Background: an optimization exercise with open tools, aiming at small area and a short achievable clock period. Do not read the settings as production practice. At most, simulation tests tie the RTL to the original design; equivalence was not proved. Not every run is shown, and edits may drop behaviour that the tests do not exercise. The RTL of runs 2 to 8 was laid out without a check of its function.

[flow/design.v]
module fp_multiplier #(parameter
   INTEGER_WIDTH_A = 3,
   FRACTION_WIDTH_A = 14,
   INTEGER_WIDTH_B = 3,
   FRACTION_WIDTH_B = 14,
   TEMP_INT_WIDTH = 6,
   TEMP_FRAC_WIDTH = 28,
   O_INT_WIDTH = 4,
   O_FRAC_WIDTH = 14
    )(input sign,
      input clk,
      input rst,
      input [((INTEGER_WIDTH_A+FRACTION_WIDTH_A)-1):0]a,
      input [((INTEGER_WIDTH_B+FRACTION_WIDTH_B)-1):0]b,
      output [((O_INT_WIDTH+O_FRAC_WIDTH)-1):0]out, 
      output reg overflow,
      output reg underflow);
      reg [((TEMP_INT_WIDTH+TEMP_FRAC_WIDTH)-1):0]temp_out;
      reg signed [((INTEGER_WIDTH_A+FRACTION_WIDTH_A)-1):0]a_sign;
      reg signed [((INTEGER_WIDTH_A+FRACTION_WIDTH_A)-1):0]b_sign;
      reg [O_INT_WIDTH-1:0]mult_i;
      reg [O_FRAC_WIDTH-1:0]mult_f;
      localparam I_EXT = (O_INT_WIDTH>TEMP_INT_WIDTH) ? (O_INT_WIDTH-TEMP_INT_WIDTH) : 1;
      localparam F_EXT = (O_FRAC_WIDTH>TEMP_FRAC_WIDTH) ? (O_FRAC_WIDTH-TEMP_FRAC_WIDTH) : 1;
      reg sign_s1;
      reg sign_s2;
      always@(posedge clk)begin
        a_sign<=a;
        b_sign<=b;
        sign_s1<=sign;
      end
      always@(posedge clk)begin
        if(rst) begin
            temp_out<=0;
            sign_s2<=0;
        end
        else begin
            sign_s2<=sign_s1;
            if(sign_s1)
                temp_out<=$signed(a_sign) * $signed(b_sign);
            else
                temp_out<=$unsigned(a_sign)*$unsigned(b_sign);
        end
     end
     always@(posedge clk)begin
        if(rst)
            overflow<=0;
        else begin
            if(sign_s2)begin
                if(O_INT_WIDTH>=TEMP_INT_WIDTH)
                    overflow<=0;
                else begin
                    if(temp_out[(TEMP_INT_WIDTH+TEMP_FRAC_WIDTH)-1])
                        overflow<= ~(&temp_out[(TEMP_INT_WIDTH+TEMP_FRAC_WIDTH)-1:(((TEMP_INT_WIDTH+TEMP_FRAC_WIDTH)-1)+(TEMP_INT_WIDTH))-(O_FRAC_WIDTH)]);
                    else
                        overflow <= (|temp_out[(TEMP_INT_WIDTH+TEMP_FRAC_WIDTH)-1:((TEMP_INT_WIDTH+TEMP_FRAC_WIDTH)-(TEMP_INT_WIDTH)-O_INT_WIDTH)]);
                end
           end
           else begin
                if(O_INT_WIDTH>=TEMP_INT_WIDTH)
                    overflow<=0;
                else
                    overflow <= (|temp_out[(TEMP_INT_WIDTH+TEMP_FRAC_WIDTH)-1:((TEMP_INT_WIDTH+TEMP_FRAC_WIDTH)-(TEMP_INT_WIDTH)-O_INT_WIDTH)]);
          end
      end    
   end
   always@(posedge clk) begin
    if(rst)
        underflow<=0;
    else begin
        if(sign_s2)begin
            if(O_FRAC_WIDTH>=TEMP_FRAC_WIDTH)
                underflow<=0;
            else if(temp_out[(TEMP_INT_WIDTH+TEMP_FRAC_WIDTH)-1]==1)
                underflow <= ~(&temp_out[TEMP_FRAC_WIDTH-(O_FRAC_WIDTH-1):0]);
            else if(temp_out[(TEMP_INT_WIDTH+TEMP_FRAC_WIDTH)-1]==0)
                underflow <= |temp_out[TEMP_FRAC_WIDTH-(O_FRAC_WIDTH-1):0];
        end
        else begin
            if(O_FRAC_WIDTH>=TEMP_FRAC_WIDTH)
                underflow<=0;
            else
                underflow <= |temp_out[TEMP_FRAC_WIDTH-(O_FRAC_WIDTH-1):0];
        end
    end
  end
  always@(posedge clk)begin
  if(rst)
    mult_i<=0;
  else begin
    if(sign_s2)begin
        if(O_INT_WIDTH == TEMP_INT_WIDTH)
            mult_i<=temp_out[(TEMP_INT_WIDTH+TEMP_FRAC_WIDTH)-1:TEMP_FRAC_WIDTH];
        else if(O_INT_WIDTH>TEMP_INT_WIDTH)
            mult_i<={{I_EXT{temp_out[(TEMP_INT_WIDTH+TEMP_FRAC_WIDTH)-1]}},temp_out[((TEMP_INT_WIDTH+TEMP_FRAC_WIDTH)-1):TEMP_FRAC_WIDTH]};
        else if(O_INT_WIDTH<TEMP_INT_WIDTH)
            mult_i<=temp_out[INTEGER_WIDTH_A+TEMP_FRAC_WIDTH:TEMP_FRAC_WIDTH];
    end
    else begin
        if(O_INT_WIDTH == TEMP_INT_WIDTH)
            mult_i<=temp_out[(TEMP_INT_WIDTH+TEMP_FRAC_WIDTH)-1:TEMP_FRAC_WIDTH];
        else if(O_INT_WIDTH>TEMP_INT_WIDTH)
            mult_i<={{I_EXT{1'b0}},temp_out[((TEMP_INT_WIDTH+TEMP_FRAC_WIDTH)-1):TEMP_FRAC_WIDTH]};
        else if(O_INT_WIDTH<TEMP_INT_WIDTH)
            mult_i<=temp_out[INTEGER_WIDTH_A+TEMP_FRAC_WIDTH:TEMP_FRAC_WIDTH];
    end
  end
  end
  always@(posedge clk)begin
    if(rst)
        mult_f<=0;
    else begin
        if(O_FRAC_WIDTH>TEMP_FRAC_WIDTH)
            mult_f <= {temp_out[TEMP_FRAC_WIDTH-1:0],{F_EXT{1'b0}}};
        else if(O_FRAC_WIDTH<TEMP_FRAC_WIDTH)
            mult_f <= temp_out[(TEMP_FRAC_WIDTH-1):(TEMP_FRAC_WIDTH-O_FRAC_WIDTH)];
        else if(O_FRAC_WIDTH==TEMP_FRAC_WIDTH)
            mult_f <= temp_out[TEMP_FRAC_WIDTH-1:0];
    end
 end
 assign out = {mult_i,mult_f};
endmodule
[flow/run.sh]
#!/bin/bash
# synth_recipe.tcl (not shown) runs the flow's synth.tcl, then flattens the netlist and writes it again
# the make line also repeats each setting of config.mk as NAME=value (left out here)
make -C /OpenROAD-flow-scripts/flow DESIGN_CONFIG=/design/flow/config.mk WORK_HOME=/design/flow/orfs CLKGATE_MAP_FILE= SYNTH_SCRIPT=/design/flow/synth_recipe.tcl finish
[flow/config.mk]
export PLATFORM = sky130hd
export DESIGN_NAME = fp_multiplier
export DESIGN_NICKNAME = fp_multiplier
export VERILOG_FILES = /design/flow/design.v
export SDC_FILE = /design/flow/constraint.sdc
export NUM_CORES = 4
export LEC_CHECK = 0
export CAP_MARGIN = 20
export CORE_MARGIN = 2
export CORE_UTILIZATION = 40
export SLEW_MARGIN = 20
[flow/constraint.sdc]
create_clock -name core_clock -period 8.0 [get_ports {clk}]
set_input_delay 1.6000 -clock core_clock [delete_from_list [all_inputs] [get_ports {clk}]]
set_output_delay 1.6000 -clock core_clock [all_outputs]
set_load 0.01 [all_outputs]
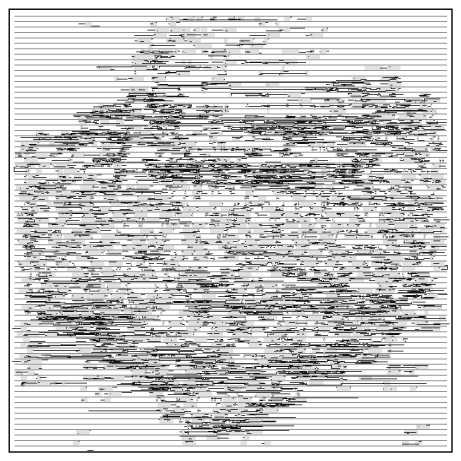
Run 1: met1 routing
Scale: 2 px per µm. Supply wires on this layer in gray. Cells faint in the background.
The layer holds 38% of the routed length. The wires run mostly horizontal. The longest straight run is 54.3 µm. The layer carries 17000 µm of wire.

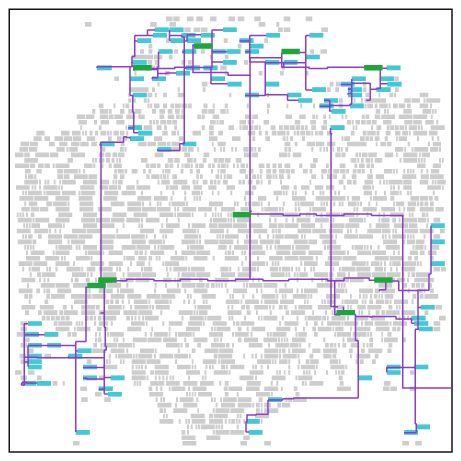
Run 1: clock network drawn from the DEF
Scale: 2 px per µm.
clock wires: shown in purple, length 1980 µm. flip-flops: shown in cyan, count 90. clock-net drivers: shown in green, count 9.
There are 10 routed clock nets.
clock latency on the worst-skew pair: 400 ps

==> summary.txt, run 1 <==
Finish
  • Most frequent cells in the layout: 537 x sky130_fd_sc_hd__inv_1, 421 x sky130_fd_sc_hd__fa_1, 188 x sky130_fd_sc_hd__nand2_1, 164 x sky130_fd_sc_hd__ha_1, 132 x sky130_fd_sc_hd__and2_1
  • Ant diodes: 0
  • Final net count: 2649
  • Most frequent standard cell in the layout excluding fill and tap cells: sky130_fd_sc_hd__inv_1
  • Final instance area: 0.02033 mm²
  • Final std cells w/o fill: 2639
  • Fraction of final layout cells with drive strength greater than 1: 2.215%

Worst setup path
  • Capture instance of the worst register-to-register path: temp_out[29]
  • Top cell by count, worst path: sky130_fd_sc_hd__fa_1
  • Register-to-Register Path Depth: 22
  • Startpoint of the worst setup timing path: a_sign[11]
  • Setup slack of the worst register-to-register path: 1100 ps
  • Signal arrival time at the worst endpoint: 7210 ps
  • Number of gates on the worst path with buffers counted: 22
  • Maximum fanout encountered on the critical timing path: 18
  • Crit-path slowest cell: sky130_fd_sc_hd__dfxtp_1
  • Max stage delay on crit path: 820 ps
  • Req. time, crit path: 8300 ps
  • Endpoint of the worst setup timing path: temp_out[29]
  • Crit path launch type: flip-flop
  • Ordered cell list for the critical path: nand2_1 > fa_1 > fa_1 > inv_1 > fa_1 > inv_1 > fa_1 > inv_1 > fa_1 > inv_1 > fa_1 > inv_1 > ha_1 > nand2_1 > or3_1 > nor3_1 > or2_4 > a221o_1 > a21oi_1 > xnor2_1 > nand2_1 > a21oi_1
  • Worst path bufs/invs: 5
  • Dominant delay contributor by cell family on the critical path: adder cells
  • Kind of capture point of the worst setup path: flip-flop

Clocking
  • TritonCTS clock tree: yes
  • Number of buffers inserted by hold repair at cts: 0
  • Maximum level of the CTS H-tree: 3
  • Clock root buffer: sky130_fd_sc_hd__clkbuf_16
  • Post CTS Setup Buffer Count: 0
  • Clock-pin slew on the worst setup and hold paths: 80 ps
  • PostCTS Resize Cnt: 0
  • TritonCTS Buffers: 9
  • # clock sinks: 90
  • Number of buffers between clock root and the deepest sink: 2

Route
  • Drt drc: 0
  • Met1 WL: 16960 µm
  • Detail Route met3 WL: 1064 µm
  • Total wirelength of the detailed-routed design: 45090 µm
  • Antenna-violating nets left: 0
  • Highest routing layer actually used: met4
  • DR pass1 iterations: 5
  • Avg WL per Cell: 17.09 µm

Yosys
  • Main area contributors after synthesis: sky130_fd_sc_hd__fa_1 45%, sky130_fd_sc_hd__ha_1 11%, sky130_fd_sc_hd__inv_1 11%
  • Number of register bits inferred by synthesis: 90
  • Synthesized instance count: 2004
  • Mean instance size in the synthesized netlist: 9.372 µm²
  • Most instantiated library cell after synthesis: sky130_fd_sc_hd__inv_1
  • Synthesis warning total: 1
  • Seq/Total Area, Yosys: 9.594%
  • Synth cell types: 64
  • Share of flip-flops with an asynchronous set or reset after synthesis: 0%
  • Leading area contributor after synthesis: sky130_fd_sc_hd__fa_1
  • Yosys top cell area share: 44.88%
  • Area of the mapped netlist: 0.01878 mm²
  • Number of enable-type register cells in the synthesized netlist: 0
  • Main flop type after synthesis: sky130_fd_sc_hd__dfxtp_1

STA
  • Transition time of the tightest slew-check pin: 824.6 ps
  • Remaining max-slew budget at the tightest pin: 44.95%
  • Setup repair after global routing missed its margin: no
  • Part of the cycle the worst path needs: 86.31%
  • Setup violations, final: 0
  • Hold Vio Cnt, Final: 0
  • Worst Hold Slack: 439.3 ps
  • Worst clock skew: 25.27 ps
  • Peak Freq: 144.8 MHz
  • Final setup TNS: 0 ps
  • Final worst setup slack: 1095 ps
  • Min Tclk post-route: 6905 ps

Job
  • Number of max-cap violations: 0

GRT
  • Maximum number of pins on one net before global-route repair: 58
  • GR Util met2: 40.39%
  • Total gr overflow: 0
  • Global routing usage on met3: 2.749%
  • Met1 routing resource usage after global routing: 22.27%
  • Number of global-route vias before repair: 15300
  • Antenna violations before repair: 0
  • Total Routing Usage GR: 20.70%
  • Wire length of the first global-routing pass: 77050 µm
  • Routing layer with the top usage in global route: met2

Floorplan
  • Die outline area: 0.04870 mm²
  • Number of standard-cell rows in the floorplan: 79
  • X dimension of the die: 220.7 µm
  • Core region area: 0.04646 mm²
  • Overall die height: 220.7 µm

Hold path
  • Worst Hold Path EP: mult_f[3]
  • Number of cells traversed by the worst hold path: 1
  • Hold crit path type: flip-flop to flip-flop
  • Critical hold path startpoint: temp_out[17]

Place
  • Setup Slack @ Placement: 1098 ps
  • Post-Place Cells: 2623
  • Total placed instance area: 0.01998 mm²
  • Hpwl dp: 38830 µm

Outcome
  • Status: no timing/DRC/antenna violations
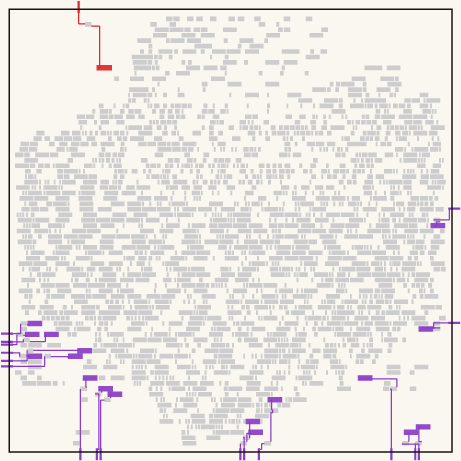
Run 1: wires at chosen ports, followed through buffers
Scale: 2 px per µm.
a: shown in purple, bits 17, direction input, end cells 17, buffers 17, wire 392 µm. sign: shown in red, bits 1, direction input, end cells 1, buffers 1, wire 34.9 µm.
number of buffer cells added on primary ports: 56
Top-Level Pins: 57

[run 1: logic make-up after synthesis]
logic type	count (synthesis)	synth area share, %
AO/OA/AOI/OAI	177	6.616
adder cells (fa/ha/maj)	585	55.80
flip-flops	90	9.594
AND/OR/NAND/NOR	492	13.00
multiplexers	9	0.4797
XOR/XNOR	56	2.612
buffers and inverters	595	11.89
[run 1: state kept, by name, summed over array words and instances, names as in the netlist]
signal and count:
a_sign 17, sign_s2 1, overflow 1, b_sign 17
sign_s1 1, underflow 1, mult_i 4, mult_f 14
temp_out 34
[run 1: area by class of cell]
type / instances / area, µm²
repair buffers: 69 / 653.1
clock buffers: 9 / 225.2
inverters: 538 / 2019
fillers: 4574 / 26130
well taps: 607 / 759.5
multi-input cells: 1319 / 14750
flip-flops and latches: 90 / 1803
clock inverters: 7 / 123.9
==> run 2: changes to the inputs <==
==> flow/design.v (replaced) <==
module fp_multiplier (
    input         sign,
    input         clk,
    input         rst,
    input  [16:0] a,
    input  [16:0] b,
    output [17:0] out,
    output reg    overflow,
    output reg    underflow
);
  reg [17:0] xr, yr;
  reg        s1, s2, rst_d;
  reg [19:0] p2;
  reg [1:0]  lo2;
  reg [17:0] out_r;
  always @(posedge clk) begin
    xr <= {sign & a[16], a};
    yr <= {sign & b[16], b};
    s1 <= sign;
  end
  wire signed [35:0] pf = $signed(xr) * $signed(yr);
  wire [33:0] p = pf[33:0];
  always @(posedge clk) begin
    s2    <= s1;
    rst_d <= rst;
    p2    <= p[33:14];
    lo2   <= {|p[13:0], &p[13:0]};
  end
  wire neg   = s2 & p2[19];
  wire ovf_w = neg ? ~&p2[19:11] : |p2[19:10];
  wire unf_w = neg ? ~(&p2[1:0] & lo2[0]) : (|p2[1:0] | lo2[1]);
  wire clr   = rst | rst_d;
  always @(posedge clk) begin
    out_r     <= clr ? 18'd0 : p2[17:0];
    overflow  <= clr ? 1'b0 : ovf_w;
    underflow <= clr ? 1'b0 : unf_w;
  end
  assign out = out_r;
endmodule
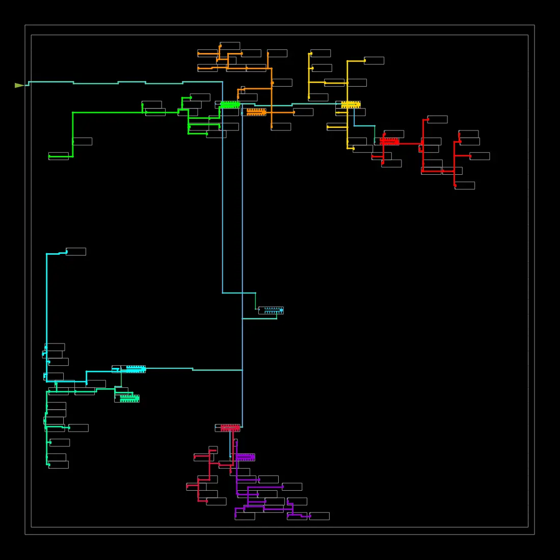
Run 2: clock tree after CTS
clock root buffer: sky130_fd_sc_hd__clkbuf_16
# clock sinks: 81
maximum level of the CTS H-tree: 3

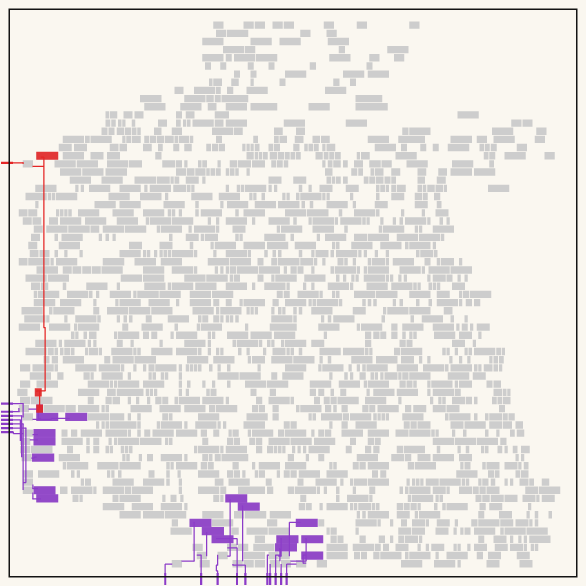
Run 2: wires at chosen ports, followed through buffers
Scale: 3 px per µm.
sign: shown in red, bits 1, direction input, end cells 3, buffers 1, wire 95.9 µm. a: shown in purple, bits 17, direction input, end cells 18, buffers 17, wire 313 µm.

==> run 2 against run 1 <==
Against the previous run: via count fell by 28%; hold slack got worse by 100 ps; utilization increased by 0.72 points; global-route usage is 1.1 points lower; cell count down 28%; count of clock-buffer cells in the layout up 4; still clean on timing, DRC and antenna.
==> summary.txt, run 2 <==
Outcome
  • Status: no timing/DRC/antenna violations

STA
  • Min Tclk post-route: 6610 ps (-295.2 ps)
  • Final setup TNS: 0 ps (unchanged)
  • Peak Freq: 151.3 MHz (+4.5%)
  • Setup repair after global routing missed its margin: no

Floorplan
  • Die outline area: 0.03559 mm² (-27%)
  • X dimension of the die: 188.7 µm (-15%)
  • Core region area: 0.03353 mm² (-28%)
  • Top-Level Pins: 57 (unchanged)

Worst setup path
  • Crit-path slowest cell: sky130_fd_sc_hd__dfxtp_1
  • Capture instance of the worst register-to-register path: p2[19]
  • Ordered cell list for the critical path: nand2_1 > fa_1 > fa_1 > inv_1 > fa_1 > fa_1 > fa_1 > fa_1 > ha_1 > a21o_1 > a221o_1 > o21bai_1 > a31o_2 > a21oi_1 > o21ai_0 > xnor2_1
  • Top cell by count, worst path: sky130_fd_sc_hd__fa_1
  • Maximum fanout encountered on the critical timing path: 18 (unchanged)
  • Kind of capture point of the worst setup path: flip-flop
  • Endpoint of the worst setup timing path: p2[19]
  • Signal arrival time at the worst endpoint: 6840 ps (-370 ps)
  • Max stage delay on crit path: 800 ps (-20 ps)
  • Startpoint of the worst setup timing path: yr[3]

Finish
  • Count of filler cells inserted in the layout: 3300 (-28%)
  • Ant diodes: 0 (unchanged)
  • Final net count: 1901 (-28%)
  • Footprint of the multi-input gates: 0.01052 mm² (-29%)
  • Area taken by flip-flops and latches: 0.001622 mm² (-10%)
  • Fraction of final layout cells with drive strength greater than 1: 1.639% (-0.58 points)

Route
  • Total wirelength of the detailed-routed design: 31540 µm (-30%)

Yosys
  • Synthesis warning total: 1 (unchanged)
  • Number of enable-type register cells in the synthesized netlist: 0 (unchanged)
  • Area fraction in compound gates after synthesis: 3.789% (-2.8 points)
  • Number of register bits inferred by synthesis: 81 (-10%)
  • Mean instance size in the synthesized netlist: 9.491 µm² (+1.3%)
  • Dominant combinational cell family by area after synthesis: adder cells
  • Seq/Total Area, Yosys: 11.89% (+2.3 points)
  • Share of flip-flops with an asynchronous set or reset after synthesis: 0% (unchanged)

GRT
  • Total gr overflow: 0 (unchanged)
  • Antenna violations before repair: 0 (unchanged)
  • GR Util met2: 35.61% (-4.8 points)
  • Maximum number of pins on one net before global-route repair: 21 (-64%)

Clocking
  • Number of buffers between clock root and the deepest sink: 2 (unchanged)
  • TritonCTS clock tree: yes
  • Post CTS Setup Buffer Count: 0 (unchanged)
  • Number of buffers inserted by hold repair at cts: 0 (unchanged)

Hold path
  • Hold crit path type: flip-flop to flip-flop
  • Worst Hold Path EP: s2

Place
  • Hpwl dp: 26280 µm (-32%)
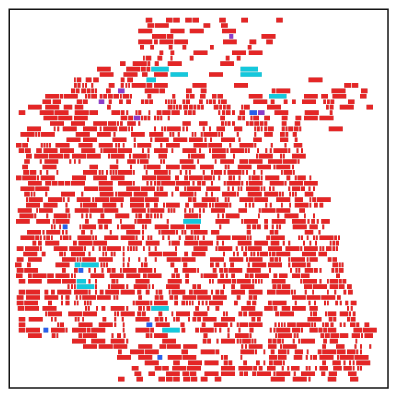
Run 2: sizing map
Scale: 2 px per µm.
x3 and x4: shown in blue, cells 6, share 0.41%. x1 and smaller: shown in red, cells 1440, share 98%. x2: shown in purple, cells 5, share 0.34%. x6 and larger: shown in cyan, cells 13, share 0.89%.
number of buffers other than clock buffers in the final layout: 60
final worst setup slack: 1390 ps
final instance area: 0.01492 mm²
area growth from synthesis to layout: 9.367%

run 2: cell count changes after synthesis, sizes merged, moves of 10 or more:
cell	before	now
inv	537	351
fa	421	315
ha	164	90
and2	132	184
nor2	71	32
nand2	188	156
nor2b	27	5
a21oi	48	31
a21o	24	9
o21ai	22	10
xor2	20	10
run 2: routing by layer:
layer  routed length (µm)  up-vias
li1                     -     4235
met3                 1040       66
met1                12520     4818
met2                16460      180
met4                 1521        0
met5                    0        -
run 2: cell type report:
cell class / count / share of cell area (%)
multi-input cells: 956 / 70.51
well taps: 448 / 3.758
flip-flops and latches: 81 / 10.87
inverters: 351 / 8.833
clock buffers: 13 / 1.745
repair buffers: 60 / 3.959
clock inverters: 3 / 0.3188
run 2: critical path: cells and delay by family, from the launching register on:
kind            cells  cell delay [ps]
compound gates      6             1360
xor+xnor            1              140
buf+inv             1              190
simple gates        1              280
flops               1              800
fa+ha+maj           7             3700
run 2: per-stage QoR:
step	instance area [µm²]	std cells	setup slack, ps
after floorplan	13640	1437	2048
after global placement	14610	1896	1543
after detailed placement	14610	1896	1411
after CTS	14910	1912	1403
after global routing	14920	1912	1052
final	14920	1912	1390
==> run 3: a larger rewrite; changed files in full <==
==> flow/design.v <==
module fp_multiplier (
    input         sign,
    input         clk,
    input         rst,
    input  [16:0] a,
    input  [16:0] b,
    output [17:0] out,
    output reg    overflow,
    output reg    underflow
);
  wire [17:0] xa = {sign & a[16], a};
  wire [17:0] yb = {sign & b[16], b};
  wire [8:0] neg_d, one_d, two_d;
  wire [18:0] ybz = {yb, 1'b0};
  genvar gi;
  generate for (gi = 0; gi < 9; gi = gi + 1) begin : benc
    wire y2 = ybz[2*gi+2], y1 = ybz[2*gi+1], y0 = ybz[2*gi];
    assign neg_d[gi] = y2 & ~(y1 & y0);
    assign one_d[gi] = y1 ^ y0;
    assign two_d[gi] = (y2 & ~y1 & ~y0) | (~y2 & y1 & y0);
  end endgenerate
  reg [17:0] xr;
  reg [8:0] negr, oner, twor;
  reg s1;
  always @(posedge clk) begin
    xr <= xa; negr <= neg_d; oner <= one_d; twor <= two_d; s1 <= sign;
  end
  wire pp1, pp2, pp3, pp4, pp5, pp6, pp7, pp8, pp9, pp10, pp11, pp12;
  wire pp13, pp14, pp15, pp16, pp17, pp18, pp19, pp20, pp21, pp22, pp23, pp24;
  wire pp25, pp26, pp27, pp28, pp29, pp30, pp31, pp32, pp33, pp34, pp35, pp36;
  wire pp37, pp38, pp39, pp40, pp41, pp42, pp43, pp44, pp45, pp46, pp47, pp48;
  wire pp49, pp50, pp51, pp52, pp53, pp54, pp55, pp56, pp57, pp58, pp59, pp60;
  wire pp61, pp62, pp63, pp64, pp65, pp66, pp67, pp68, pp69, pp70, pp71, pp72;
  wire pp73, pp74, pp75, pp76, pp77, pp78, pp79, pp80, pp81, pp82, pp83, pp84;
  wire pp85, pp86, pp87, pp88, pp89, pp90, pp91, pp92, pp93, pp94, pp95, pp96;
  wire pp97, pp98, pp99, pp100, pp101, pp102, pp103, pp104, pp105, pp106, pp107, pp108;
  wire pp109, pp110, pp111, pp112, pp113, pp114, pp115, pp116, pp117, pp118, pp119, pp120;
  wire pp121, pp122, pp123, pp124, pp125, pp126, pp127, pp128, pp129, pp130, pp131, pp132;
  wire pp133, pp134, pp135, pp136, pp137, pp138, pp139, pp140, pp141, pp142, pp143, pp144;
  wire pp145, pp146, pp147, pp148, pp149, pp150, pp151, pp152, pp153, pp154, pp155, pp156;
  wire pp157, pp158, pp159, pp160, pp161, pp162, pp163, pp164, pp165, pp166, pp167, pp168;
  wire pp169, pp170, s171, c172, s173, c174, s175, c176, s177, c178, s179, c180;
  wire s181, c182, s183, c184, s185, c186, s187, c188, s189, c190, s191, c192;
  wire s193, c194, s195, c196, s197, c198, s199, c200, s201, c202, s203, c204;
  wire s205, c206, s207, c208, s209, c210, s211, c212, s213, c214, s215, c216;
  wire s217, c218, s219, c220, s221, c222, s223, c224, s225, c226, s227, c228;
  wire s229, c230, s231, c232, s233, c234, s235, c236, s237, c238, s239, c240;
  wire s241, c242, s243, c244, s245, c246, s247, c248, s249, c250, s251, c252;
  wire s253, c254, s255, c256, s257, c258, s259, c260, s261, c262, s263, c264;
  wire s265, c266, s267, c268, s269, c270, s271, c272, s273, c274, s275, c276;
  wire s277, c278, s279, c280, s281, c282, s283, c284, s285, c286, s287, c288;
  wire s289, c290, s291, c292, s293, c294, s295, c296, s297, c298, s299, c300;
  wire s301, c302, s303, c304, s305, c306, s307, c308, s309, c310, s311, c312;
  wire s313, c314, s315, c316, s317, c318, s319, c320, s321, c322, s323, c324;
  wire s325, c326, s327, c328, s329, c330, s331, c332, s333, c334, s335, c336;
  wire s337, c338, s339, c340, s341, c342, s343, c344, s345, c346, s347, c348;
  wire s349, c350, s351, c352, s353, c354, s355, c356, s357, c358, s359, c360;
  wire s361, c362, s363, c364, s365, c366, s367, c368, s369, c370, s371, c372;
  wire s373, c374, s375, c376, s377, c378, s379, c380, s381, c382, s383, c384;
  wire s385, c386, s387, c388, s389, c390, s391, c392, s393, c394, s395, c396;
  wire s397, c398, s399, c400, s401, c402, s403, c404, s405, c406, s407, c408;
  wire s409, c410, s411, c412, s413, c414, s415, c416, s417, c418, s419, c420;
  wire s421, c422, s423, c424, s425, c426, s427, c428, s429, c430, s431, c432;
  wire s433, c434, s435, c436, s437, c438, s439, c440, s441, c442, s443, c444;
  wire s445, c446, s447, c448, s449, c450, s451, c452, s453, c454, s455, c456;
  wire s457, c458, lg459, lp460, lg461, lp462, lg463, lp464, lg465, lp466, lg467, lp468;
  wire lg469, lp470, lg471, lp472, lg473, lp474, lg475, lp476, lg477, lp478, lg479, lp480;
  wire lg481, lp482, lG483, lP484, lG485, lP486, lG487, lP488, lG489, lP490, lG491, lP492;
  wire lG493, lP494, lG495, lP496, lG497, lP498, lG499, lP500, lG501, lP502, lG503, lP504;
  wire lG505, lP506, lG507, lP508, lG509, lP510, lG511, lP512, lG513, lP514, lG515, lP516;
  wire lG517, lP518, lG519, lP520, lG521, lP522, hg524, hp525, hg526, hp527, hg528, hp529;
  wire hg530, hp531, hg532, hp533, hg534, hp535, hg536, hp537, hg538, hp539, hg540, hp541;
  wire hg542, hp543, hg544, hp545, hg546, hp547, hg548, hp549, hg550, hp551, hg552, hp553;
  wire hg554, hp555, hg556, hp557, hg558, hp559, hg560, hp561, hg562, hp563, hg564, hp565;
  wire hg566, hp567, hg568, hp569, hG570, hP571, hG572, hP573, hG574, hP575, hG576, hP577;
  wire hG578, hP579, hG580, hP581, hG582, hP583, hG584, hP585, hG586, hP587, hG588, hP589;
  wire hG590, hP591, hG592, hP593, hG594, hP595, hG596, hP597, hG598, hP599, hG600, hP601;
  wire hG602, hP603, hG604, hP605, hG606, hP607, hG608, hP609, hG610, hP611, hG612, hP613;
  wire hG614, hP615, hG616, hP617, hG618, hP619, hG620, hP621, hG622, hP623, hG624, hP625;
  wire hG626, hP627, hG628, hP629, hG630, hP631, hG632, hP633, hG634, hP635, hG636, hP637;
  wire hG638, hP639, hG640, hP641, hG642, hP643, hG644, hP645, hG646, hP647, hG648, hP649;
  wire hG650, hP651, hG652, hP653, hG654, hP655, hG656, hP657, hG658, hP659, hG660, hP661;
  wire hG662, hP663, hG664, hP665;
  assign pp1 = ((oner[0] & xr[0])) ^ negr[0];
  assign pp2 = ((oner[0] & xr[1]) | (twor[0] & xr[0])) ^ negr[0];
  assign pp3 = ((oner[0] & xr[2]) | (twor[0] & xr[1])) ^ negr[0];
  assign pp4 = ((oner[0] & xr[3]) | (twor[0] & xr[2])) ^ negr[0];
  assign pp5 = ((oner[0] & xr[4]) | (twor[0] & xr[3])) ^ negr[0];
  assign pp6 = ((oner[0] & xr[5]) | (twor[0] & xr[4])) ^ negr[0];
  assign pp7 = ((oner[0] & xr[6]) | (twor[0] & xr[5])) ^ negr[0];
  assign pp8 = ((oner[0] & xr[7]) | (twor[0] & xr[6])) ^ negr[0];
  assign pp9 = ((oner[0] & xr[8]) | (twor[0] & xr[7])) ^ negr[0];
  assign pp10 = ((oner[0] & xr[9]) | (twor[0] & xr[8])) ^ negr[0];
  assign pp11 = ((oner[0] & xr[10]) | (twor[0] & xr[9])) ^ negr[0];
  assign pp12 = ((oner[0] & xr[11]) | (twor[0] & xr[10])) ^ negr[0];
  assign pp13 = ((oner[0] & xr[12]) | (twor[0] & xr[11])) ^ negr[0];
  assign pp14 = ((oner[0] & xr[13]) | (twor[0] & xr[12])) ^ negr[0];
  assign pp15 = ((oner[0] & xr[14]) | (twor[0] & xr[13])) ^ negr[0];
  assign pp16 = ((oner[0] & xr[15]) | (twor[0] & xr[14])) ^ negr[0];
  assign pp17 = ((oner[0] & xr[16]) | (twor[0] & xr[15])) ^ negr[0];
  assign pp18 = ((oner[0] & xr[17]) | (twor[0] & xr[16])) ^ negr[0];
  assign pp19 = ~(((oner[0] & xr[17]) | (twor[0] & xr[17])) ^ negr[0]);
  assign pp20 = ((oner[1] & xr[0])) ^ negr[1];
  assign pp21 = ((oner[1] & xr[1]) | (twor[1] & xr[0])) ^ negr[1];
  assign pp22 = ((oner[1] & xr[2]) | (twor[1] & xr[1])) ^ negr[1];
  assign pp23 = ((oner[1] & xr[3]) | (twor[1] & xr[2])) ^ negr[1];
  assign pp24 = ((oner[1] & xr[4]) | (twor[1] & xr[3])) ^ negr[1];
  assign pp25 = ((oner[1] & xr[5]) | (twor[1] & xr[4])) ^ negr[1];
  assign pp26 = ((oner[1] & xr[6]) | (twor[1] & xr[5])) ^ negr[1];
  assign pp27 = ((oner[1] & xr[7]) | (twor[1] & xr[6])) ^ negr[1];
  assign pp28 = ((oner[1] & xr[8]) | (twor[1] & xr[7])) ^ negr[1];
  assign pp29 = ((oner[1] & xr[9]) | (twor[1] & xr[8])) ^ negr[1];
  assign pp30 = ((oner[1] & xr[10]) | (twor[1] & xr[9])) ^ negr[1];
  assign pp31 = ((oner[1] & xr[11]) | (twor[1] & xr[10])) ^ negr[1];
  assign pp32 = ((oner[1] & xr[12]) | (twor[1] & xr[11])) ^ negr[1];
  assign pp33 = ((oner[1] & xr[13]) | (twor[1] & xr[12])) ^ negr[1];
  assign pp34 = ((oner[1] & xr[14]) | (twor[1] & xr[13])) ^ negr[1];
  assign pp35 = ((oner[1] & xr[15]) | (twor[1] & xr[14])) ^ negr[1];
  assign pp36 = ((oner[1] & xr[16]) | (twor[1] & xr[15])) ^ negr[1];
  assign pp37 = ((oner[1] & xr[17]) | (twor[1] & xr[16])) ^ negr[1];
  assign pp38 = ~(((oner[1] & xr[17]) | (twor[1] & xr[17])) ^ negr[1]);
  assign pp39 = ((oner[2] & xr[0])) ^ negr[2];
  assign pp40 = ((oner[2] & xr[1]) | (twor[2] & xr[0])) ^ negr[2];
  assign pp41 = ((oner[2] & xr[2]) | (twor[2] & xr[1])) ^ negr[2];
  assign pp42 = ((oner[2] & xr[3]) | (twor[2] & xr[2])) ^ negr[2];
  assign pp43 = ((oner[2] & xr[4]) | (twor[2] & xr[3])) ^ negr[2];
  assign pp44 = ((oner[2] & xr[5]) | (twor[2] & xr[4])) ^ negr[2];
  assign pp45 = ((oner[2] & xr[6]) | (twor[2] & xr[5])) ^ negr[2];
  assign pp46 = ((oner[2] & xr[7]) | (twor[2] & xr[6])) ^ negr[2];
  assign pp47 = ((oner[2] & xr[8]) | (twor[2] & xr[7])) ^ negr[2];
  assign pp48 = ((oner[2] & xr[9]) | (twor[2] & xr[8])) ^ negr[2];
  assign pp49 = ((oner[2] & xr[10]) | (twor[2] & xr[9])) ^ negr[2];
  assign pp50 = ((oner[2] & xr[11]) | (twor[2] & xr[10])) ^ negr[2];
  assign pp51 = ((oner[2] & xr[12]) | (twor[2] & xr[11])) ^ negr[2];
  assign pp52 = ((oner[2] & xr[13]) | (twor[2] & xr[12])) ^ negr[2];
  assign pp53 = ((oner[2] & xr[14]) | (twor[2] & xr[13])) ^ negr[2];
  assign pp54 = ((oner[2] & xr[15]) | (twor[2] & xr[14])) ^ negr[2];
  assign pp55 = ((oner[2] & xr[16]) | (twor[2] & xr[15])) ^ negr[2];
  assign pp56 = ((oner[2] & xr[17]) | (twor[2] & xr[16])) ^ negr[2];
  assign pp57 = ~(((oner[2] & xr[17]) | (twor[2] & xr[17])) ^ negr[2]);
  assign pp58 = ((oner[3] & xr[0])) ^ negr[3];
  assign pp59 = ((oner[3] & xr[1]) | (twor[3] & xr[0])) ^ negr[3];
  assign pp60 = ((oner[3] & xr[2]) | (twor[3] & xr[1])) ^ negr[3];
  assign pp61 = ((oner[3] & xr[3]) | (twor[3] & xr[2])) ^ negr[3];
  assign pp62 = ((oner[3] & xr[4]) | (twor[3] & xr[3])) ^ negr[3];
  assign pp63 = ((oner[3] & xr[5]) | (twor[3] & xr[4])) ^ negr[3];
  assign pp64 = ((oner[3] & xr[6]) | (twor[3] & xr[5])) ^ negr[3];
  assign pp65 = ((oner[3] & xr[7]) | (twor[3] & xr[6])) ^ negr[3];
  assign pp66 = ((oner[3] & xr[8]) | (twor[3] & xr[7])) ^ negr[3];
  assign pp67 = ((oner[3] & xr[9]) | (twor[3] & xr[8])) ^ negr[3];
  assign pp68 = ((oner[3] & xr[10]) | (twor[3] & xr[9])) ^ negr[3];
  assign pp69 = ((oner[3] & xr[11]) | (twor[3] & xr[10])) ^ negr[3];
  assign pp70 = ((oner[3] & xr[12]) | (twor[3] & xr[11])) ^ negr[3];
  assign pp71 = ((oner[3] & xr[13]) | (twor[3] & xr[12])) ^ negr[3];
  assign pp72 = ((oner[3] & xr[14]) | (twor[3] & xr[13])) ^ negr[3];
  assign pp73 = ((oner[3] & xr[15]) | (twor[3] & xr[14])) ^ negr[3];
  assign pp74 = ((oner[3] & xr[16]) | (twor[3] & xr[15])) ^ negr[3];
  assign pp75 = ((oner[3] & xr[17]) | (twor[3] & xr[16])) ^ negr[3];
  assign pp76 = ~(((oner[3] & xr[17]) | (twor[3] & xr[17])) ^ negr[3]);
  assign pp77 = ((oner[4] & xr[0])) ^ negr[4];
  assign pp78 = ((oner[4] & xr[1]) | (twor[4] & xr[0])) ^ negr[4];
  assign pp79 = ((oner[4] & xr[2]) | (twor[4] & xr[1])) ^ negr[4];
  assign pp80 = ((oner[4] & xr[3]) | (twor[4] & xr[2])) ^ negr[4];
  assign pp81 = ((oner[4] & xr[4]) | (twor[4] & xr[3])) ^ negr[4];
  assign pp82 = ((oner[4] & xr[5]) | (twor[4] & xr[4])) ^ negr[4];
  assign pp83 = ((oner[4] & xr[6]) | (twor[4] & xr[5])) ^ negr[4];
  assign pp84 = ((oner[4] & xr[7]) | (twor[4] & xr[6])) ^ negr[4];
  assign pp85 = ((oner[4] & xr[8]) | (twor[4] & xr[7])) ^ negr[4];
  assign pp86 = ((oner[4] & xr[9]) | (twor[4] & xr[8])) ^ negr[4];
  assign pp87 = ((oner[4] & xr[10]) | (twor[4] & xr[9])) ^ negr[4];
  assign pp88 = ((oner[4] & xr[11]) | (twor[4] & xr[10])) ^ negr[4];
  assign pp89 = ((oner[4] & xr[12]) | (twor[4] & xr[11])) ^ negr[4];
  assign pp90 = ((oner[4] & xr[13]) | (twor[4] & xr[12])) ^ negr[4];
  assign pp91 = ((oner[4] & xr[14]) | (twor[4] & xr[13])) ^ negr[4];
  assign pp92 = ((oner[4] & xr[15]) | (twor[4] & xr[14])) ^ negr[4];
  assign pp93 = ((oner[4] & xr[16]) | (twor[4] & xr[15])) ^ negr[4];
  assign pp94 = ((oner[4] & xr[17]) | (twor[4] & xr[16])) ^ negr[4];
  assign pp95 = ~(((oner[4] & xr[17]) | (twor[4] & xr[17])) ^ negr[4]);
  assign pp96 = ((oner[5] & xr[0])) ^ negr[5];
  assign pp97 = ((oner[5] & xr[1]) | (twor[5] & xr[0])) ^ negr[5];
  assign pp98 = ((oner[5] & xr[2]) | (twor[5] & xr[1])) ^ negr[5];
  assign pp99 = ((oner[5] & xr[3]) | (twor[5] & xr[2])) ^ negr[5];
  assign pp100 = ((oner[5] & xr[4]) | (twor[5] & xr[3])) ^ negr[5];
  assign pp101 = ((oner[5] & xr[5]) | (twor[5] & xr[4])) ^ negr[5];
  assign pp102 = ((oner[5] & xr[6]) | (twor[5] & xr[5])) ^ negr[5];
  assign pp103 = ((oner[5] & xr[7]) | (twor[5] & xr[6])) ^ negr[5];
  assign pp104 = ((oner[5] & xr[8]) | (twor[5] & xr[7])) ^ negr[5];
  assign pp105 = ((oner[5] & xr[9]) | (twor[5] & xr[8])) ^ negr[5];
  assign pp106 = ((oner[5] & xr[10]) | (twor[5] & xr[9])) ^ negr[5];
  assign pp107 = ((oner[5] & xr[11]) | (twor[5] & xr[10])) ^ negr[5];
  assign pp108 = ((oner[5] & xr[12]) | (twor[5] & xr[11])) ^ negr[5];
  assign pp109 = ((oner[5] & xr[13]) | (twor[5] & xr[12])) ^ negr[5];
  assign pp110 = ((oner[5] & xr[14]) | (twor[5] & xr[13])) ^ negr[5];
  assign pp111 = ((oner[5] & xr[15]) | (twor[5] & xr[14])) ^ negr[5];
  assign pp112 = ((oner[5] & xr[16]) | (twor[5] & xr[15])) ^ negr[5];
  assign pp113 = ((oner[5] & xr[17]) | (twor[5] & xr[16])) ^ negr[5];
  assign pp114 = ~(((oner[5] & xr[17]) | (twor[5] & xr[17])) ^ negr[5]);
  assign pp115 = ((oner[6] & xr[0])) ^ negr[6];
  assign pp116 = ((oner[6] & xr[1]) | (twor[6] & xr[0])) ^ negr[6];
  assign pp117 = ((oner[6] & xr[2]) | (twor[6] & xr[1])) ^ negr[6];
  assign pp118 = ((oner[6] & xr[3]) | (twor[6] & xr[2])) ^ negr[6];
  assign pp119 = ((oner[6] & xr[4]) | (twor[6] & xr[3])) ^ negr[6];
  assign pp120 = ((oner[6] & xr[5]) | (twor[6] & xr[4])) ^ negr[6];
  assign pp121 = ((oner[6] & xr[6]) | (twor[6] & xr[5])) ^ negr[6];
  assign pp122 = ((oner[6] & xr[7]) | (twor[6] & xr[6])) ^ negr[6];
  assign pp123 = ((oner[6] & xr[8]) | (twor[6] & xr[7])) ^ negr[6];
  assign pp124 = ((oner[6] & xr[9]) | (twor[6] & xr[8])) ^ negr[6];
  assign pp125 = ((oner[6] & xr[10]) | (twor[6] & xr[9])) ^ negr[6];
  assign pp126 = ((oner[6] & xr[11]) | (twor[6] & xr[10])) ^ negr[6];
  assign pp127 = ((oner[6] & xr[12]) | (twor[6] & xr[11])) ^ negr[6];
  assign pp128 = ((oner[6] & xr[13]) | (twor[6] & xr[12])) ^ negr[6];
  assign pp129 = ((oner[6] & xr[14]) | (twor[6] & xr[13])) ^ negr[6];
  assign pp130 = ((oner[6] & xr[15]) | (twor[6] & xr[14])) ^ negr[6];
  assign pp131 = ((oner[6] & xr[16]) | (twor[6] & xr[15])) ^ negr[6];
  assign pp132 = ((oner[6] & xr[17]) | (twor[6] & xr[16])) ^ negr[6];
  assign pp133 = ~(((oner[6] & xr[17]) | (twor[6] & xr[17])) ^ negr[6]);
  assign pp134 = ((oner[7] & xr[0])) ^ negr[7];
  assign pp135 = ((oner[7] & xr[1]) | (twor[7] & xr[0])) ^ negr[7];
  assign pp136 = ((oner[7] & xr[2]) | (twor[7] & xr[1])) ^ negr[7];
  assign pp137 = ((oner[7] & xr[3]) | (twor[7] & xr[2])) ^ negr[7];
  assign pp138 = ((oner[7] & xr[4]) | (twor[7] & xr[3])) ^ negr[7];
  assign pp139 = ((oner[7] & xr[5]) | (twor[7] & xr[4])) ^ negr[7];
  assign pp140 = ((oner[7] & xr[6]) | (twor[7] & xr[5])) ^ negr[7];
  assign pp141 = ((oner[7] & xr[7]) | (twor[7] & xr[6])) ^ negr[7];
  assign pp142 = ((oner[7] & xr[8]) | (twor[7] & xr[7])) ^ negr[7];
  assign pp143 = ((oner[7] & xr[9]) | (twor[7] & xr[8])) ^ negr[7];
  assign pp144 = ((oner[7] & xr[10]) | (twor[7] & xr[9])) ^ negr[7];
  assign pp145 = ((oner[7] & xr[11]) | (twor[7] & xr[10])) ^ negr[7];
  assign pp146 = ((oner[7] & xr[12]) | (twor[7] & xr[11])) ^ negr[7];
  assign pp147 = ((oner[7] & xr[13]) | (twor[7] & xr[12])) ^ negr[7];
  assign pp148 = ((oner[7] & xr[14]) | (twor[7] & xr[13])) ^ negr[7];
  assign pp149 = ((oner[7] & xr[15]) | (twor[7] & xr[14])) ^ negr[7];
  assign pp150 = ((oner[7] & xr[16]) | (twor[7] & xr[15])) ^ negr[7];
  assign pp151 = ((oner[7] & xr[17]) | (twor[7] & xr[16])) ^ negr[7];
  assign pp152 = ~(((oner[7] & xr[17]) | (twor[7] & xr[17])) ^ negr[7]);
  assign pp153 = ((oner[8] & xr[0])) ^ negr[8];
  assign pp154 = ((oner[8] & xr[1]) | (twor[8] & xr[0])) ^ negr[8];
  assign pp155 = ((oner[8] & xr[2]) | (twor[8] & xr[1])) ^ negr[8];
  assign pp156 = ((oner[8] & xr[3]) | (twor[8] & xr[2])) ^ negr[8];
  assign pp157 = ((oner[8] & xr[4]) | (twor[8] & xr[3])) ^ negr[8];
  assign pp158 = ((oner[8] & xr[5]) | (twor[8] & xr[4])) ^ negr[8];
  assign pp159 = ((oner[8] & xr[6]) | (twor[8] & xr[5])) ^ negr[8];
  assign pp160 = ((oner[8] & xr[7]) | (twor[8] & xr[6])) ^ negr[8];
  assign pp161 = ((oner[8] & xr[8]) | (twor[8] & xr[7])) ^ negr[8];
  assign pp162 = ((oner[8] & xr[9]) | (twor[8] & xr[8])) ^ negr[8];
  assign pp163 = ((oner[8] & xr[10]) | (twor[8] & xr[9])) ^ negr[8];
  assign pp164 = ((oner[8] & xr[11]) | (twor[8] & xr[10])) ^ negr[8];
  assign pp165 = ((oner[8] & xr[12]) | (twor[8] & xr[11])) ^ negr[8];
  assign pp166 = ((oner[8] & xr[13]) | (twor[8] & xr[12])) ^ negr[8];
  assign pp167 = ((oner[8] & xr[14]) | (twor[8] & xr[13])) ^ negr[8];
  assign pp168 = ((oner[8] & xr[15]) | (twor[8] & xr[14])) ^ negr[8];
  assign pp169 = ((oner[8] & xr[16]) | (twor[8] & xr[15])) ^ negr[8];
  assign pp170 = ((oner[8] & xr[17]) | (twor[8] & xr[16])) ^ negr[8];
  assign s171 = negr[8] ^ pp17;
  assign c172 = negr[8] & pp17;
  assign s173 = pp18 ^ pp35;
  assign c174 = pp18 & pp35;
  assign s175 = 1'b1 ^ pp19 ^ pp36;
  assign c176 = (1'b1 & pp19) | (pp36 & (1'b1 ^ pp19));
  assign s177 = 1'b1 ^ pp37;
  assign c178 = 1'b1 & pp37;
  assign s179 = negr[5] ^ pp11;
  assign c180 = negr[5] & pp11;
  assign s181 = pp12 ^ pp29;
  assign c182 = pp12 & pp29;
  assign s183 = negr[6] ^ pp13 ^ pp30;
  assign c184 = (negr[6] & pp13) | (pp30 & (negr[6] ^ pp13));
  assign s185 = pp47 ^ pp64;
  assign c186 = pp47 & pp64;
  assign s187 = pp14 ^ pp31 ^ pp48;
  assign c188 = (pp14 & pp31) | (pp48 & (pp14 ^ pp31));
  assign s189 = pp65 ^ pp82;
  assign c190 = pp65 & pp82;
  assign s191 = negr[7] ^ pp15 ^ pp32;
  assign c192 = (negr[7] & pp15) | (pp32 & (negr[7] ^ pp15));
  assign s193 = pp49 ^ pp66 ^ pp83;
  assign c194 = (pp49 & pp66) | (pp83 & (pp49 ^ pp66));
  assign s195 = pp100 ^ pp117;
  assign c196 = pp100 & pp117;
  assign s197 = pp16 ^ pp33 ^ pp50;
  assign c198 = (pp16 & pp33) | (pp50 & (pp16 ^ pp33));
  assign s199 = pp67 ^ pp84 ^ pp101;
  assign c200 = (pp67 & pp84) | (pp101 & (pp67 ^ pp84));
  assign s201 = pp118 ^ pp135;
  assign c202 = pp118 & pp135;
  assign s203 = pp34 ^ pp51 ^ pp68;
  assign c204 = (pp34 & pp51) | (pp68 & (pp34 ^ pp51));
  assign s205 = pp85 ^ pp102 ^ pp119;
  assign c206 = (pp85 & pp102) | (pp119 & (pp85 ^ pp102));
  assign s207 = pp136 ^ pp153 ^ s171;
  assign c208 = (pp136 & pp153) | (s171 & (pp136 ^ pp153));
  assign s209 = pp52 ^ pp69 ^ pp86;
  assign c210 = (pp52 & pp69) | (pp86 & (pp52 ^ pp69));
  assign s211 = pp103 ^ pp120 ^ pp137;
  assign c212 = (pp103 & pp120) | (pp137 & (pp103 ^ pp120));
  assign s213 = pp154 ^ c172 ^ s173;
  assign c214 = (pp154 & c172) | (s173 & (pp154 ^ c172));
  assign s215 = pp53 ^ pp70 ^ pp87;
  assign c216 = (pp53 & pp70) | (pp87 & (pp53 ^ pp70));
  assign s217 = pp104 ^ pp121 ^ pp138;
  assign c218 = (pp104 & pp121) | (pp138 & (pp104 ^ pp121));
  assign s219 = pp155 ^ c174 ^ s175;
  assign c220 = (pp155 & c174) | (s175 & (pp155 ^ c174));
  assign s221 = pp54 ^ pp71 ^ pp88;
  assign c222 = (pp54 & pp71) | (pp88 & (pp54 ^ pp71));
  assign s223 = pp105 ^ pp122 ^ pp139;
  assign c224 = (pp105 & pp122) | (pp139 & (pp105 ^ pp122));
  assign s225 = pp156 ^ s177 ^ c176;
  assign c226 = (pp156 & s177) | (c176 & (pp156 ^ s177));
  assign s227 = pp38 ^ pp55 ^ pp72;
  assign c228 = (pp38 & pp55) | (pp72 & (pp38 ^ pp55));
  assign s229 = pp89 ^ pp106 ^ pp123;
  assign c230 = (pp89 & pp106) | (pp123 & (pp89 ^ pp106));
  assign s231 = pp140 ^ pp157 ^ c178;
  assign c232 = (pp140 & pp157) | (c178 & (pp140 ^ pp157));
  assign s233 = 1'b1 ^ pp56 ^ pp73;
  assign c234 = (1'b1 & pp56) | (pp73 & (1'b1 ^ pp56));
  assign s235 = pp90 ^ pp107 ^ pp124;
  assign c236 = (pp90 & pp107) | (pp124 & (pp90 ^ pp107));
  assign s237 = pp141 ^ pp158;
  assign c238 = pp141 & pp158;
  assign s239 = pp57 ^ pp74 ^ pp91;
  assign c240 = (pp57 & pp74) | (pp91 & (pp57 ^ pp74));
  assign s241 = pp108 ^ pp125 ^ pp142;
  assign c242 = (pp108 & pp125) | (pp142 & (pp108 ^ pp125));
  assign s243 = 1'b1 ^ pp75 ^ pp92;
  assign c244 = (1'b1 & pp75) | (pp92 & (1'b1 ^ pp75));
  assign s245 = pp109 ^ pp126;
  assign c246 = pp109 & pp126;
  assign s247 = pp76 ^ pp93 ^ pp110;
  assign c248 = (pp76 & pp93) | (pp110 & (pp76 ^ pp93));
  assign s249 = 1'b1 ^ pp94;
  assign c250 = 1'b1 & pp94;
  assign s251 = negr[3] ^ pp7;
  assign c252 = negr[3] & pp7;
  assign s253 = pp8 ^ pp25;
  assign c254 = pp8 & pp25;
  assign s255 = negr[4] ^ pp9 ^ pp26;
  assign c256 = (negr[4] & pp9) | (pp26 & (negr[4] ^ pp9));
  assign s257 = pp43 ^ pp60;
  assign c258 = pp43 & pp60;
  assign s259 = pp10 ^ pp27 ^ pp44;
  assign c260 = (pp10 & pp27) | (pp44 & (pp10 ^ pp27));
  assign s261 = pp61 ^ pp78;
  assign c262 = pp61 & pp78;
  assign s263 = pp28 ^ pp45 ^ pp62;
  assign c264 = (pp28 & pp45) | (pp62 & (pp28 ^ pp45));
  assign s265 = pp79 ^ pp96 ^ s179;
  assign c266 = (pp79 & pp96) | (s179 & (pp79 ^ pp96));
  assign s267 = pp46 ^ pp63 ^ pp80;
  assign c268 = (pp46 & pp63) | (pp80 & (pp46 ^ pp63));
  assign s269 = pp97 ^ c180 ^ s181;
  assign c270 = (pp97 & c180) | (s181 & (pp97 ^ c180));
  assign s271 = pp81 ^ pp98 ^ pp115;
  assign c272 = (pp81 & pp98) | (pp115 & (pp81 ^ pp98));
  assign s273 = c182 ^ s185 ^ s183;
  assign c274 = (c182 & s185) | (s183 & (c182 ^ s185));
  assign s275 = pp99 ^ pp116 ^ c186;
  assign c276 = (pp99 & pp116) | (c186 & (pp99 ^ pp116));
  assign s277 = s189 ^ c184 ^ s187;
  assign c278 = (s189 & c184) | (s187 & (s189 ^ c184));
  assign s279 = pp134 ^ c190 ^ s195;
  assign c280 = (pp134 & c190) | (s195 & (pp134 ^ c190));
  assign s281 = c188 ^ s191 ^ s193;
  assign c282 = (c188 & s191) | (s193 & (c188 ^ s191));
  assign s283 = c196 ^ s201 ^ c192;
  assign c284 = (c196 & s201) | (c192 & (c196 ^ s201));
  assign s285 = c194 ^ s197 ^ s199;
  assign c286 = (c194 & s197) | (s199 & (c194 ^ s197));
  assign s287 = c202 ^ c198 ^ c200;
  assign c288 = (c202 & c198) | (c200 & (c202 ^ c198));
  assign s289 = s203 ^ s205 ^ s207;
  assign c290 = (s203 & s205) | (s207 & (s203 ^ s205));
  assign s291 = c204 ^ c206 ^ s209;
  assign c292 = (c204 & c206) | (s209 & (c204 ^ c206));
  assign s293 = s211 ^ c208 ^ s213;
  assign c294 = (s211 & c208) | (s213 & (s211 ^ c208));
  assign s295 = c210 ^ c212 ^ s215;
  assign c296 = (c210 & c212) | (s215 & (c210 ^ c212));
  assign s297 = s217 ^ c214 ^ s219;
  assign c298 = (s217 & c214) | (s219 & (s217 ^ c214));
  assign s299 = c216 ^ c218 ^ s221;
  assign c300 = (c216 & c218) | (s221 & (c216 ^ c218));
  assign s301 = s223 ^ c220 ^ s225;
  assign c302 = (s223 & c220) | (s225 & (s223 ^ c220));
  assign s303 = c222 ^ c224 ^ s227;
  assign c304 = (c222 & c224) | (s227 & (c222 ^ c224));
  assign s305 = s229 ^ s231 ^ c226;
  assign c306 = (s229 & s231) | (c226 & (s229 ^ s231));
  assign s307 = s237 ^ c228 ^ c230;
  assign c308 = (s237 & c228) | (c230 & (s237 ^ c228));
  assign s309 = s233 ^ s235 ^ c232;
  assign c310 = (s233 & s235) | (c232 & (s233 ^ s235));
  assign s311 = pp159 ^ c238 ^ c234;
  assign c312 = (pp159 & c238) | (c234 & (pp159 ^ c238));
  assign s313 = c236 ^ s239 ^ s241;
  assign c314 = (c236 & s239) | (s241 & (c236 ^ s239));
  assign s315 = pp143 ^ pp160 ^ s245;
  assign c316 = (pp143 & pp160) | (s245 & (pp143 ^ pp160));
  assign s317 = c240 ^ c242 ^ s243;
  assign c318 = (c240 & c242) | (s243 & (c240 ^ c242));
  assign s319 = pp127 ^ pp144 ^ pp161;
  assign c320 = (pp127 & pp144) | (pp161 & (pp127 ^ pp144));
  assign s321 = c246 ^ c244 ^ s247;
  assign c322 = (c246 & c244) | (s247 & (c246 ^ c244));
  assign s323 = pp111 ^ pp128 ^ pp145;
  assign c324 = (pp111 & pp128) | (pp145 & (pp111 ^ pp128));
  assign s325 = pp162 ^ s249 ^ c248;
  assign c326 = (pp162 & s249) | (c248 & (pp162 ^ s249));
  assign s327 = pp95 ^ pp112 ^ pp129;
  assign c328 = (pp95 & pp112) | (pp129 & (pp95 ^ pp112));
  assign s329 = pp146 ^ pp163 ^ c250;
  assign c330 = (pp146 & pp163) | (c250 & (pp146 ^ pp163));
  assign s331 = 1'b1 ^ pp113 ^ pp130;
  assign c332 = (1'b1 & pp113) | (pp130 & (1'b1 ^ pp113));
  assign s333 = pp147 ^ pp164;
  assign c334 = pp147 & pp164;
  assign s335 = pp114 ^ pp131 ^ pp148;
  assign c336 = (pp114 & pp131) | (pp148 & (pp114 ^ pp131));
  assign s337 = 1'b1 ^ pp132;
  assign c338 = 1'b1 & pp132;
  assign s339 = negr[2] ^ pp5;
  assign c340 = negr[2] & pp5;
  assign s341 = pp6 ^ pp23;
  assign c342 = pp6 & pp23;
  assign s343 = pp24 ^ pp41 ^ pp58;
  assign c344 = (pp24 & pp41) | (pp58 & (pp24 ^ pp41));
  assign s345 = pp42 ^ pp59 ^ c252;
  assign c346 = (pp42 & pp59) | (c252 & (pp42 ^ pp59));
  assign s347 = pp77 ^ c254 ^ s257;
  assign c348 = (pp77 & c254) | (s257 & (pp77 ^ c254));
  assign s349 = c258 ^ s261 ^ c256;
  assign c350 = (c258 & s261) | (c256 & (c258 ^ s261));
  assign s351 = c262 ^ c260 ^ s263;
  assign c352 = (c262 & c260) | (s263 & (c262 ^ c260));
  assign s353 = c264 ^ s267 ^ c266;
  assign c354 = (c264 & s267) | (c266 & (c264 ^ s267));
  assign s355 = c268 ^ s271 ^ c270;
  assign c356 = (c268 & s271) | (c270 & (c268 ^ s271));
  assign s357 = c272 ^ s275 ^ c274;
  assign c358 = (c272 & s275) | (c274 & (c272 ^ s275));
  assign s359 = c276 ^ s279 ^ c278;
  assign c360 = (c276 & s279) | (c278 & (c276 ^ s279));
  assign s361 = c280 ^ c282 ^ s283;
  assign c362 = (c280 & c282) | (s283 & (c280 ^ c282));
  assign s363 = c284 ^ c286 ^ s287;
  assign c364 = (c284 & c286) | (s287 & (c284 ^ c286));
  assign s365 = c288 ^ s291 ^ c290;
  assign c366 = (c288 & s291) | (c290 & (c288 ^ s291));
  assign s367 = c292 ^ s295 ^ c294;
  assign c368 = (c292 & s295) | (c294 & (c292 ^ s295));
  assign s369 = c296 ^ s299 ^ c298;
  assign c370 = (c296 & s299) | (c298 & (c296 ^ s299));
  assign s371 = c300 ^ s303 ^ s305;
  assign c372 = (c300 & s303) | (s305 & (c300 ^ s303));
  assign s373 = c304 ^ s307 ^ s309;
  assign c374 = (c304 & s307) | (s309 & (c304 ^ s307));
  assign s375 = c308 ^ s311 ^ s313;
  assign c376 = (c308 & s311) | (s313 & (c308 ^ s311));
  assign s377 = s315 ^ c312 ^ c314;
  assign c378 = (s315 & c312) | (c314 & (s315 ^ c312));
  assign s379 = s319 ^ c316 ^ c318;
  assign c380 = (s319 & c316) | (c318 & (s319 ^ c316));
  assign s381 = c320 ^ s323 ^ c322;
  assign c382 = (c320 & s323) | (c322 & (c320 ^ s323));
  assign s383 = c324 ^ s327 ^ s329;
  assign c384 = (c324 & s327) | (s329 & (c324 ^ s327));
  assign s385 = s333 ^ c328 ^ s331;
  assign c386 = (s333 & c328) | (s331 & (s333 ^ c328));
  assign s387 = pp165 ^ c334 ^ c332;
  assign c388 = (pp165 & c334) | (c332 & (pp165 ^ c334));
  assign s389 = pp149 ^ pp166 ^ s337;
  assign c390 = (pp149 & pp166) | (s337 & (pp149 ^ pp166));
  assign s391 = pp133 ^ pp150 ^ pp167;
  assign c392 = (pp133 & pp150) | (pp167 & (pp133 ^ pp150));
  assign s393 = 1'b1 ^ pp151;
  assign c394 = 1'b1 & pp151;
  assign s395 = negr[1] ^ pp3;
  assign c396 = negr[1] & pp3;
  assign s397 = pp4 ^ pp21;
  assign c398 = pp4 & pp21;
  assign s399 = pp22 ^ pp39 ^ s339;
  assign c400 = (pp22 & pp39) | (s339 & (pp22 ^ pp39));
  assign s401 = pp40 ^ c340 ^ s341;
  assign c402 = (pp40 & c340) | (s341 & (pp40 ^ c340));
  assign s403 = c342 ^ s251 ^ s343;
  assign c404 = (c342 & s251) | (s343 & (c342 ^ s251));
  assign s405 = s253 ^ c344 ^ s345;
  assign c406 = (s253 & c344) | (s345 & (s253 ^ c344));
  assign s407 = s255 ^ c346 ^ s347;
  assign c408 = (s255 & c346) | (s347 & (s255 ^ c346));
  assign s409 = s259 ^ c348 ^ s349;
  assign c410 = (s259 & c348) | (s349 & (s259 ^ c348));
  assign s411 = s265 ^ c350 ^ s351;
  assign c412 = (s265 & c350) | (s351 & (s265 ^ c350));
  assign s413 = s269 ^ c352 ^ s353;
  assign c414 = (s269 & c352) | (s353 & (s269 ^ c352));
  assign s415 = s273 ^ c354 ^ s355;
  assign c416 = (s273 & c354) | (s355 & (s273 ^ c354));
  assign s417 = s277 ^ c356 ^ s357;
  assign c418 = (s277 & c356) | (s357 & (s277 ^ c356));
  assign s419 = s281 ^ c358 ^ s359;
  assign c420 = (s281 & c358) | (s359 & (s281 ^ c358));
  assign s421 = s285 ^ c360 ^ s361;
  assign c422 = (s285 & c360) | (s361 & (s285 ^ c360));
  assign s423 = s289 ^ c362 ^ s363;
  assign c424 = (s289 & c362) | (s363 & (s289 ^ c362));
  assign s425 = s293 ^ c364 ^ s365;
  assign c426 = (s293 & c364) | (s365 & (s293 ^ c364));
  assign s427 = s297 ^ c366 ^ s367;
  assign c428 = (s297 & c366) | (s367 & (s297 ^ c366));
  assign s429 = s301 ^ c368 ^ s369;
  assign c430 = (s301 & c368) | (s369 & (s301 ^ c368));
  assign s431 = c302 ^ s371 ^ c370;
  assign c432 = (c302 & s371) | (c370 & (c302 ^ s371));
  assign s433 = c306 ^ s373 ^ c372;
  assign c434 = (c306 & s373) | (c372 & (c306 ^ s373));
  assign s435 = c310 ^ s375 ^ c374;
  assign c436 = (c310 & s375) | (c374 & (c310 ^ s375));
  assign s437 = s317 ^ c376 ^ s377;
  assign c438 = (s317 & c376) | (s377 & (s317 ^ c376));
  assign s439 = s321 ^ c378 ^ s379;
  assign c440 = (s321 & c378) | (s379 & (s321 ^ c378));
  assign s441 = s325 ^ c380 ^ s381;
  assign c442 = (s325 & c380) | (s381 & (s325 ^ c380));
  assign s443 = c326 ^ s383 ^ c382;
  assign c444 = (c326 & s383) | (c382 & (c326 ^ s383));
  assign s445 = c330 ^ s385 ^ c384;
  assign c446 = (c330 & s385) | (c384 & (c330 ^ s385));
  assign s447 = s335 ^ c386 ^ s387;
  assign c448 = (s335 & c386) | (s387 & (s335 ^ c386));
  assign s449 = c336 ^ s389 ^ c388;
  assign c450 = (c336 & s389) | (c388 & (c336 ^ s389));
  assign s451 = c338 ^ s391 ^ c390;
  assign c452 = (c338 & s391) | (c390 & (c338 ^ s391));
  assign s453 = pp168 ^ s393 ^ c392;
  assign c454 = (pp168 & s393) | (c392 & (pp168 ^ s393));
  assign s455 = pp152 ^ pp169 ^ c394;
  assign c456 = (pp152 & pp169) | (c394 & (pp152 ^ pp169));
  assign s457 = 1'b1 ^ pp170;
  assign c458 = 1'b1 & pp170;
  assign lg459 = (negr[0] & pp1);
  assign lp460 = (negr[0] ^ pp1);
  assign lg461 = (pp2 & 1'b0);
  assign lp462 = (pp2 ^ 1'b0);
  assign lg463 = (s395 & pp20);
  assign lp464 = (s395 ^ pp20);
  assign lg465 = (c396 & s397);
  assign lp466 = (c396 ^ s397);
  assign lg467 = (c398 & s399);
  assign lp468 = (c398 ^ s399);
  assign lg469 = (c400 & s401);
  assign lp470 = (c400 ^ s401);
  assign lg471 = (c402 & s403);
  assign lp472 = (c402 ^ s403);
  assign lg473 = (c404 & s405);
  assign lp474 = (c404 ^ s405);
  assign lg475 = (c406 & s407);
  assign lp476 = (c406 ^ s407);
  assign lg477 = (c408 & s409);
  assign lp478 = (c408 ^ s409);
  assign lg479 = (c410 & s411);
  assign lp480 = (c410 ^ s411);
  assign lg481 = (c412 & s413);
  assign lp482 = (c412 ^ s413);
  assign lG483 = lg461 | (lp462 & lg459);
  assign lP484 = lp462 & lp460;
  assign lG485 = lg465 | (lp466 & lg463);
  assign lP486 = lp466 & lp464;
  assign lG487 = lg469 | (lp470 & lg467);
  assign lP488 = lp470 & lp468;
  assign lG489 = lg473 | (lp474 & lg471);
  assign lP490 = lp474 & lp472;
  assign lG491 = lg477 | (lp478 & lg475);
  assign lP492 = lp478 & lp476;
  assign lG493 = lg481 | (lp482 & lg479);
  assign lP494 = lp482 & lp480;
  assign lG495 = lg463 | (lp464 & lG483);
  assign lP496 = lp464 & lP484;
  assign lG497 = lG485 | (lP486 & lG483);
  assign lP498 = lP486 & lP484;
  assign lG499 = lg471 | (lp472 & lG487);
  assign lP500 = lp472 & lP488;
  assign lG501 = lG489 | (lP490 & lG487);
  assign lP502 = lP490 & lP488;
  assign lG503 = lg479 | (lp480 & lG491);
  assign lP504 = lp480 & lP492;
  assign lG505 = lG493 | (lP494 & lG491);
  assign lP506 = lP494 & lP492;
  assign lG507 = lg467 | (lp468 & lG497);
  assign lP508 = lp468 & lP498;
  assign lG509 = lG487 | (lP488 & lG497);
  assign lP510 = lP488 & lP498;
  assign lG511 = lG499 | (lP500 & lG497);
  assign lP512 = lP500 & lP498;
  assign lG513 = lG501 | (lP502 & lG497);
  assign lP514 = lP502 & lP498;
  assign lG515 = lg475 | (lp476 & lG513);
  assign lP516 = lp476 & lP514;
  assign lG517 = lG491 | (lP492 & lG513);
  assign lP518 = lP492 & lP514;
  assign lG519 = lG503 | (lP504 & lG513);
  assign lP520 = lP504 & lP514;
  assign lG521 = lG505 | (lP506 & lG513);
  assign lP522 = lP506 & lP514;
  wire [11:0] plow = {(lp482 ^ lG519), (lp480 ^ lG517), (lp478 ^ lG515), (lp476 ^ lG513), (lp474 ^ lG511), (lp472 ^ lG509), (lp470 ^ lG507), (lp468 ^ lG497), (lp466 ^ lG495), (lp464 ^ lG483), (lp462 ^ lg459), lp460};
  wire ck_w = lG521;
  wire [21:0] ha_w = {c456, c454, c452, c450, c448, c446, c444, c442, c440, c438, c436, c434, c432, c430, c428, c426, c424, c422, c420, c418, c416, c414};
  wire [21:0] hb_w = {s457, s455, s453, s451, s449, s447, s445, s443, s441, s439, s437, s435, s433, s431, s429, s427, s425, s423, s421, s419, s417, s415};
  reg [21:0] ra, rb;
  reg lor, land, ck, s2, rst_d;
  always @(posedge clk) begin
    ra <= ha_w; rb <= hb_w; s2 <= s1; rst_d <= rst;
    lor <= |plow; land <= &plow; ck <= ck_w;
  end
  assign hg524 = (ck & ck);
  assign hp525 = (ck ^ ck);
  assign hg526 = (ra[0] & rb[0]);
  assign hp527 = (ra[0] ^ rb[0]);
  assign hg528 = (ra[1] & rb[1]);
  assign hp529 = (ra[1] ^ rb[1]);
  assign hg530 = (ra[2] & rb[2]);
  assign hp531 = (ra[2] ^ rb[2]);
  assign hg532 = (ra[3] & rb[3]);
  assign hp533 = (ra[3] ^ rb[3]);
  assign hg534 = (ra[4] & rb[4]);
  assign hp535 = (ra[4] ^ rb[4]);
  assign hg536 = (ra[5] & rb[5]);
  assign hp537 = (ra[5] ^ rb[5]);
  assign hg538 = (ra[6] & rb[6]);
  assign hp539 = (ra[6] ^ rb[6]);
  assign hg540 = (ra[7] & rb[7]);
  assign hp541 = (ra[7] ^ rb[7]);
  assign hg542 = (ra[8] & rb[8]);
  assign hp543 = (ra[8] ^ rb[8]);
  assign hg544 = (ra[9] & rb[9]);
  assign hp545 = (ra[9] ^ rb[9]);
  assign hg546 = (ra[10] & rb[10]);
  assign hp547 = (ra[10] ^ rb[10]);
  assign hg548 = (ra[11] & rb[11]);
  assign hp549 = (ra[11] ^ rb[11]);
  assign hg550 = (ra[12] & rb[12]);
  assign hp551 = (ra[12] ^ rb[12]);
  assign hg552 = (ra[13] & rb[13]);
  assign hp553 = (ra[13] ^ rb[13]);
  assign hg554 = (ra[14] & rb[14]);
  assign hp555 = (ra[14] ^ rb[14]);
  assign hg556 = (ra[15] & rb[15]);
  assign hp557 = (ra[15] ^ rb[15]);
  assign hg558 = (ra[16] & rb[16]);
  assign hp559 = (ra[16] ^ rb[16]);
  assign hg560 = (ra[17] & rb[17]);
  assign hp561 = (ra[17] ^ rb[17]);
  assign hg562 = (ra[18] & rb[18]);
  assign hp563 = (ra[18] ^ rb[18]);
  assign hg564 = (ra[19] & rb[19]);
  assign hp565 = (ra[19] ^ rb[19]);
  assign hg566 = (ra[20] & rb[20]);
  assign hp567 = (ra[20] ^ rb[20]);
  assign hg568 = (ra[21] & rb[21]);
  assign hp569 = (ra[21] ^ rb[21]);
  assign hG570 = hg526 | (hp527 & hg524);
  assign hP571 = hp527 & hp525;
  assign hG572 = hg530 | (hp531 & hg528);
  assign hP573 = hp531 & hp529;
  assign hG574 = hg534 | (hp535 & hg532);
  assign hP575 = hp535 & hp533;
  assign hG576 = hg538 | (hp539 & hg536);
  assign hP577 = hp539 & hp537;
  assign hG578 = hg542 | (hp543 & hg540);
  assign hP579 = hp543 & hp541;
  assign hG580 = hg546 | (hp547 & hg544);
  assign hP581 = hp547 & hp545;
  assign hG582 = hg550 | (hp551 & hg548);
  assign hP583 = hp551 & hp549;
  assign hG584 = hg554 | (hp555 & hg552);
  assign hP585 = hp555 & hp553;
  assign hG586 = hg558 | (hp559 & hg556);
  assign hP587 = hp559 & hp557;
  assign hG588 = hg562 | (hp563 & hg560);
  assign hP589 = hp563 & hp561;
  assign hG590 = hg566 | (hp567 & hg564);
  assign hP591 = hp567 & hp565;
  assign hG592 = hg528 | (hp529 & hG570);
  assign hP593 = hp529 & hP571;
  assign hG594 = hG572 | (hP573 & hG570);
  assign hP595 = hP573 & hP571;
  assign hG596 = hg536 | (hp537 & hG574);
  assign hP597 = hp537 & hP575;
  assign hG598 = hG576 | (hP577 & hG574);
  assign hP599 = hP577 & hP575;
  assign hG600 = hg544 | (hp545 & hG578);
  assign hP601 = hp545 & hP579;
  assign hG602 = hG580 | (hP581 & hG578);
  assign hP603 = hP581 & hP579;
  assign hG604 = hg552 | (hp553 & hG582);
  assign hP605 = hp553 & hP583;
  assign hG606 = hG584 | (hP585 & hG582);
  assign hP607 = hP585 & hP583;
  assign hG608 = hg560 | (hp561 & hG586);
  assign hP609 = hp561 & hP587;
  assign hG610 = hG588 | (hP589 & hG586);
  assign hP611 = hP589 & hP587;
  assign hG612 = hg568 | (hp569 & hG590);
  assign hP613 = hp569 & hP591;
  assign hG614 = hg532 | (hp533 & hG594);
  assign hP615 = hp533 & hP595;
  assign hG616 = hG574 | (hP575 & hG594);
  assign hP617 = hP575 & hP595;
  assign hG618 = hG596 | (hP597 & hG594);
  assign hP619 = hP597 & hP595;
  assign hG620 = hG598 | (hP599 & hG594);
  assign hP621 = hP599 & hP595;
  assign hG622 = hg548 | (hp549 & hG602);
  assign hP623 = hp549 & hP603;
  assign hG624 = hG582 | (hP583 & hG602);
  assign hP625 = hP583 & hP603;
  assign hG626 = hG604 | (hP605 & hG602);
  assign hP627 = hP605 & hP603;
  assign hG628 = hG606 | (hP607 & hG602);
  assign hP629 = hP607 & hP603;
  assign hG630 = hg564 | (hp565 & hG610);
  assign hP631 = hp565 & hP611;
  assign hG632 = hG590 | (hP591 & hG610);
  assign hP633 = hP591 & hP611;
  assign hG634 = hG612 | (hP613 & hG610);
  assign hP635 = hP613 & hP611;
  assign hG636 = hg540 | (hp541 & hG620);
  assign hP637 = hp541 & hP621;
  assign hG638 = hG578 | (hP579 & hG620);
  assign hP639 = hP579 & hP621;
  assign hG640 = hG600 | (hP601 & hG620);
  assign hP641 = hP601 & hP621;
  assign hG642 = hG602 | (hP603 & hG620);
  assign hP643 = hP603 & hP621;
  assign hG644 = hG622 | (hP623 & hG620);
  assign hP645 = hP623 & hP621;
  assign hG646 = hG624 | (hP625 & hG620);
  assign hP647 = hP625 & hP621;
  assign hG648 = hG626 | (hP627 & hG620);
  assign hP649 = hP627 & hP621;
  assign hG650 = hG628 | (hP629 & hG620);
  assign hP651 = hP629 & hP621;
  assign hG652 = hg556 | (hp557 & hG650);
  assign hP653 = hp557 & hP651;
  assign hG654 = hG586 | (hP587 & hG650);
  assign hP655 = hP587 & hP651;
  assign hG656 = hG608 | (hP609 & hG650);
  assign hP657 = hP609 & hP651;
  assign hG658 = hG610 | (hP611 & hG650);
  assign hP659 = hP611 & hP651;
  assign hG660 = hG630 | (hP631 & hG650);
  assign hP661 = hP631 & hP651;
  assign hG662 = hG632 | (hP633 & hG650);
  assign hP663 = hP633 & hP651;
  assign hG664 = hG634 | (hP635 & hG650);
  assign hP665 = hP635 & hP651;
  wire [33:12] ph = {(hp569 ^ hG662), (hp567 ^ hG660), (hp565 ^ hG658), (hp563 ^ hG656), (hp561 ^ hG654), (hp559 ^ hG652), (hp557 ^ hG650), (hp555 ^ hG648), (hp553 ^ hG646), (hp551 ^ hG644), (hp549 ^ hG642), (hp547 ^ hG640), (hp545 ^ hG638), (hp543 ^ hG636), (hp541 ^ hG620), (hp539 ^ hG618), (hp537 ^ hG616), (hp535 ^ hG614), (hp533 ^ hG594), (hp531 ^ hG592), (hp529 ^ hG570), (hp527 ^ hg524)};
  wire neg = s2 & ph[33];
  wire ovf_w = neg ? ~&ph[33:25] : |ph[33:24];
  wire unf_w = neg ? ~(&ph[15:12] & land) : (|ph[15:12] | lor);
  wire clr = rst | rst_d;
  reg [17:0] out_r;
  always @(posedge clk) begin
    out_r     <= clr ? 18'd0 : ph[31:14];
    overflow  <= clr ? 1'b0 : ovf_w;
    underflow <= clr ? 1'b0 : unf_w;
  end
  assign out = out_r;
endmodule
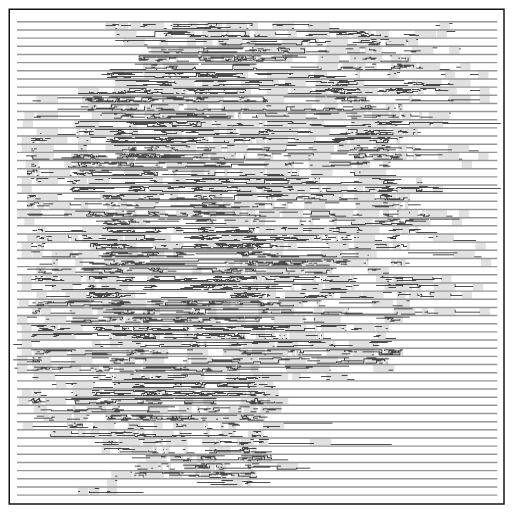
Run 3: met1 routing
Scale: 3 px per µm. Supply wires on this layer in gray. Cells faint in the background.
total wirelength of the detailed-routed design: 24650 µm
met1 routing resource usage after global routing: 28.89%
vias after detailed routing: 7232

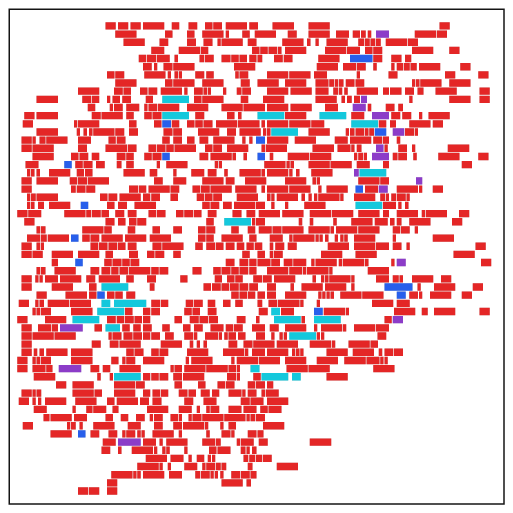
Run 3: sizing map
Scale: 3 px per µm.
area growth from synthesis to layout: 12.03%
final worst setup slack: 3667 ps
final instance area: 0.01153 mm²
number of buffers other than clock buffers in the final layout: 61

==> run 3 against run 2 <==
Against the previous run: cell area is 23% lower; utilization increased by 1.2 points; cell count down 27%; synthesized area decreased by 25%; count of clock-buffer cells in the layout grew 6; synthesized cell count is 26% lower; sequential share of layout area grew 9.1 points; global-route usage fell by 0.40 points; critical endpoint is now land.
==> summary.txt, run 3 <==
Finish
  • Layout non-clock buf frac: 5.186% (+1.2 points)
  • Multi-input gate count: 706 (-26%)
  • Seq area share: 20.00% (+9.1 points)
  • Fraction of final layout cells with drive strength greater than 1: 5.094% (+3.5 points)
  • Final std cells w/o fill: 1390 (-27%)
  • Area taken by flip-flops and latches: 0.002306 mm² (+42%)
  • Biggest cell category by area in the final layout: multi-input combinational cells
  • Clock tree buffer count of the final layout: 19 (+6)
  • Fraction of area in multi-input gates: 61.55% (-9.0 points)
  • Ant diodes: 0 (unchanged)

Place
  • Post-Place Cells: 1358 (-28%)
  • Hpwl dp: 18190 µm (-31%)
  • Setup Slack @ Placement: 3664 ps (+2252 ps)

Floorplan
  • Core region area: 0.02525 mm² (-25%)
  • X dimension of the die: 164.4 µm (-13%)
  • Num tapcells: 330 (-26%)

Outcome
  • Status: no timing/DRC/antenna violations

GRT
  • Maximum number of pins on one net before global-route repair: 21 (unchanged)
  • Total gr overflow: 0 (unchanged)

Worst setup path
  • Max stage delay on crit path: 810 ps (about the same)
  • Maximum fanout encountered on the critical timing path: 18 (unchanged)
  • Startpoint of the worst setup timing path: xr[3]
  • Top cell by count, worst path: sky130_fd_sc_hd__inv_1
  • Endpoint of the worst setup timing path: land
  • Capture instance of the worst register-to-register path: land
  • Worst path bufs/invs: 3 (+2)
  • Dominant delay contributor by cell family on the critical path: adder cells
  • Number of gates on the worst path with buffers counted: 16 (unchanged)

Clocking
  • Post CTS Setup Buffer Count: 0 (unchanged)
  • TritonCTS clock tree: yes
  • Number of buffers inserted by hold repair at cts: 0 (unchanged)
  • Number of buffers between clock root and the deepest sink: 2 (unchanged)
  • Clock root buffer: sky130_fd_sc_hd__clkbuf_16

Yosys
  • Area fraction in compound gates after synthesis: 15.07% (+11 points)
  • Share of flip-flops with an asynchronous set or reset after synthesis: 0% (unchanged)
  • Dominant combinational cell family by area after synthesis: adder cells
  • Number of register bits inferred by synthesis: 115 (+42%)

Hold path
  • Hold crit path type: flip-flop to flip-flop

STA
  • Setup repair after global routing missed its margin: no
  • Peak Freq: 230.8 MHz (+53%)
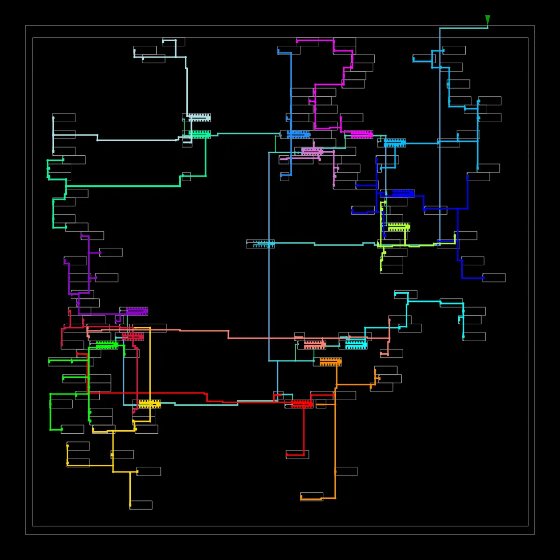
Run 3: clock tree after CTS
TritonCTS Buffers: 17
number of sequential storage elements: 115
# clock sinks: 115
maximum level of the CTS H-tree: 4

## run 3: changes by cell type in the layout (fill, tap and decap cells not counted), sizes merged, moves of 7 or more
| cell | before | now |
|---|---|---|
| xnor2 | 28 | 87 |
| inv | 352 | 150 |
| nand2 | 156 | 37 |
| and2 | 184 | 10 |
| xor2 | 10 | 107 |
| fa | 315 | 124 |
| a22oi | 0 | 153 |
| o21ai | 10 | 20 |
| ha | 90 | 62 |
| dfxtp | 81 | 115 |
| nand3 | 11 | 4 |
| a21oi | 31 | 14 |
## run 3: per-layer routing
metal | vias up | track usage, % | wire length [µm]
met3 | 35 | 4.470 | 2180
met2 | 329 | 27.04 | 10410
met5 | - | 0 | 0
li1 | 3430 | - | -
met1 | 3438 | 28.89 | 11550
met4 | 0 | 6.087 | 511
## run 3: how the worst min path moves through the flow
| stage | from | to | slack [ps] |
|---|---|---|---|
| 2_1_floorplan | s1 | s2 | 310 |
| 3_3_place_gp | s1 | s2 | 420 |
| 3_5_place_dp | s1 | s2 | 420 |
| 4_1_cts | s1 | s2 | 440 |
| 5_1_grt | s1 | s2 | 450 |
| 6_report | s1 | s2 | 450 |
## Run 4: large edit since run 3, in outline
flow/design.v: 770 -> 772 lines; modules unchanged: 0
  fp_multiplier: edited, 770 -> 772 lines
--- a/flow/config.mk
+++ b/flow/config.mk
@@ -9,3 +9,4 @@
 export CORE_MARGIN = 2
 export CORE_UTILIZATION = 40
+export SETUP_SLACK_MARGIN = 5
 export SLEW_MARGIN = 20
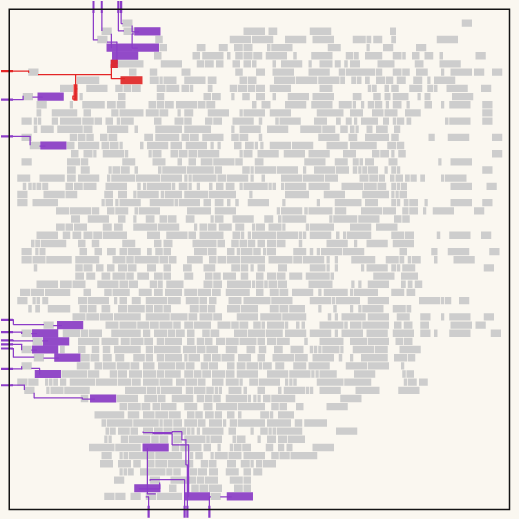
Run 4: wires at chosen ports, followed through buffers
Scale: 3 px per µm.
a: shown in purple, bits 17, direction input, end cells 18, buffers 17, wire 302 µm. sign: shown in red, bits 1, direction input, end cells 4, buffers 1, wire 50.9 µm.

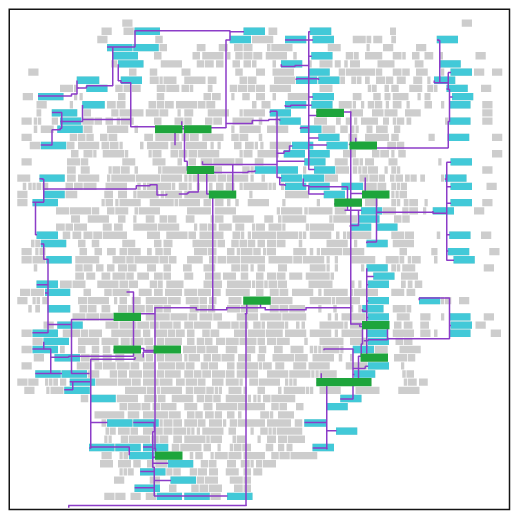
Run 4: clock network drawn from the DEF
Scale: 3 px per µm.
worst clock skew: 15.13 ps
clock latency on the worst-skew pair: 440 ps

==> run 4 against run 3 <==
Against the previous run: still clean on timing, DRC and antenna; sequential share of layout area shrank 1.3 points; cell count grew 9.6%; count of clock-buffer cells in the layout shrank 2; maximum frequency grew 24%; critical path type unchanged; largest cell class unchanged.
==> summary.txt, run 4 <==
Outcome
  • Status: no timing/DRC/antenna violations

Route
  • Antenna-violating nets left: 0
  • Wire length on met2: 12580 µm (+21%)
  • Detail Route met3 WL: 2356 µm (+8.1%)
  • Highest routing layer actually used: met4
  • Met1 WL: 12410 µm (+7.4%)
  • Avg WL per Cell: 18.49 µm
  • Drt drc: 0
  • Total wirelength of the detailed-routed design: 28180 µm (+14%)
  • Drt first-iter violations: 699
  • DR pass1 iterations: 6
  • Vias after detailed routing: 8010 (+11%)
  • Vias/cell: 5.256

Worst setup path
  • Worst path bufs/invs: 3 (unchanged)
  • Kind of capture point of the worst setup path: flip-flop
  • Maximum fanout encountered on the critical timing path: 4 (-14)
  • Capture instance of the worst register-to-register path: land
  • Max stage delay on crit path: 530 ps (-280 ps)
  • Setup slack of the worst register-to-register path: 4510 ps
  • Register-to-Register Path Depth: 14
  • Number of gates on the worst path with buffers counted: 14 (-2)
  • Ordered cell list for the critical path: buf_6 > a22oi_2 > xnor2_1 > ha_2 > inv_2 > fa_1 > fa_1 > inv_2 > ha_4 > a21o_1 > fa_2 > xor2_2 > nand4_1 > nor4_1
  • Dominant delay contributor by cell family on the critical path: adder cells
  • Startpoint of the worst setup timing path: twor[0]
  • Endpoint of the worst setup timing path: land
  • Signal arrival time at the worst endpoint: 3810 ps
  • Crit path launch type: flip-flop

Finish
  • Ant diodes: 0 (unchanged)
  • Biggest cell category by area in the final layout: multi-input combinational cells
  • Multi-input gate count: 729 (+3.3%)
  • End-of-flow core utilization: 52.02%
  • Fraction of area in multi-input gates: 58.42% (-3.1 points)
  • Clock network area share: 4.508%
  • Clock tree buffer count of the final layout: 17 (-2)
  • Number of sequential storage elements: 119 (+3.5%)
  • Most frequent standard cell in the layout excluding fill and tap cells: sky130_fd_sc_hd__inv_1
  • Area taken by flip-flops and latches: 0.002526 mm² (+9.5%)
  • Fraction of final layout cells with drive strength greater than 1: 29.86% (+25 points)
  • Layout non-clock buf frac: 11.17% (+6.0 points)
  • Number of inverters outside the clock class in the layout: 148
  • Final std cells w/o fill: 1524 (+9.6%)
  • Most frequent cells in the layout: 115 x sky130_fd_sc_hd__inv_1, 104 x sky130_fd_sc_hd__a22oi_1, 95 x sky130_fd_sc_hd__xor2_1, 81 x sky130_fd_sc_hd__fa_1, 78 x sky130_fd_sc_hd__dfxtp_1
  • Final net count: 1399
  • Seq area share: 18.69% (-1.3 points)
  • Footprint of the multi-input gates: 0.007896 mm²
  • Count of filler cells inserted in the layout: 2277

Yosys
  • Seq/Total Area, Yosys: 22.63%
  • Post-Synth Simple-Gate Area: 6.110%
  • Main flop type after synthesis: sky130_fd_sc_hd__dfxtp_1
  • Mean instance size in the synthesized netlist: 9.666 µm²
  • Xor/xnor share of the synthesized area: 15.73%
  • Share of flip-flops with an asynchronous set or reset after synthesis: 0% (unchanged)
  • Synth cell types: 56
  • Post-synthesis mux area share: 0.1902%
  • Main area contributors after synthesis: sky130_fd_sc_hd__fa_1 24%, sky130_fd_sc_hd__dfxtp_1 23%, sky130_fd_sc_hd__a22oi_1 11%
  • Area of the mapped netlist: 0.01053 mm²
  • Number of register bits inferred by synthesis: 119 (+3.5%)
  • Adder-cell share of the synthesized area: 30.95%
  • Area fraction in compound gates after synthesis: 15.80% (+0.72 points)
  • Number of enable-type register cells in the synthesized netlist: 0
  • Synthesis warning total: 1
  • Top cells by instance count after synthesis: 153 x sky130_fd_sc_hd__a22oi_1, 148 x sky130_fd_sc_hd__inv_1, 124 x sky130_fd_sc_hd__fa_1
  • Most instantiated library cell after synthesis: sky130_fd_sc_hd__a22oi_1
  • Dominant combinational cell family by area after synthesis: adder cells

Clocking
  • Clock-pin slew on the worst setup and hold paths: 70 ps
  • TritonCTS Buffers: 17 (unchanged)
  • Number of buffers between clock root and the deepest sink: 2 (unchanged)
  • TritonCTS clock tree: yes
  • Clock root buffer: sky130_fd_sc_hd__clkbuf_16
  • Number of buffers inserted by hold repair at cts: 0 (unchanged)
  • # clock sinks: 119 (+3.5%)
  • Maximum level of the CTS H-tree: 4 (unchanged)

Floorplan
  • Number of standard-cell rows in the floorplan: 59
  • X dimension of the die: 166.2 µm (+1.1%)
  • Core region area: 0.02598 mm² (+2.9%)
  • Num tapcells: 335 (+1.5%)
  • Die outline area: 0.02763 mm²
  • Top-Level Pins: 57
  • Overall die height: 166.2 µm

STA
  • Final max-slew violation count: 0
  • Transition time of the tightest slew-check pin: 591.0 ps
  • Worst Hold Slack: 399.4 ps
  • Setup repair after global routing missed its margin: yes
  • Hold Vio Cnt, Final: 0
  • Part of the cycle the worst path needs: 43.66%
  • Remaining max-slew budget at the tightest pin: 60.07%
  • Peak Freq: 286.3 MHz (+24%)
  • Setup violations, final: 0
  • Final worst setup slack: 4507 ps (+841.0 ps)
  • Min Tclk post-route: 3493 ps

GRT
  • Global routing usage on met3: 5.148% (+0.68 points)
  • Routing layer with the top usage in global route: met2
  • Wire length of the first global-routing pass: 44910 µm
  • Number of global-route vias before repair: 8199
  • Maximum number of pins on one net before global-route repair: 21 (unchanged)
  • Total gr overflow: 0 (unchanged)
  • Total Routing Usage GR: 20.65%
  • GR Util met2: 31.66% (+4.6 points)
  • Met1 routing resource usage after global routing: 28.39% (-0.50 points)

Place
  • RePlAce Congestion: 0.8645
  • Post-Place Cells: 1393 (+2.6%)
  • Hpwl dp: 18360 µm (+0.98%)
  • Number of buffer cells added on primary ports: 56
  • Setup Slack @ Placement: 3977 ps (+312.9 ps)

Hold path
  • Hold crit path type: flip-flop to flip-flop

Job
  • Number of max-cap violations: 0
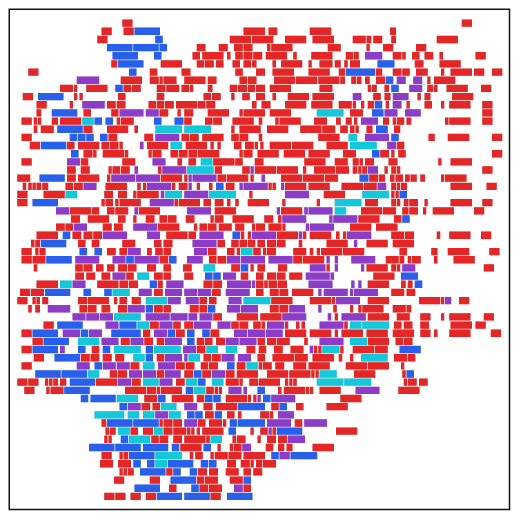
Run 4: sizing map
Scale: 3 px per µm.
x1 and smaller: shown in red, cells 834, share 70%. x3 and x4: shown in blue, cells 127, share 11%. x6 and larger: shown in cyan, cells 58, share 4.9%. x2: shown in purple, cells 170, share 14%.
final instance area: 0.01352 mm²
number of buffers other than clock buffers in the final layout: 161
area growth from synthesis to layout: 28.41%

[run 4: cell count changes after synthesis, moves of 3 or more]
| cell | delta |
|---|---|
| sky130_fd_sc_hd__a21o_1 | +3 |
| sky130_fd_sc_hd__dfxtp_1 | +4 |
| sky130_fd_sc_hd__nand2_1 | -4 |
| sky130_fd_sc_hd__nand3_1 | +3 |
| sky130_fd_sc_hd__nor2_1 | +5 |
| sky130_fd_sc_hd__or3_1 | +5 |
| sky130_fd_sc_hd__xor2_1 | -3 |
[run 4: worst min path at each step]
stage          end  from  depth (start not counted)
6_report        s2    s1                          0
5_1_grt         s2    s1                          0
4_1_cts         s2    s1                          0
3_5_place_dp    s2    s1                          0
3_3_place_gp    s2    s1                          0
2_1_floorplan   s2    s1                          0
[run 4: what timing repair did]
item / 4_1_cts / 5_1_grt
gates cloned: 1 / 0
setup endpoints to repair: 40 / 38
resized for setup: 189 / 68
pin swaps: 93 / 69
buffers inserted: 83 / 15
==> run 5: changes to the inputs <==
--- a/flow/config.mk
+++ b/flow/config.mk
@@ -7,2 +7,3 @@
 export LEC_CHECK = 0
+export ABC_CLOCK_PERIOD_IN_PS = 2500
 export CAP_MARGIN = 20
@@ -10,3 +11,2 @@
 export CORE_UTILIZATION = 40
-export SETUP_SLACK_MARGIN = 5
 export SLEW_MARGIN = 20
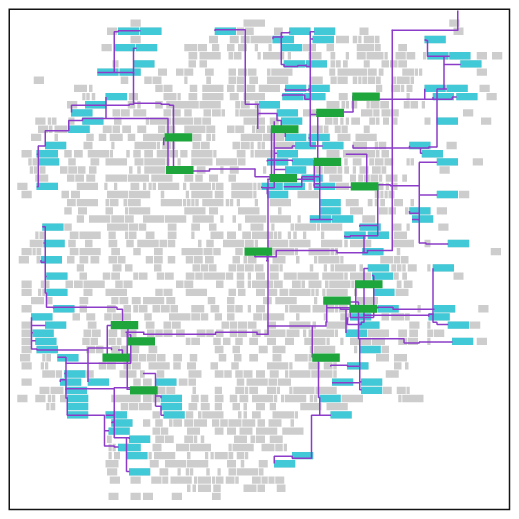
Run 5: clock network drawn from the DEF
Scale: 3 px per µm.
clock-net drivers: shown in green, count 17. flip-flops: shown in cyan, count 119. clock wires: shown in purple, length 1820 µm.
There are 18 routed clock nets. Position of the flops: widely spread.
clock latency on the worst-skew pair: 420 ps
worst clock skew: 9.627 ps

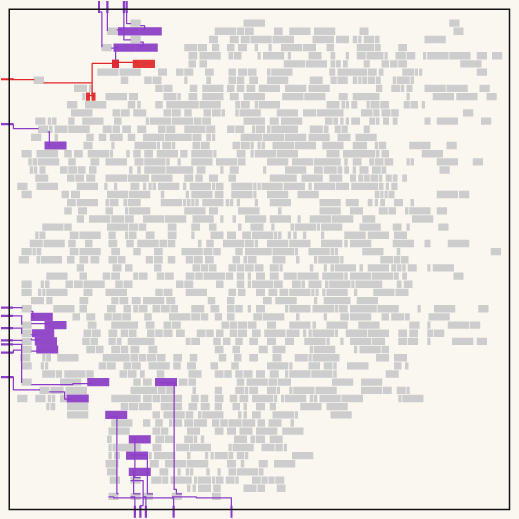
Run 5: wires at chosen ports, followed through buffers
Scale: 3 px per µm.
a: shown in purple, bits 17, direction input, end cells 18, buffers 17, wire 360 µm. sign: shown in red, bits 1, direction input, end cells 4, buffers 1, wire 53.0 µm.

==> run 5 against run 4 <==
Against the previous run: die area is the same; sequential share of layout area grew 1.5 points; cell count shrank 6.4%; via count shrank 6.3%; routed wire length shrank 10%; register-to-register slack lost 750 ps; critical endpoint unchanged; still clean on timing, DRC and antenna; cell area shrank 12%; count of clock-buffer cells in the layout grew 1; critical path depth grew 1; synthesized cell count is the same.
==> summary.txt, run 5 <==
Hold path
  • Hold crit path type: flip-flop to flip-flop

Worst setup path
  • Signal arrival time at the worst endpoint: 4550 ps (+740 ps)
  • Maximum fanout encountered on the critical timing path: 19 (+15)
  • Max stage delay on crit path: 980 ps (+450 ps)
  • Crit path launch type: flip-flop

Yosys
  • Share of flip-flops with an asynchronous set or reset after synthesis: 0% (unchanged)
  • Synth cell types: 56 (unchanged)
  • Main flop type after synthesis: sky130_fd_sc_hd__dfxtp_1
  • Xor/xnor share of the synthesized area: 15.73% (unchanged)
  • Seq/Total Area, Yosys: 22.63% (unchanged)
  • Adder-cell share of the synthesized area: 30.95% (unchanged)
  • Post-synthesis mux area share: 0.1902% (unchanged)
  • Number of enable-type register cells in the synthesized netlist: 0 (unchanged)
  • Post-Synth Simple-Gate Area: 6.110% (unchanged)
  • Dominant combinational cell family by area after synthesis: adder cells
  • Main area contributors after synthesis: sky130_fd_sc_hd__fa_1 24%, sky130_fd_sc_hd__dfxtp_1 23%, sky130_fd_sc_hd__a22oi_1 11%
  • Most instantiated library cell after synthesis: sky130_fd_sc_hd__a22oi_1
  • Top cells by instance count after synthesis: 153 x sky130_fd_sc_hd__a22oi_1, 148 x sky130_fd_sc_hd__inv_1, 124 x sky130_fd_sc_hd__fa_1
  • Area fraction in compound gates after synthesis: 15.80% (unchanged)
  • Number of register bits inferred by synthesis: 119 (unchanged)

STA
  • Transition time of the tightest slew-check pin: 1001 ps (+409.9 ps)
  • Final worst setup slack: 3758 ps (-749.5 ps)
  • Hold Vio Cnt, Final: 0 (unchanged)
  • Remaining max-slew budget at the tightest pin: 33.18% (-27 points)
  • Setup repair after global routing missed its margin: no
  • Peak Freq: 235.7 MHz (-18%)
  • Setup violations, final: 0 (unchanged)
  • Part of the cycle the worst path needs: 53.03% (+9.4 points)
  • Min Tclk post-route: 4242 ps (+749.5 ps)

Clocking
  • Maximum level of the CTS H-tree: 4 (unchanged)
  • Clock-pin slew on the worst setup and hold paths: 60 ps (about the same)
  • TritonCTS Buffers: 17 (unchanged)
  • PostCTS Resize Cnt: 0 (-100%)
  • Number of buffers inserted by hold repair at cts: 0 (unchanged)
  • Post CTS Setup Buffer Count: 0 (-100%)
  • TritonCTS clock tree: yes
  • Clock root buffer: sky130_fd_sc_hd__clkbuf_16

Finish
  • Most frequent cells in the layout: 153 x sky130_fd_sc_hd__a22oi_1, 148 x sky130_fd_sc_hd__inv_1, 124 x sky130_fd_sc_hd__fa_1, 118 x sky130_fd_sc_hd__dfxtp_1, 104 x sky130_fd_sc_hd__xor2_1
  • Ant diodes: 0 (unchanged)
  • Final std cells w/o fill: 1426 (-6.4%)
  • Fraction of final layout cells with drive strength greater than 1: 4.675% (-25 points)
  • Final net count: 1301 (-7.0%)
  • Most frequent standard cell in the layout excluding fill and tap cells: sky130_fd_sc_hd__a22oi_1
  • Final instance area: 0.01183 mm² (-12%)
  • Area growth from synthesis to layout: 12.41%
  • End-of-flow core utilization: 45.54% (-6.5 points)

GRT
  • Wire length of the first global-routing pass: 42190 µm (-6.1%)
  • Maximum number of pins on one net before global-route repair: 21 (unchanged)
  • Routing layer with the top usage in global route: met2
  • Total gr overflow: 0 (unchanged)
  • Global routing usage on met3: 5.172% (+0.024 points)
  • GR Util met2: 28.09% (-3.6 points)
  • Number of global-route vias before repair: 7850 (-4.3%)

Floorplan
  • Top-Level Pins: 57 (unchanged)
  • X dimension of the die: 166.2 µm (unchanged)
  • Number of standard-cell rows in the floorplan: 59 (unchanged)
  • Die outline area: 0.02763 mm² (unchanged)
  • Overall die height: 166.2 µm (unchanged)
  • Core region area: 0.02598 mm² (unchanged)

Route
  • DR pass1 iterations: 5 (-1)
  • Drt drc: 0 (unchanged)
  • Drt first-iter violations: 679 (-2.9%)
  • Highest routing layer actually used: met4
  • Antenna-violating nets left: 0 (unchanged)
  • Total wirelength of the detailed-routed design: 25330 µm (-10%)
  • Met1 WL: 11910 µm (-4.0%)
  • Wire length on met2: 10760 µm (-14%)
  • Vias after detailed routing: 7507 (-6.3%)
  • Avg WL per Cell: 17.76 µm (-3.9%)

Job
  • Number of max-cap violations: 0 (unchanged)

Place
  • Number of buffer cells added on primary ports: 56 (unchanged)
  • Post-Place Cells: 1393 (unchanged)
  • Hpwl dp: 18810 µm (+2.4%)
  • RePlAce Congestion: 0.8728 (+0.96%)

Outcome
  • Status: no timing/DRC/antenna violations
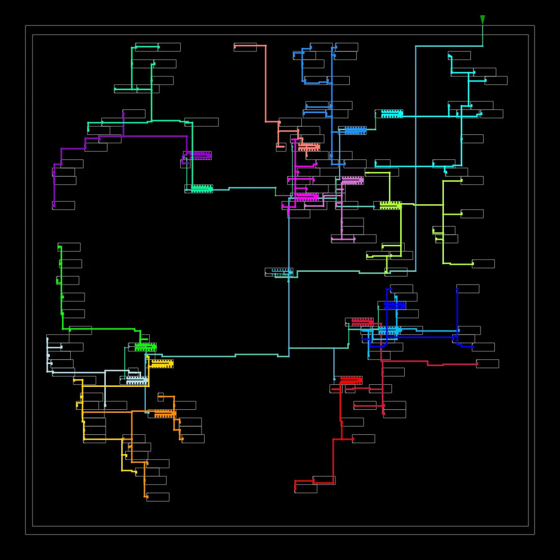
Run 5: clock tree after CTS
number of sequential storage elements: 119
# clock sinks: 119

-- run 5: cell types whose count changed in the layout (fill, tap and decap cells not counted), sizes merged --
cell	change
buf	-98
bufinv	+2
clkbuf	+1
clkinv	-3
clkinvlp	+1
inv	-1
-- run 5: worst paths after layout --
path / endpoint / slack (ps) / start / cells after the start
min reg2reg: s2 / 380 / s1 / 0
min: s2 / 380 / s1 / 0
max reg2reg: land / 3760 / negr[0] / 15
max: land / 3760 / negr[0] / 15
-- run 5: critical path, delay by kind of cell, from the launching register on --
kind            cells  cell delay [ps]
fa+ha+maj           4             1540
flops               1              980
simple gates        2              390
xor+xnor            2              380
buf+inv             3              160
compound gates      4              670
-- run 5: cells by family (layout without fill, tap and decap cells) --
kind of cell,Yosys count,in the layout
mux,2,2
fa+ha+maj,186,186
flops,119,119
xor+xnor,189,189
simple gates,128,128
compound gates,224,224
buf+inv,241,243
-- run 5: cell type report --
type | instances | area [µm²]
Timing Repair Buffer | 63 | 633.1
Clock inverter | 14 | 162.7
Sequential cell | 119 | 2384
Inverter | 148 | 555.5
Fill cell | 2522 | 14150
Tap cell | 335 | 419.2
Multi-Input combinational cell | 729 | 7239
Clock buffer | 18 | 439.2
==> run 6: too many edits to list; what changed since run 5 <==
flow/design.v: 772 -> 797 lines; modules unchanged: 0
  fp_multiplier: edited, 772 -> 797 lines
--- a/flow/config.mk
+++ b/flow/config.mk
@@ -6,5 +6,4 @@
 export NUM_CORES = 4
 export LEC_CHECK = 0
-export ABC_CLOCK_PERIOD_IN_PS = 2500
 export CAP_MARGIN = 20
 export CORE_MARGIN = 2
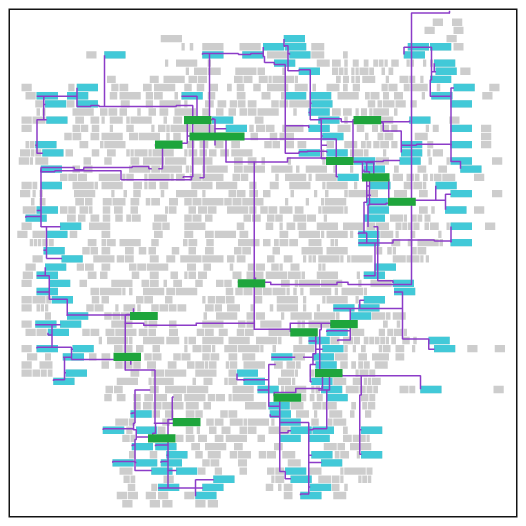
Run 6: clock network drawn from the DEF
Scale: 3 px per µm.
clock wires: shown in purple, length 2050 µm. clock-net drivers: shown in green, count 17. flip-flops: shown in cyan, count 135.
There are 18 routed clock nets. Position of the flops: widely spread.
worst clock skew: 13.98 ps
clock latency on the worst-skew pair: 430 ps

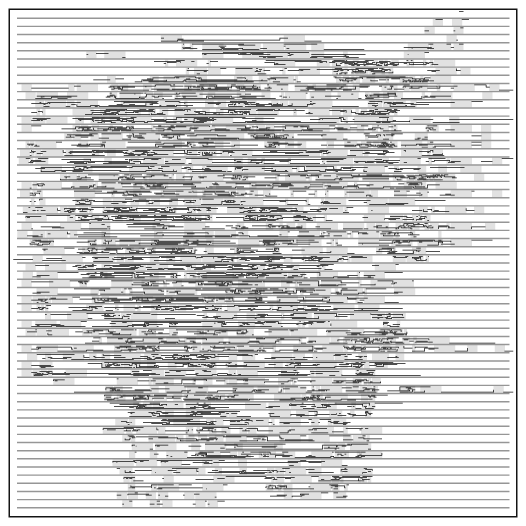
Run 6: met1 routing
Scale: 3 px per µm. Supply wires on this layer in gray. Cells faint in the background.
The layer holds 48% of the routed length. The wires run mostly horizontal. The layer carries 12400 µm of wire. 1190 nets have wire on it. The longest straight run is 52.0 µm.

==> run 6 against run 5 <==
Against the previous run: first-iteration DRC count decreased by 18%; cell count up 1.8%; cell area grew 2.3%; largest cell class unchanged; clock skew up 4.4 ps; critical path type unchanged; sequential share of layout area is 2.2 points higher.
==> summary.txt, run 6 <==
Outcome
  • Status: no timing/DRC/antenna violations

Clocking
  • # clock sinks: 135 (+13%)
  • PostCTS Resize Cnt: 0 (unchanged)
  • Clock root buffer: sky130_fd_sc_hd__clkbuf_16
  • TritonCTS clock tree: yes
  • Number of buffers inserted by hold repair at cts: 0 (unchanged)
  • TritonCTS Buffers: 17 (unchanged)
  • Clock-pin slew on the worst setup and hold paths: 70 ps (about the same)

Finish
  • Most frequent cells in the layout: 153 x sky130_fd_sc_hd__a22oi_1, 135 x sky130_fd_sc_hd__dfxtp_1, 132 x sky130_fd_sc_hd__inv_1, 121 x sky130_fd_sc_hd__fa_1, 102 x sky130_fd_sc_hd__xnor2_1
  • Clock tree buffer count of the final layout: 17 (-1)
  • Final net count: 1319 (+1.4%)
  • Number of inverters outside the clock class in the layout: 134 (-9.5%)
  • Layout non-clock buf frac: 5.251% (-0.099 points)
  • Most frequent standard cell in the layout excluding fill and tap cells: sky130_fd_sc_hd__a22oi_1
  • Multi-input gate count: 744 (+2.1%)
  • Biggest cell category by area in the final layout: multi-input combinational cells
  • Clock network area share: 4.610% (-0.48 points)
  • Fraction of area in multi-input gates: 60.13% (-1.1 points)
  • Final std cells w/o fill: 1452 (+1.8%)
  • Number of buffers other than clock buffers in the final layout: 66 (+4.8%)
  • Ant diodes: 0 (unchanged)
  • Number of sequential storage elements: 135 (+13%)
  • Fraction of final layout cells with drive strength greater than 1: 4.950% (+0.28 points)
  • End-of-flow core utilization: 45.16% (-0.37 points)
  • Footprint of the multi-input gates: 0.007278 mm² (+0.54%)
  • Seq area share: 22.33% (+2.2 points)
  • Final instance area: 0.01210 mm² (+2.3%)
  • Count of filler cells inserted in the layout: 2566 (+1.7%)
  • Area taken by flip-flops and latches: 0.002703 mm² (+13%)

Place
  • Setup Slack @ Placement: 3275 ps
  • RePlAce Congestion: 0.8548 (-2.1%)
  • Number of buffer cells added on primary ports: 56 (unchanged)
  • Hpwl dp: 18370 µm (-2.3%)
  • Post-Place Cells: 1420 (+1.9%)

STA
  • Min Tclk post-route: 4710 ps (+467.5 ps)
  • Remaining max-slew budget at the tightest pin: 34.29% (+1.1 points)
  • Setup repair after global routing missed its margin: no
  • Transition time of the tightest slew-check pin: 984.3 ps (-16.63 ps)
  • Hold Vio Cnt, Final: 0 (unchanged)
  • Peak Freq: 212.3 MHz (-9.9%)
  • Final worst setup slack: 3290 ps (-467.5 ps)
  • Setup violations, final: 0 (unchanged)
  • Part of the cycle the worst path needs: 58.87% (+5.8 points)

Route
  • Total wirelength of the detailed-routed design: 26000 µm (+2.6%)
  • Antenna-violating nets left: 0 (unchanged)
  • Drt first-iter violations: 557 (-18%)
  • Drt drc: 0 (unchanged)
  • DR pass1 iterations: 5 (unchanged)
  • Avg WL per Cell: 17.91 µm (+0.81%)

Yosys
  • Main flop type after synthesis: sky130_fd_sc_hd__dfxtp_1
  • Number of register bits inferred by synthesis: 135 (+13%)
  • Synthesis warning total: 1
  • Most instantiated library cell after synthesis: sky130_fd_sc_hd__a22oi_1
  • Seq/Total Area, Yosys: 24.92% (+2.3 points)
  • Share of flip-flops with an asynchronous set or reset after synthesis: 0% (unchanged)
  • Top cells by instance count after synthesis: 153 x sky130_fd_sc_hd__a22oi_1, 135 x sky130_fd_sc_hd__dfxtp_1, 132 x sky130_fd_sc_hd__inv_1
  • Number of enable-type register cells in the synthesized netlist: 0 (unchanged)

Worst setup path
  • Worst path bufs/invs: 0 (-3)
  • Endpoint of the worst setup timing path: underflow
  • Maximum fanout encountered on the critical timing path: 5 (-14)
  • Setup slack of the worst register-to-register path: 3290 ps (-470 ps)
  • Dominant delay contributor by cell family on the critical path: compound AO/OA/AOI/OAI gates
  • Startpoint of the worst setup timing path: ra[5]
  • Capture instance of the worst register-to-register path: underflow
  • Signal arrival time at the worst endpoint: 5010 ps (+460 ps)
  • Number of gates on the worst path with buffers counted: 18 (+3)
  • Register-to-Register Path Depth: 18 (+3)
  • Max stage delay on crit path: 530 ps (-450 ps)
  • Crit path launch type: flip-flop
  • Startpoint of the worst register-to-register path: ra[5]

Job
  • Number of max-cap violations: 0 (unchanged)

GRT
  • Number of global-route vias before repair: 7817 (-0.42%)
  • Wire length of the first global-routing pass: 42680 µm (+1.2%)
  • Total gr overflow: 0 (unchanged)

Floorplan
  • Overall die height: 168.7 µm (+1.5%)
  • Number of standard-cell rows in the floorplan: 60 (+1.7%)
  • Num tapcells: 341 (+1.8%)
  • Top-Level Pins: 57 (unchanged)
  • X dimension of the die: 168.7 µm (+1.5%)

Hold path
  • Number of cells traversed by the worst hold path: 0 (unchanged)
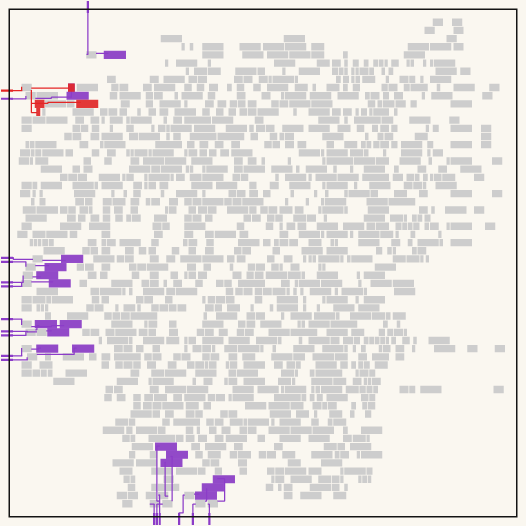
Run 6: wires at chosen ports, followed through buffers
Scale: 3 px per µm.
sign: shown in red, bits 1, direction input, end cells 4, buffers 1, wire 43.1 µm. a: shown in purple, bits 17, direction input, end cells 18, buffers 17, wire 254 µm.

## run 6: how the worst min path moves through the flow
stage | from | to | slack [ps]
2_1_floorplan | s1 | s2 | 310
5_1_grt | s1 | s2 | 410
3_5_place_dp | s1 | s2 | 390
4_1_cts | s1 | s2 | 410
6_report | s1 | s2 | 430
3_3_place_gp | s1 | s2 | 400
## run 6: cells by family (layout without fill, tap and decap cells)
kind of cell / after synthesis / in the layout / synth area share, %
compound gates: 239 / 239 / 15.89
buf+inv: 229 / 232 / 7.961
xor+xnor: 190 / 190 / 15.35
fa+ha+maj: 184 / 184 / 29.61
flops: 135 / 135 / 24.92
simple gates: 130 / 130 / 6.184
mux: 1 / 1 / 0.09231
## run 6: routing by layer
layer | wire length, µm | GRT usage, % | up-vias
met5 | 0 | 0 | -
met4 | 416 | 5.885 | 0
met3 | 1910 | 3.671 | 28
met2 | 11320 | 29.27 | 317
met1 | 12350 | 27.87 | 3654
li1 | - | - | 3657
--- run 7: outline of the changes from run 6 ---
flow/design.v: 797 -> 636 lines; modules unchanged: 0
  fp_multiplier: edited, 797 -> 628 lines
  fp_fa: new, 4 lines
  fp_ha: new, 4 lines
==> module fp_fa as of run 7 <==
module fp_fa (input a, input b, input c, output s, output co);
  assign s = a ^ b ^ c;
  assign co = (a & b) | (c & (a ^ b));
endmodule
==> module fp_ha as of run 7 <==
module fp_ha (input a, input b, output s, output co);
  assign s = a ^ b;
  assign co = a & b;
endmodule
--- a/flow/config.mk
+++ b/flow/config.mk
@@ -10,2 +10,3 @@
 export CORE_UTILIZATION = 40
 export SLEW_MARGIN = 20
+export SYNTH_HIERARCHICAL = 1
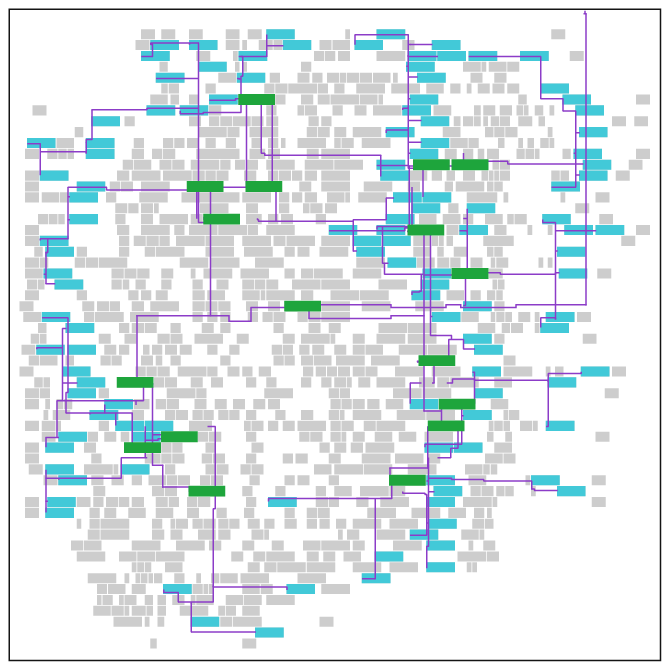
Run 7: clock network drawn from the DEF
Scale: 4 px per µm.
worst clock skew: 11.91 ps

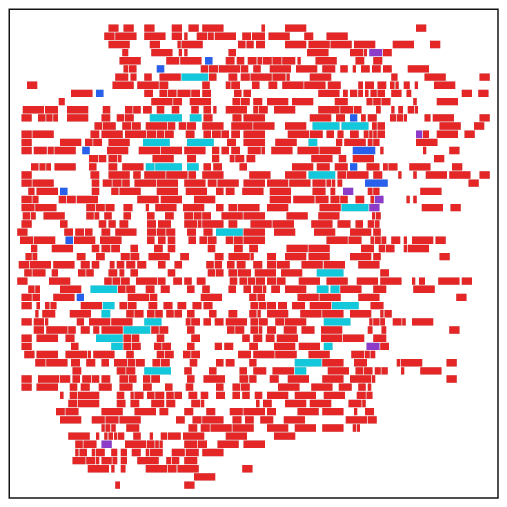
Run 7: sizing map
Scale: 3 px per µm.
x6 and larger: shown in cyan, cells 30, share 3.1%. x3 and x4: shown in blue, cells 11, share 1.2%. x2: shown in purple, cells 7, share 0.73%. x1 and smaller: shown in red, cells 906, share 95%.

==> run 7 against run 6 <==
Against the previous run: register-to-register slack improved by 500 ps; maximum frequency rose by 12%; critical endpoint is now land; non-clock buffer count fell by 3; sequential share of layout area fell by 1.3 points; synthesized area fell by 7.4%; synthesized cell count fell by 15%; first-iteration DRC count rose by 2.3%; flip-flop and latch count fell by 16; count of clock-buffer cells in the layout did not move; still clean; cell area fell by 6.3%; cell count fell by 12%.
==> summary.txt, run 7 <==
Yosys
  • Number of register bits inferred by synthesis: 119 (-12%)
  • Xor/xnor share of the synthesized area: 16.57% (+1.2 points)
  • Dominant combinational cell family by area after synthesis: adder cells
  • Seq/Total Area, Yosys: 23.72% (-1.2 points)
  • Post-synthesis mux area share: 0% (-0.092 points)
  • Area fraction in compound gates after synthesis: 16.30% (+0.41 points)
  • Synthesis warning total: 7 (+6)
  • Adder-cell share of the synthesized area: 33.37% (+3.8 points)
  • Most instantiated library cell after synthesis: sky130_fd_sc_hd__xnor2_1
  • Post-Synth Simple-Gate Area: 5.993% (-0.19 points)
  • Top cells by instance count after synthesis: 175 x sky130_fd_sc_hd__xnor2_1, 153 x sky130_fd_sc_hd__a22oi_1, 128 x sky130_fd_sc_hd__fa_1
  • Main flop type after synthesis: sky130_fd_sc_hd__dfxtp_1
  • Share of flip-flops with an asynchronous set or reset after synthesis: 0% (unchanged)

Route
  • DR pass1 iterations: 5 (unchanged)
  • Highest routing layer actually used: met4
  • Met1 WL: 11350 µm (-8.2%)
  • Antenna-violating nets left: 0 (unchanged)
  • Total wirelength of the detailed-routed design: 24190 µm (-7.0%)
  • Avg WL per Cell: 18.93 µm (+5.7%)
  • Drt first-iter violations: 570 (+2.3%)
  • Wire length on met2: 10710 µm (-5.4%)
  • Detail Route met3 WL: 1832 µm (-4.1%)
  • Drt drc: 0 (unchanged)

Finish
  • Clock tree buffer count of the final layout: 17 (unchanged)
  • Final std cells w/o fill: 1278 (-12%)
  • Footprint of the multi-input gates: 0.007287 mm² (+0.12%)
  • Most frequent standard cell in the layout excluding fill and tap cells: sky130_fd_sc_hd__xnor2_1
  • Most frequent cells in the layout: 175 x sky130_fd_sc_hd__xnor2_1, 153 x sky130_fd_sc_hd__a22oi_1, 128 x sky130_fd_sc_hd__fa_1, 119 x sky130_fd_sc_hd__dfxtp_1, 63 x sky130_fd_sc_hd__ha_1
  • Biggest cell category by area in the final layout: multi-input combinational cells
  • Final net count: 1169 (-11%)
  • Count of filler cells inserted in the layout: 2302 (-10%)
  • Number of inverters outside the clock class in the layout: 14 (-90%)
  • Layout non-clock buf frac: 5.407% (+0.16 points)
  • Fraction of area in multi-input gates: 64.27% (+4.1 points)
  • Seq area share: 21.01% (-1.3 points)
  • Ant diodes: 0 (unchanged)
  • Multi-input gate count: 726 (-2.4%)
  • Final instance area: 0.01134 mm² (-6.3%)
  • Number of buffers other than clock buffers in the final layout: 63 (-4.5%)

Outcome
  • Status: no timing/DRC/antenna violations

STA
  • Setup violations, final: 0 (unchanged)
  • Hold Vio Cnt, Final: 0 (unchanged)
  • Setup repair after global routing missed its margin: no
  • Remaining max-slew budget at the tightest pin: 30.30% (-4.0 points)
  • Peak Freq: 237.6 MHz (+12%)
  • Transition time of the tightest slew-check pin: 1044 ps (+59.79 ps)
  • Min Tclk post-route: 4208 ps (-501.7 ps)

Worst setup path
  • Capture instance of the worst register-to-register path: land
  • Signal arrival time at the worst endpoint: 4540 ps (-470 ps)
  • Register-to-Register Path Depth: 12 (-6)
  • Startpoint of the worst register-to-register path: xr[5]
  • Worst path bufs/invs: 1 (+1)
  • Maximum fanout encountered on the critical timing path: 18 (+13)
  • Max stage delay on crit path: 800 ps (+270 ps)
  • Setup slack of the worst register-to-register path: 3790 ps (+500 ps)
  • Crit path launch type: flip-flop

Floorplan
  • Number of standard-cell rows in the floorplan: 57 (-5.0%)
  • Num tapcells: 324 (-5.0%)

Clocking
  • Clock-pin slew on the worst setup and hold paths: 60 ps (about the same)
  • # clock sinks: 119 (-12%)
  • Clock root buffer: sky130_fd_sc_hd__clkbuf_16
  • Number of buffers inserted by hold repair at cts: 0 (unchanged)
  • TritonCTS Buffers: 17 (unchanged)
  • PostCTS Resize Cnt: 0 (unchanged)
  • Clock latency on the worst-skew pair: 430 ps (about the same)

GRT
  • Global routing usage on met3: 3.947% (+0.28 points)
  • Total gr overflow: 0 (unchanged)
  • Wire length of the first global-routing pass: 39250 µm (-8.1%)
  • Routing layer with the top usage in global route: met2

Hold path
  • Critical hold path startpoint: s1

Place
  • Hpwl dp: 17900 µm (-2.6%)
  • Post-Place Cells: 1246 (-12%)
  • Number of buffer cells added on primary ports: 56 (unchanged)

Job
  • Number of max-cap violations: 0 (unchanged)
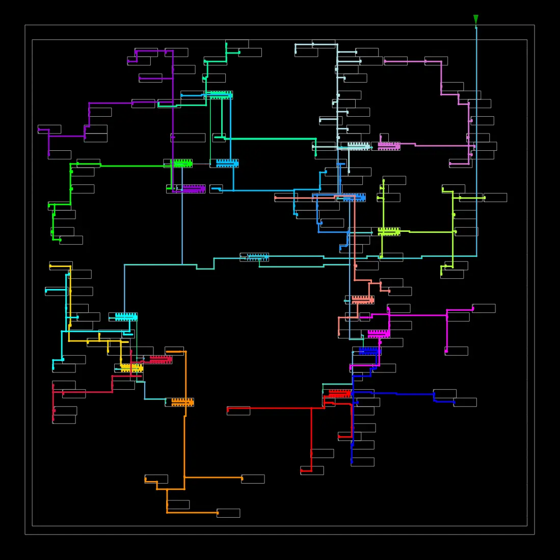
Run 7: clock tree after CTS

==> run 7: cell count changes in the layout (fill, tap and decap cells not counted), moves of 5 or more <==
cell and change:
sky130_fd_sc_hd__nand3b_1 +5, sky130_fd_sc_hd__xnor2_1 +73, sky130_fd_sc_hd__nor3_1 -6, sky130_fd_sc_hd__inv_1 -118, sky130_fd_sc_hd__fa_1 +7, sky130_fd_sc_hd__xor2_1 -73, sky130_fd_sc_hd__dfxtp_1 -16, sky130_fd_sc_hd__o21ai_0 -7
sky130_fd_sc_hd__nand2_1 -12, sky130_fd_sc_hd__a21oi_1 -7, sky130_fd_sc_hd__conb_1 +9
==> run 7: worst max path at each step <==
stage	startpoint	endpoint	cells past startpoint
global placement	negr[0]	land	11
global route	negr[0]	land	11
CTS	negr[0]	land	11
finish	xr[5]	land	12
floorplan	negr[0]	land	13
detailed placement	negr[0]	land	11
==> run 7: through the flow <==
step	util [%]	setup slack, ps
floorplan	-	3948
global placement	43.91	3980
CTS	46.35	3848
finish	46.35	3792
detailed placement	43.91	3860
global route	46.35	3662
==> run 8: changes to the inputs <==
--- a/flow/config.mk
+++ b/flow/config.mk
@@ -10,2 +10,3 @@
 export CORE_UTILIZATION = 40
+export SETUP_SLACK_MARGIN = 5
 export SLEW_MARGIN = 20
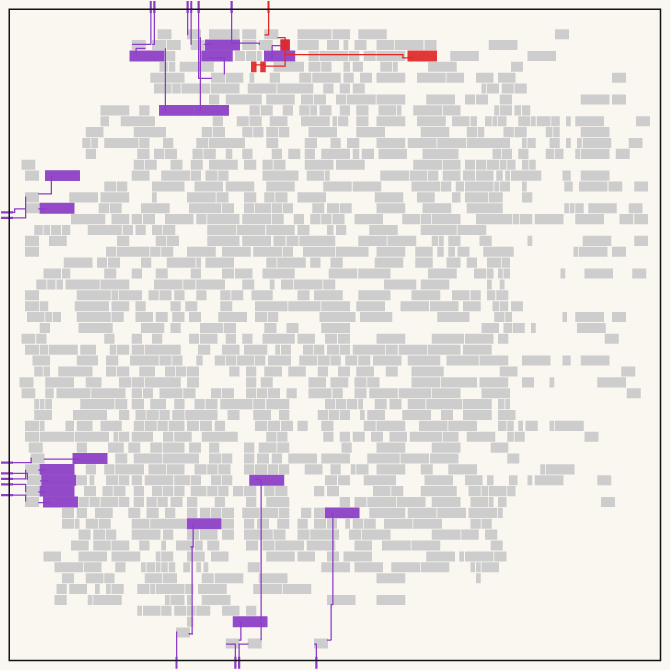
Run 8: wires at chosen ports, followed through buffers
Scale: 4 px per µm.
sign: shown in red, bits 1, direction input, end cells 4, buffers 1, wire 56.8 µm. a: shown in purple, bits 17, direction input, end cells 18, buffers 17, wire 324 µm.

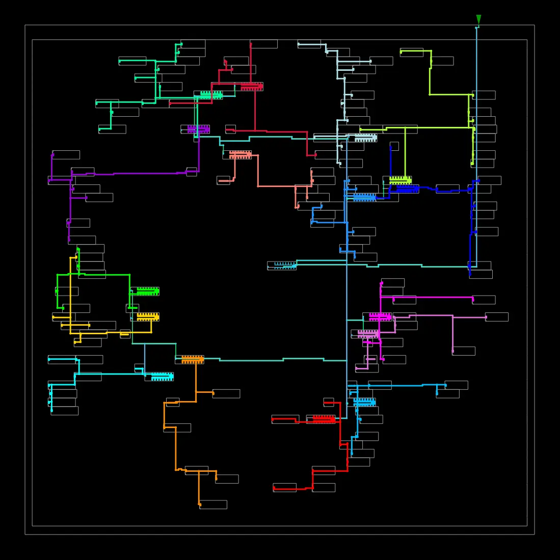
Run 8: clock tree after CTS

==> run 8 against run 7 <==
Against the previous run: still clean on timing, DRC and antenna; worst setup slack gained 590 ps; global-route usage about the same; maximum frequency grew 16%; sequential share of layout area decreased by 0.43 points.
==> summary.txt, run 8 <==
Outcome
  • Status: no timing/DRC/antenna violations

Worst setup path
  • Worst path bufs/invs: 1 (unchanged)
  • Signal arrival time at the worst endpoint: 3960 ps (-580 ps)
  • Startpoint of the worst setup timing path: xr[5]
  • Crit path launch type: flip-flop
  • Register-to-Register Path Depth: 12 (unchanged)
  • Maximum fanout encountered on the critical timing path: 4 (-14)
  • Startpoint of the worst register-to-register path: xr[5]
  • Endpoint of the worst setup timing path: land
  • Number of gates on the worst path with buffers counted: 12 (unchanged)
  • Capture instance of the worst register-to-register path: land

Yosys
  • Post-synthesis mux area share: 0% (unchanged)
  • Number of register bits inferred by synthesis: 119 (unchanged)
  • Synthesis warning total: 7 (unchanged)
  • Top cells by instance count after synthesis: 175 x sky130_fd_sc_hd__xnor2_1, 153 x sky130_fd_sc_hd__a22oi_1, 128 x sky130_fd_sc_hd__fa_1
  • Share of flip-flops with an asynchronous set or reset after synthesis: 0% (unchanged)
  • Adder-cell share of the synthesized area: 33.37% (unchanged)
  • Seq/Total Area, Yosys: 23.72% (unchanged)
  • Area fraction in compound gates after synthesis: 16.30% (unchanged)
  • Xor/xnor share of the synthesized area: 16.57% (unchanged)
  • Post-Synth Simple-Gate Area: 5.993% (unchanged)

STA
  • Transition time of the tightest slew-check pin: 666.1 ps (-378.0 ps)
  • Remaining max-slew budget at the tightest pin: 55.03% (+25 points)
  • Peak Freq: 276.1 MHz (+16%)
  • Hold Vio Cnt, Final: 0 (unchanged)
  • Setup violations, final: 0 (unchanged)
  • Min Tclk post-route: 3621 ps (-586.5 ps)

Place
  • Number of buffer cells added on primary ports: 56 (unchanged)
  • Hpwl dp: 17520 µm (-2.1%)

GRT
  • Global routing usage on met3: 3.794% (-0.15 points)
  • Total gr overflow: 0 (unchanged)

Finish
  • Ant diodes: 0 (unchanged)
  • Count of filler cells inserted in the layout: 2157 (-6.3%)
  • Final net count: 1219 (+4.3%)
  • Most frequent cells in the layout: 165 x sky130_fd_sc_hd__xnor2_1, 133 x sky130_fd_sc_hd__a22oi_1, 99 x sky130_fd_sc_hd__fa_1, 81 x sky130_fd_sc_hd__dfxtp_1, 60 x sky130_fd_sc_hd__ha_1
  • End-of-flow core utilization: 49.96% (+3.6 points)
  • Footprint of the multi-input gates: 0.007580 mm² (+4.0%)

Hold path
  • Critical hold path startpoint: s1

Clocking
  • # clock sinks: 119 (unchanged)
  • TritonCTS Buffers: 17 (unchanged)
  • Number of buffers inserted by hold repair at cts: 0 (unchanged)
  • Clock root buffer: sky130_fd_sc_hd__clkbuf_16
  • Clock latency on the worst-skew pair: 420 ps (about the same)
  • PostCTS Resize Cnt: 95 (+95)
  • Clock-pin slew on the worst setup and hold paths: 60 ps (about the same)

Floorplan
  • Number of standard-cell rows in the floorplan: 57 (unchanged)

Route
  • DR pass1 iterations: 5 (unchanged)
  • Avg WL per Cell: 18.86 µm (-0.36%)
  • Drt first-iter violations: 571 (+0.18%)
  • Drt drc: 0 (unchanged)

Job
  • Number of max-cap violations: 0 (unchanged)
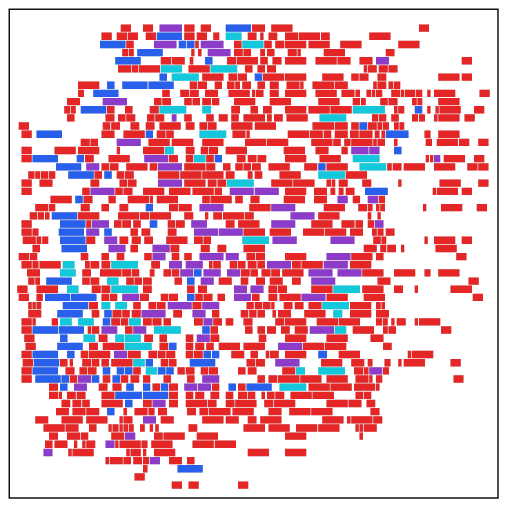
Run 8: sizing map
Scale: 3 px per µm.
final instance area: 0.01222 mm²
number of buffers other than clock buffers in the final layout: 113
final worst setup slack: 4379 ps

==> run 8: logic make-up after synthesis <==
group / Yosys count
AOI/OAI and AO/OA: 223
adders and majority gates: 191
xor gates and xnor gates: 190
DFF: 119
and+or+nand+nor: 113
buffers and inverters: 107
other: 1
==> run 8: through the flow <==
stage | worst slack (ps) | area [µm²] | hold WS [ps] | cells
after floorplan | 4425 | 10280 | 309.6 | 952
after global placement | 3875 | 10790 | 315.1 | 1248
after detailed placement | 3845 | 10790 | 336.0 | 1248
after CTS | 4462 | 11830 | 347.6 | 1310
after global routing | 4262 | 12220 | 358.2 | 1328
final | 4379 | 12220 | 341.0 | 1328
==> run 8: area by class of cell <==
| class | count | share of cell area, % |
|---|---|---|
| clock buffer | 17 | 3.481 |
| clock inverter | 15 | 1.280 |
| inverter | 14 | 0.4300 |
| multi-input combinational | 726 | 62.02 |
| sequential | 119 | 20.58 |
| tap | 324 | 3.317 |
| timing repair buffer | 113 | 8.896 |
==> run 8: layer usage <==
layer  part of all wire, %  vias to the layer above
met3                   7.5                       22
met5                     0                        -
met4                   1.3                        0
li1                      -                     3364
met2                    46                      278
met1                    45                     3553

## afterwards: timing with drivers on the ports
The flow's constraints put no driver on any port. The routed layouts listed below were extracted and timed again, unchanged, in two steps.
Step 1 sets driving cells, clkbuf_16 on the clock port and buf_2 on the other inputs (assumed; they add their load-dependent delay and slew).
Step 2 also shifts input and output timing later by t, the mid clock arrival at the registers, as if the neighbouring blocks saw the same clock.
Slacks: ideal ports / drivers / drivers and shift; pairs: ideal ports / drivers.
run | t, ns | setup WS [ns] | hold slack, ns | worst data-port slew with drivers (ns) | cell pins on the clock port's net
run 1 | 0.440 | 1.095 / 1.095 / 1.095 | 0.439 / 0.439 / 0.439 | 0.04 | 1
run 2 | 0.396 | 1.390 / 1.390 / 1.390 | 0.334 / 0.334 / 0.334 | 0.04 | 1
run 3 | 0.462 | 3.667 / 3.667 / 3.667 | 0.447 / 0.447 / 0.447 | 0.04 | 1
run 4 | 0.471 | 4.507 / 4.507 / 4.507 | 0.399 / 0.399 / 0.399 | 0.06 | 1
run 5 | 0.467 | 3.758 / 3.758 / 3.758 | 0.383 / 0.383 / 0.383 | 0.04 | 1
run 6 | 0.475 | 3.290 / 3.290 / 3.290 | 0.428 / 0.428 / 0.428 | 0.04 | 1
run 7 | 0.469 | 3.792 / 3.792 / 3.792 | 0.333 / 0.333 / 0.333 | 0.04 | 1
run 8 | 0.467 | 4.379 / 4.379 / 4.379 | 0.341 / 0.341 / 0.341 | 0.04 | 1
After both steps setup and hold are still met in every run listed.
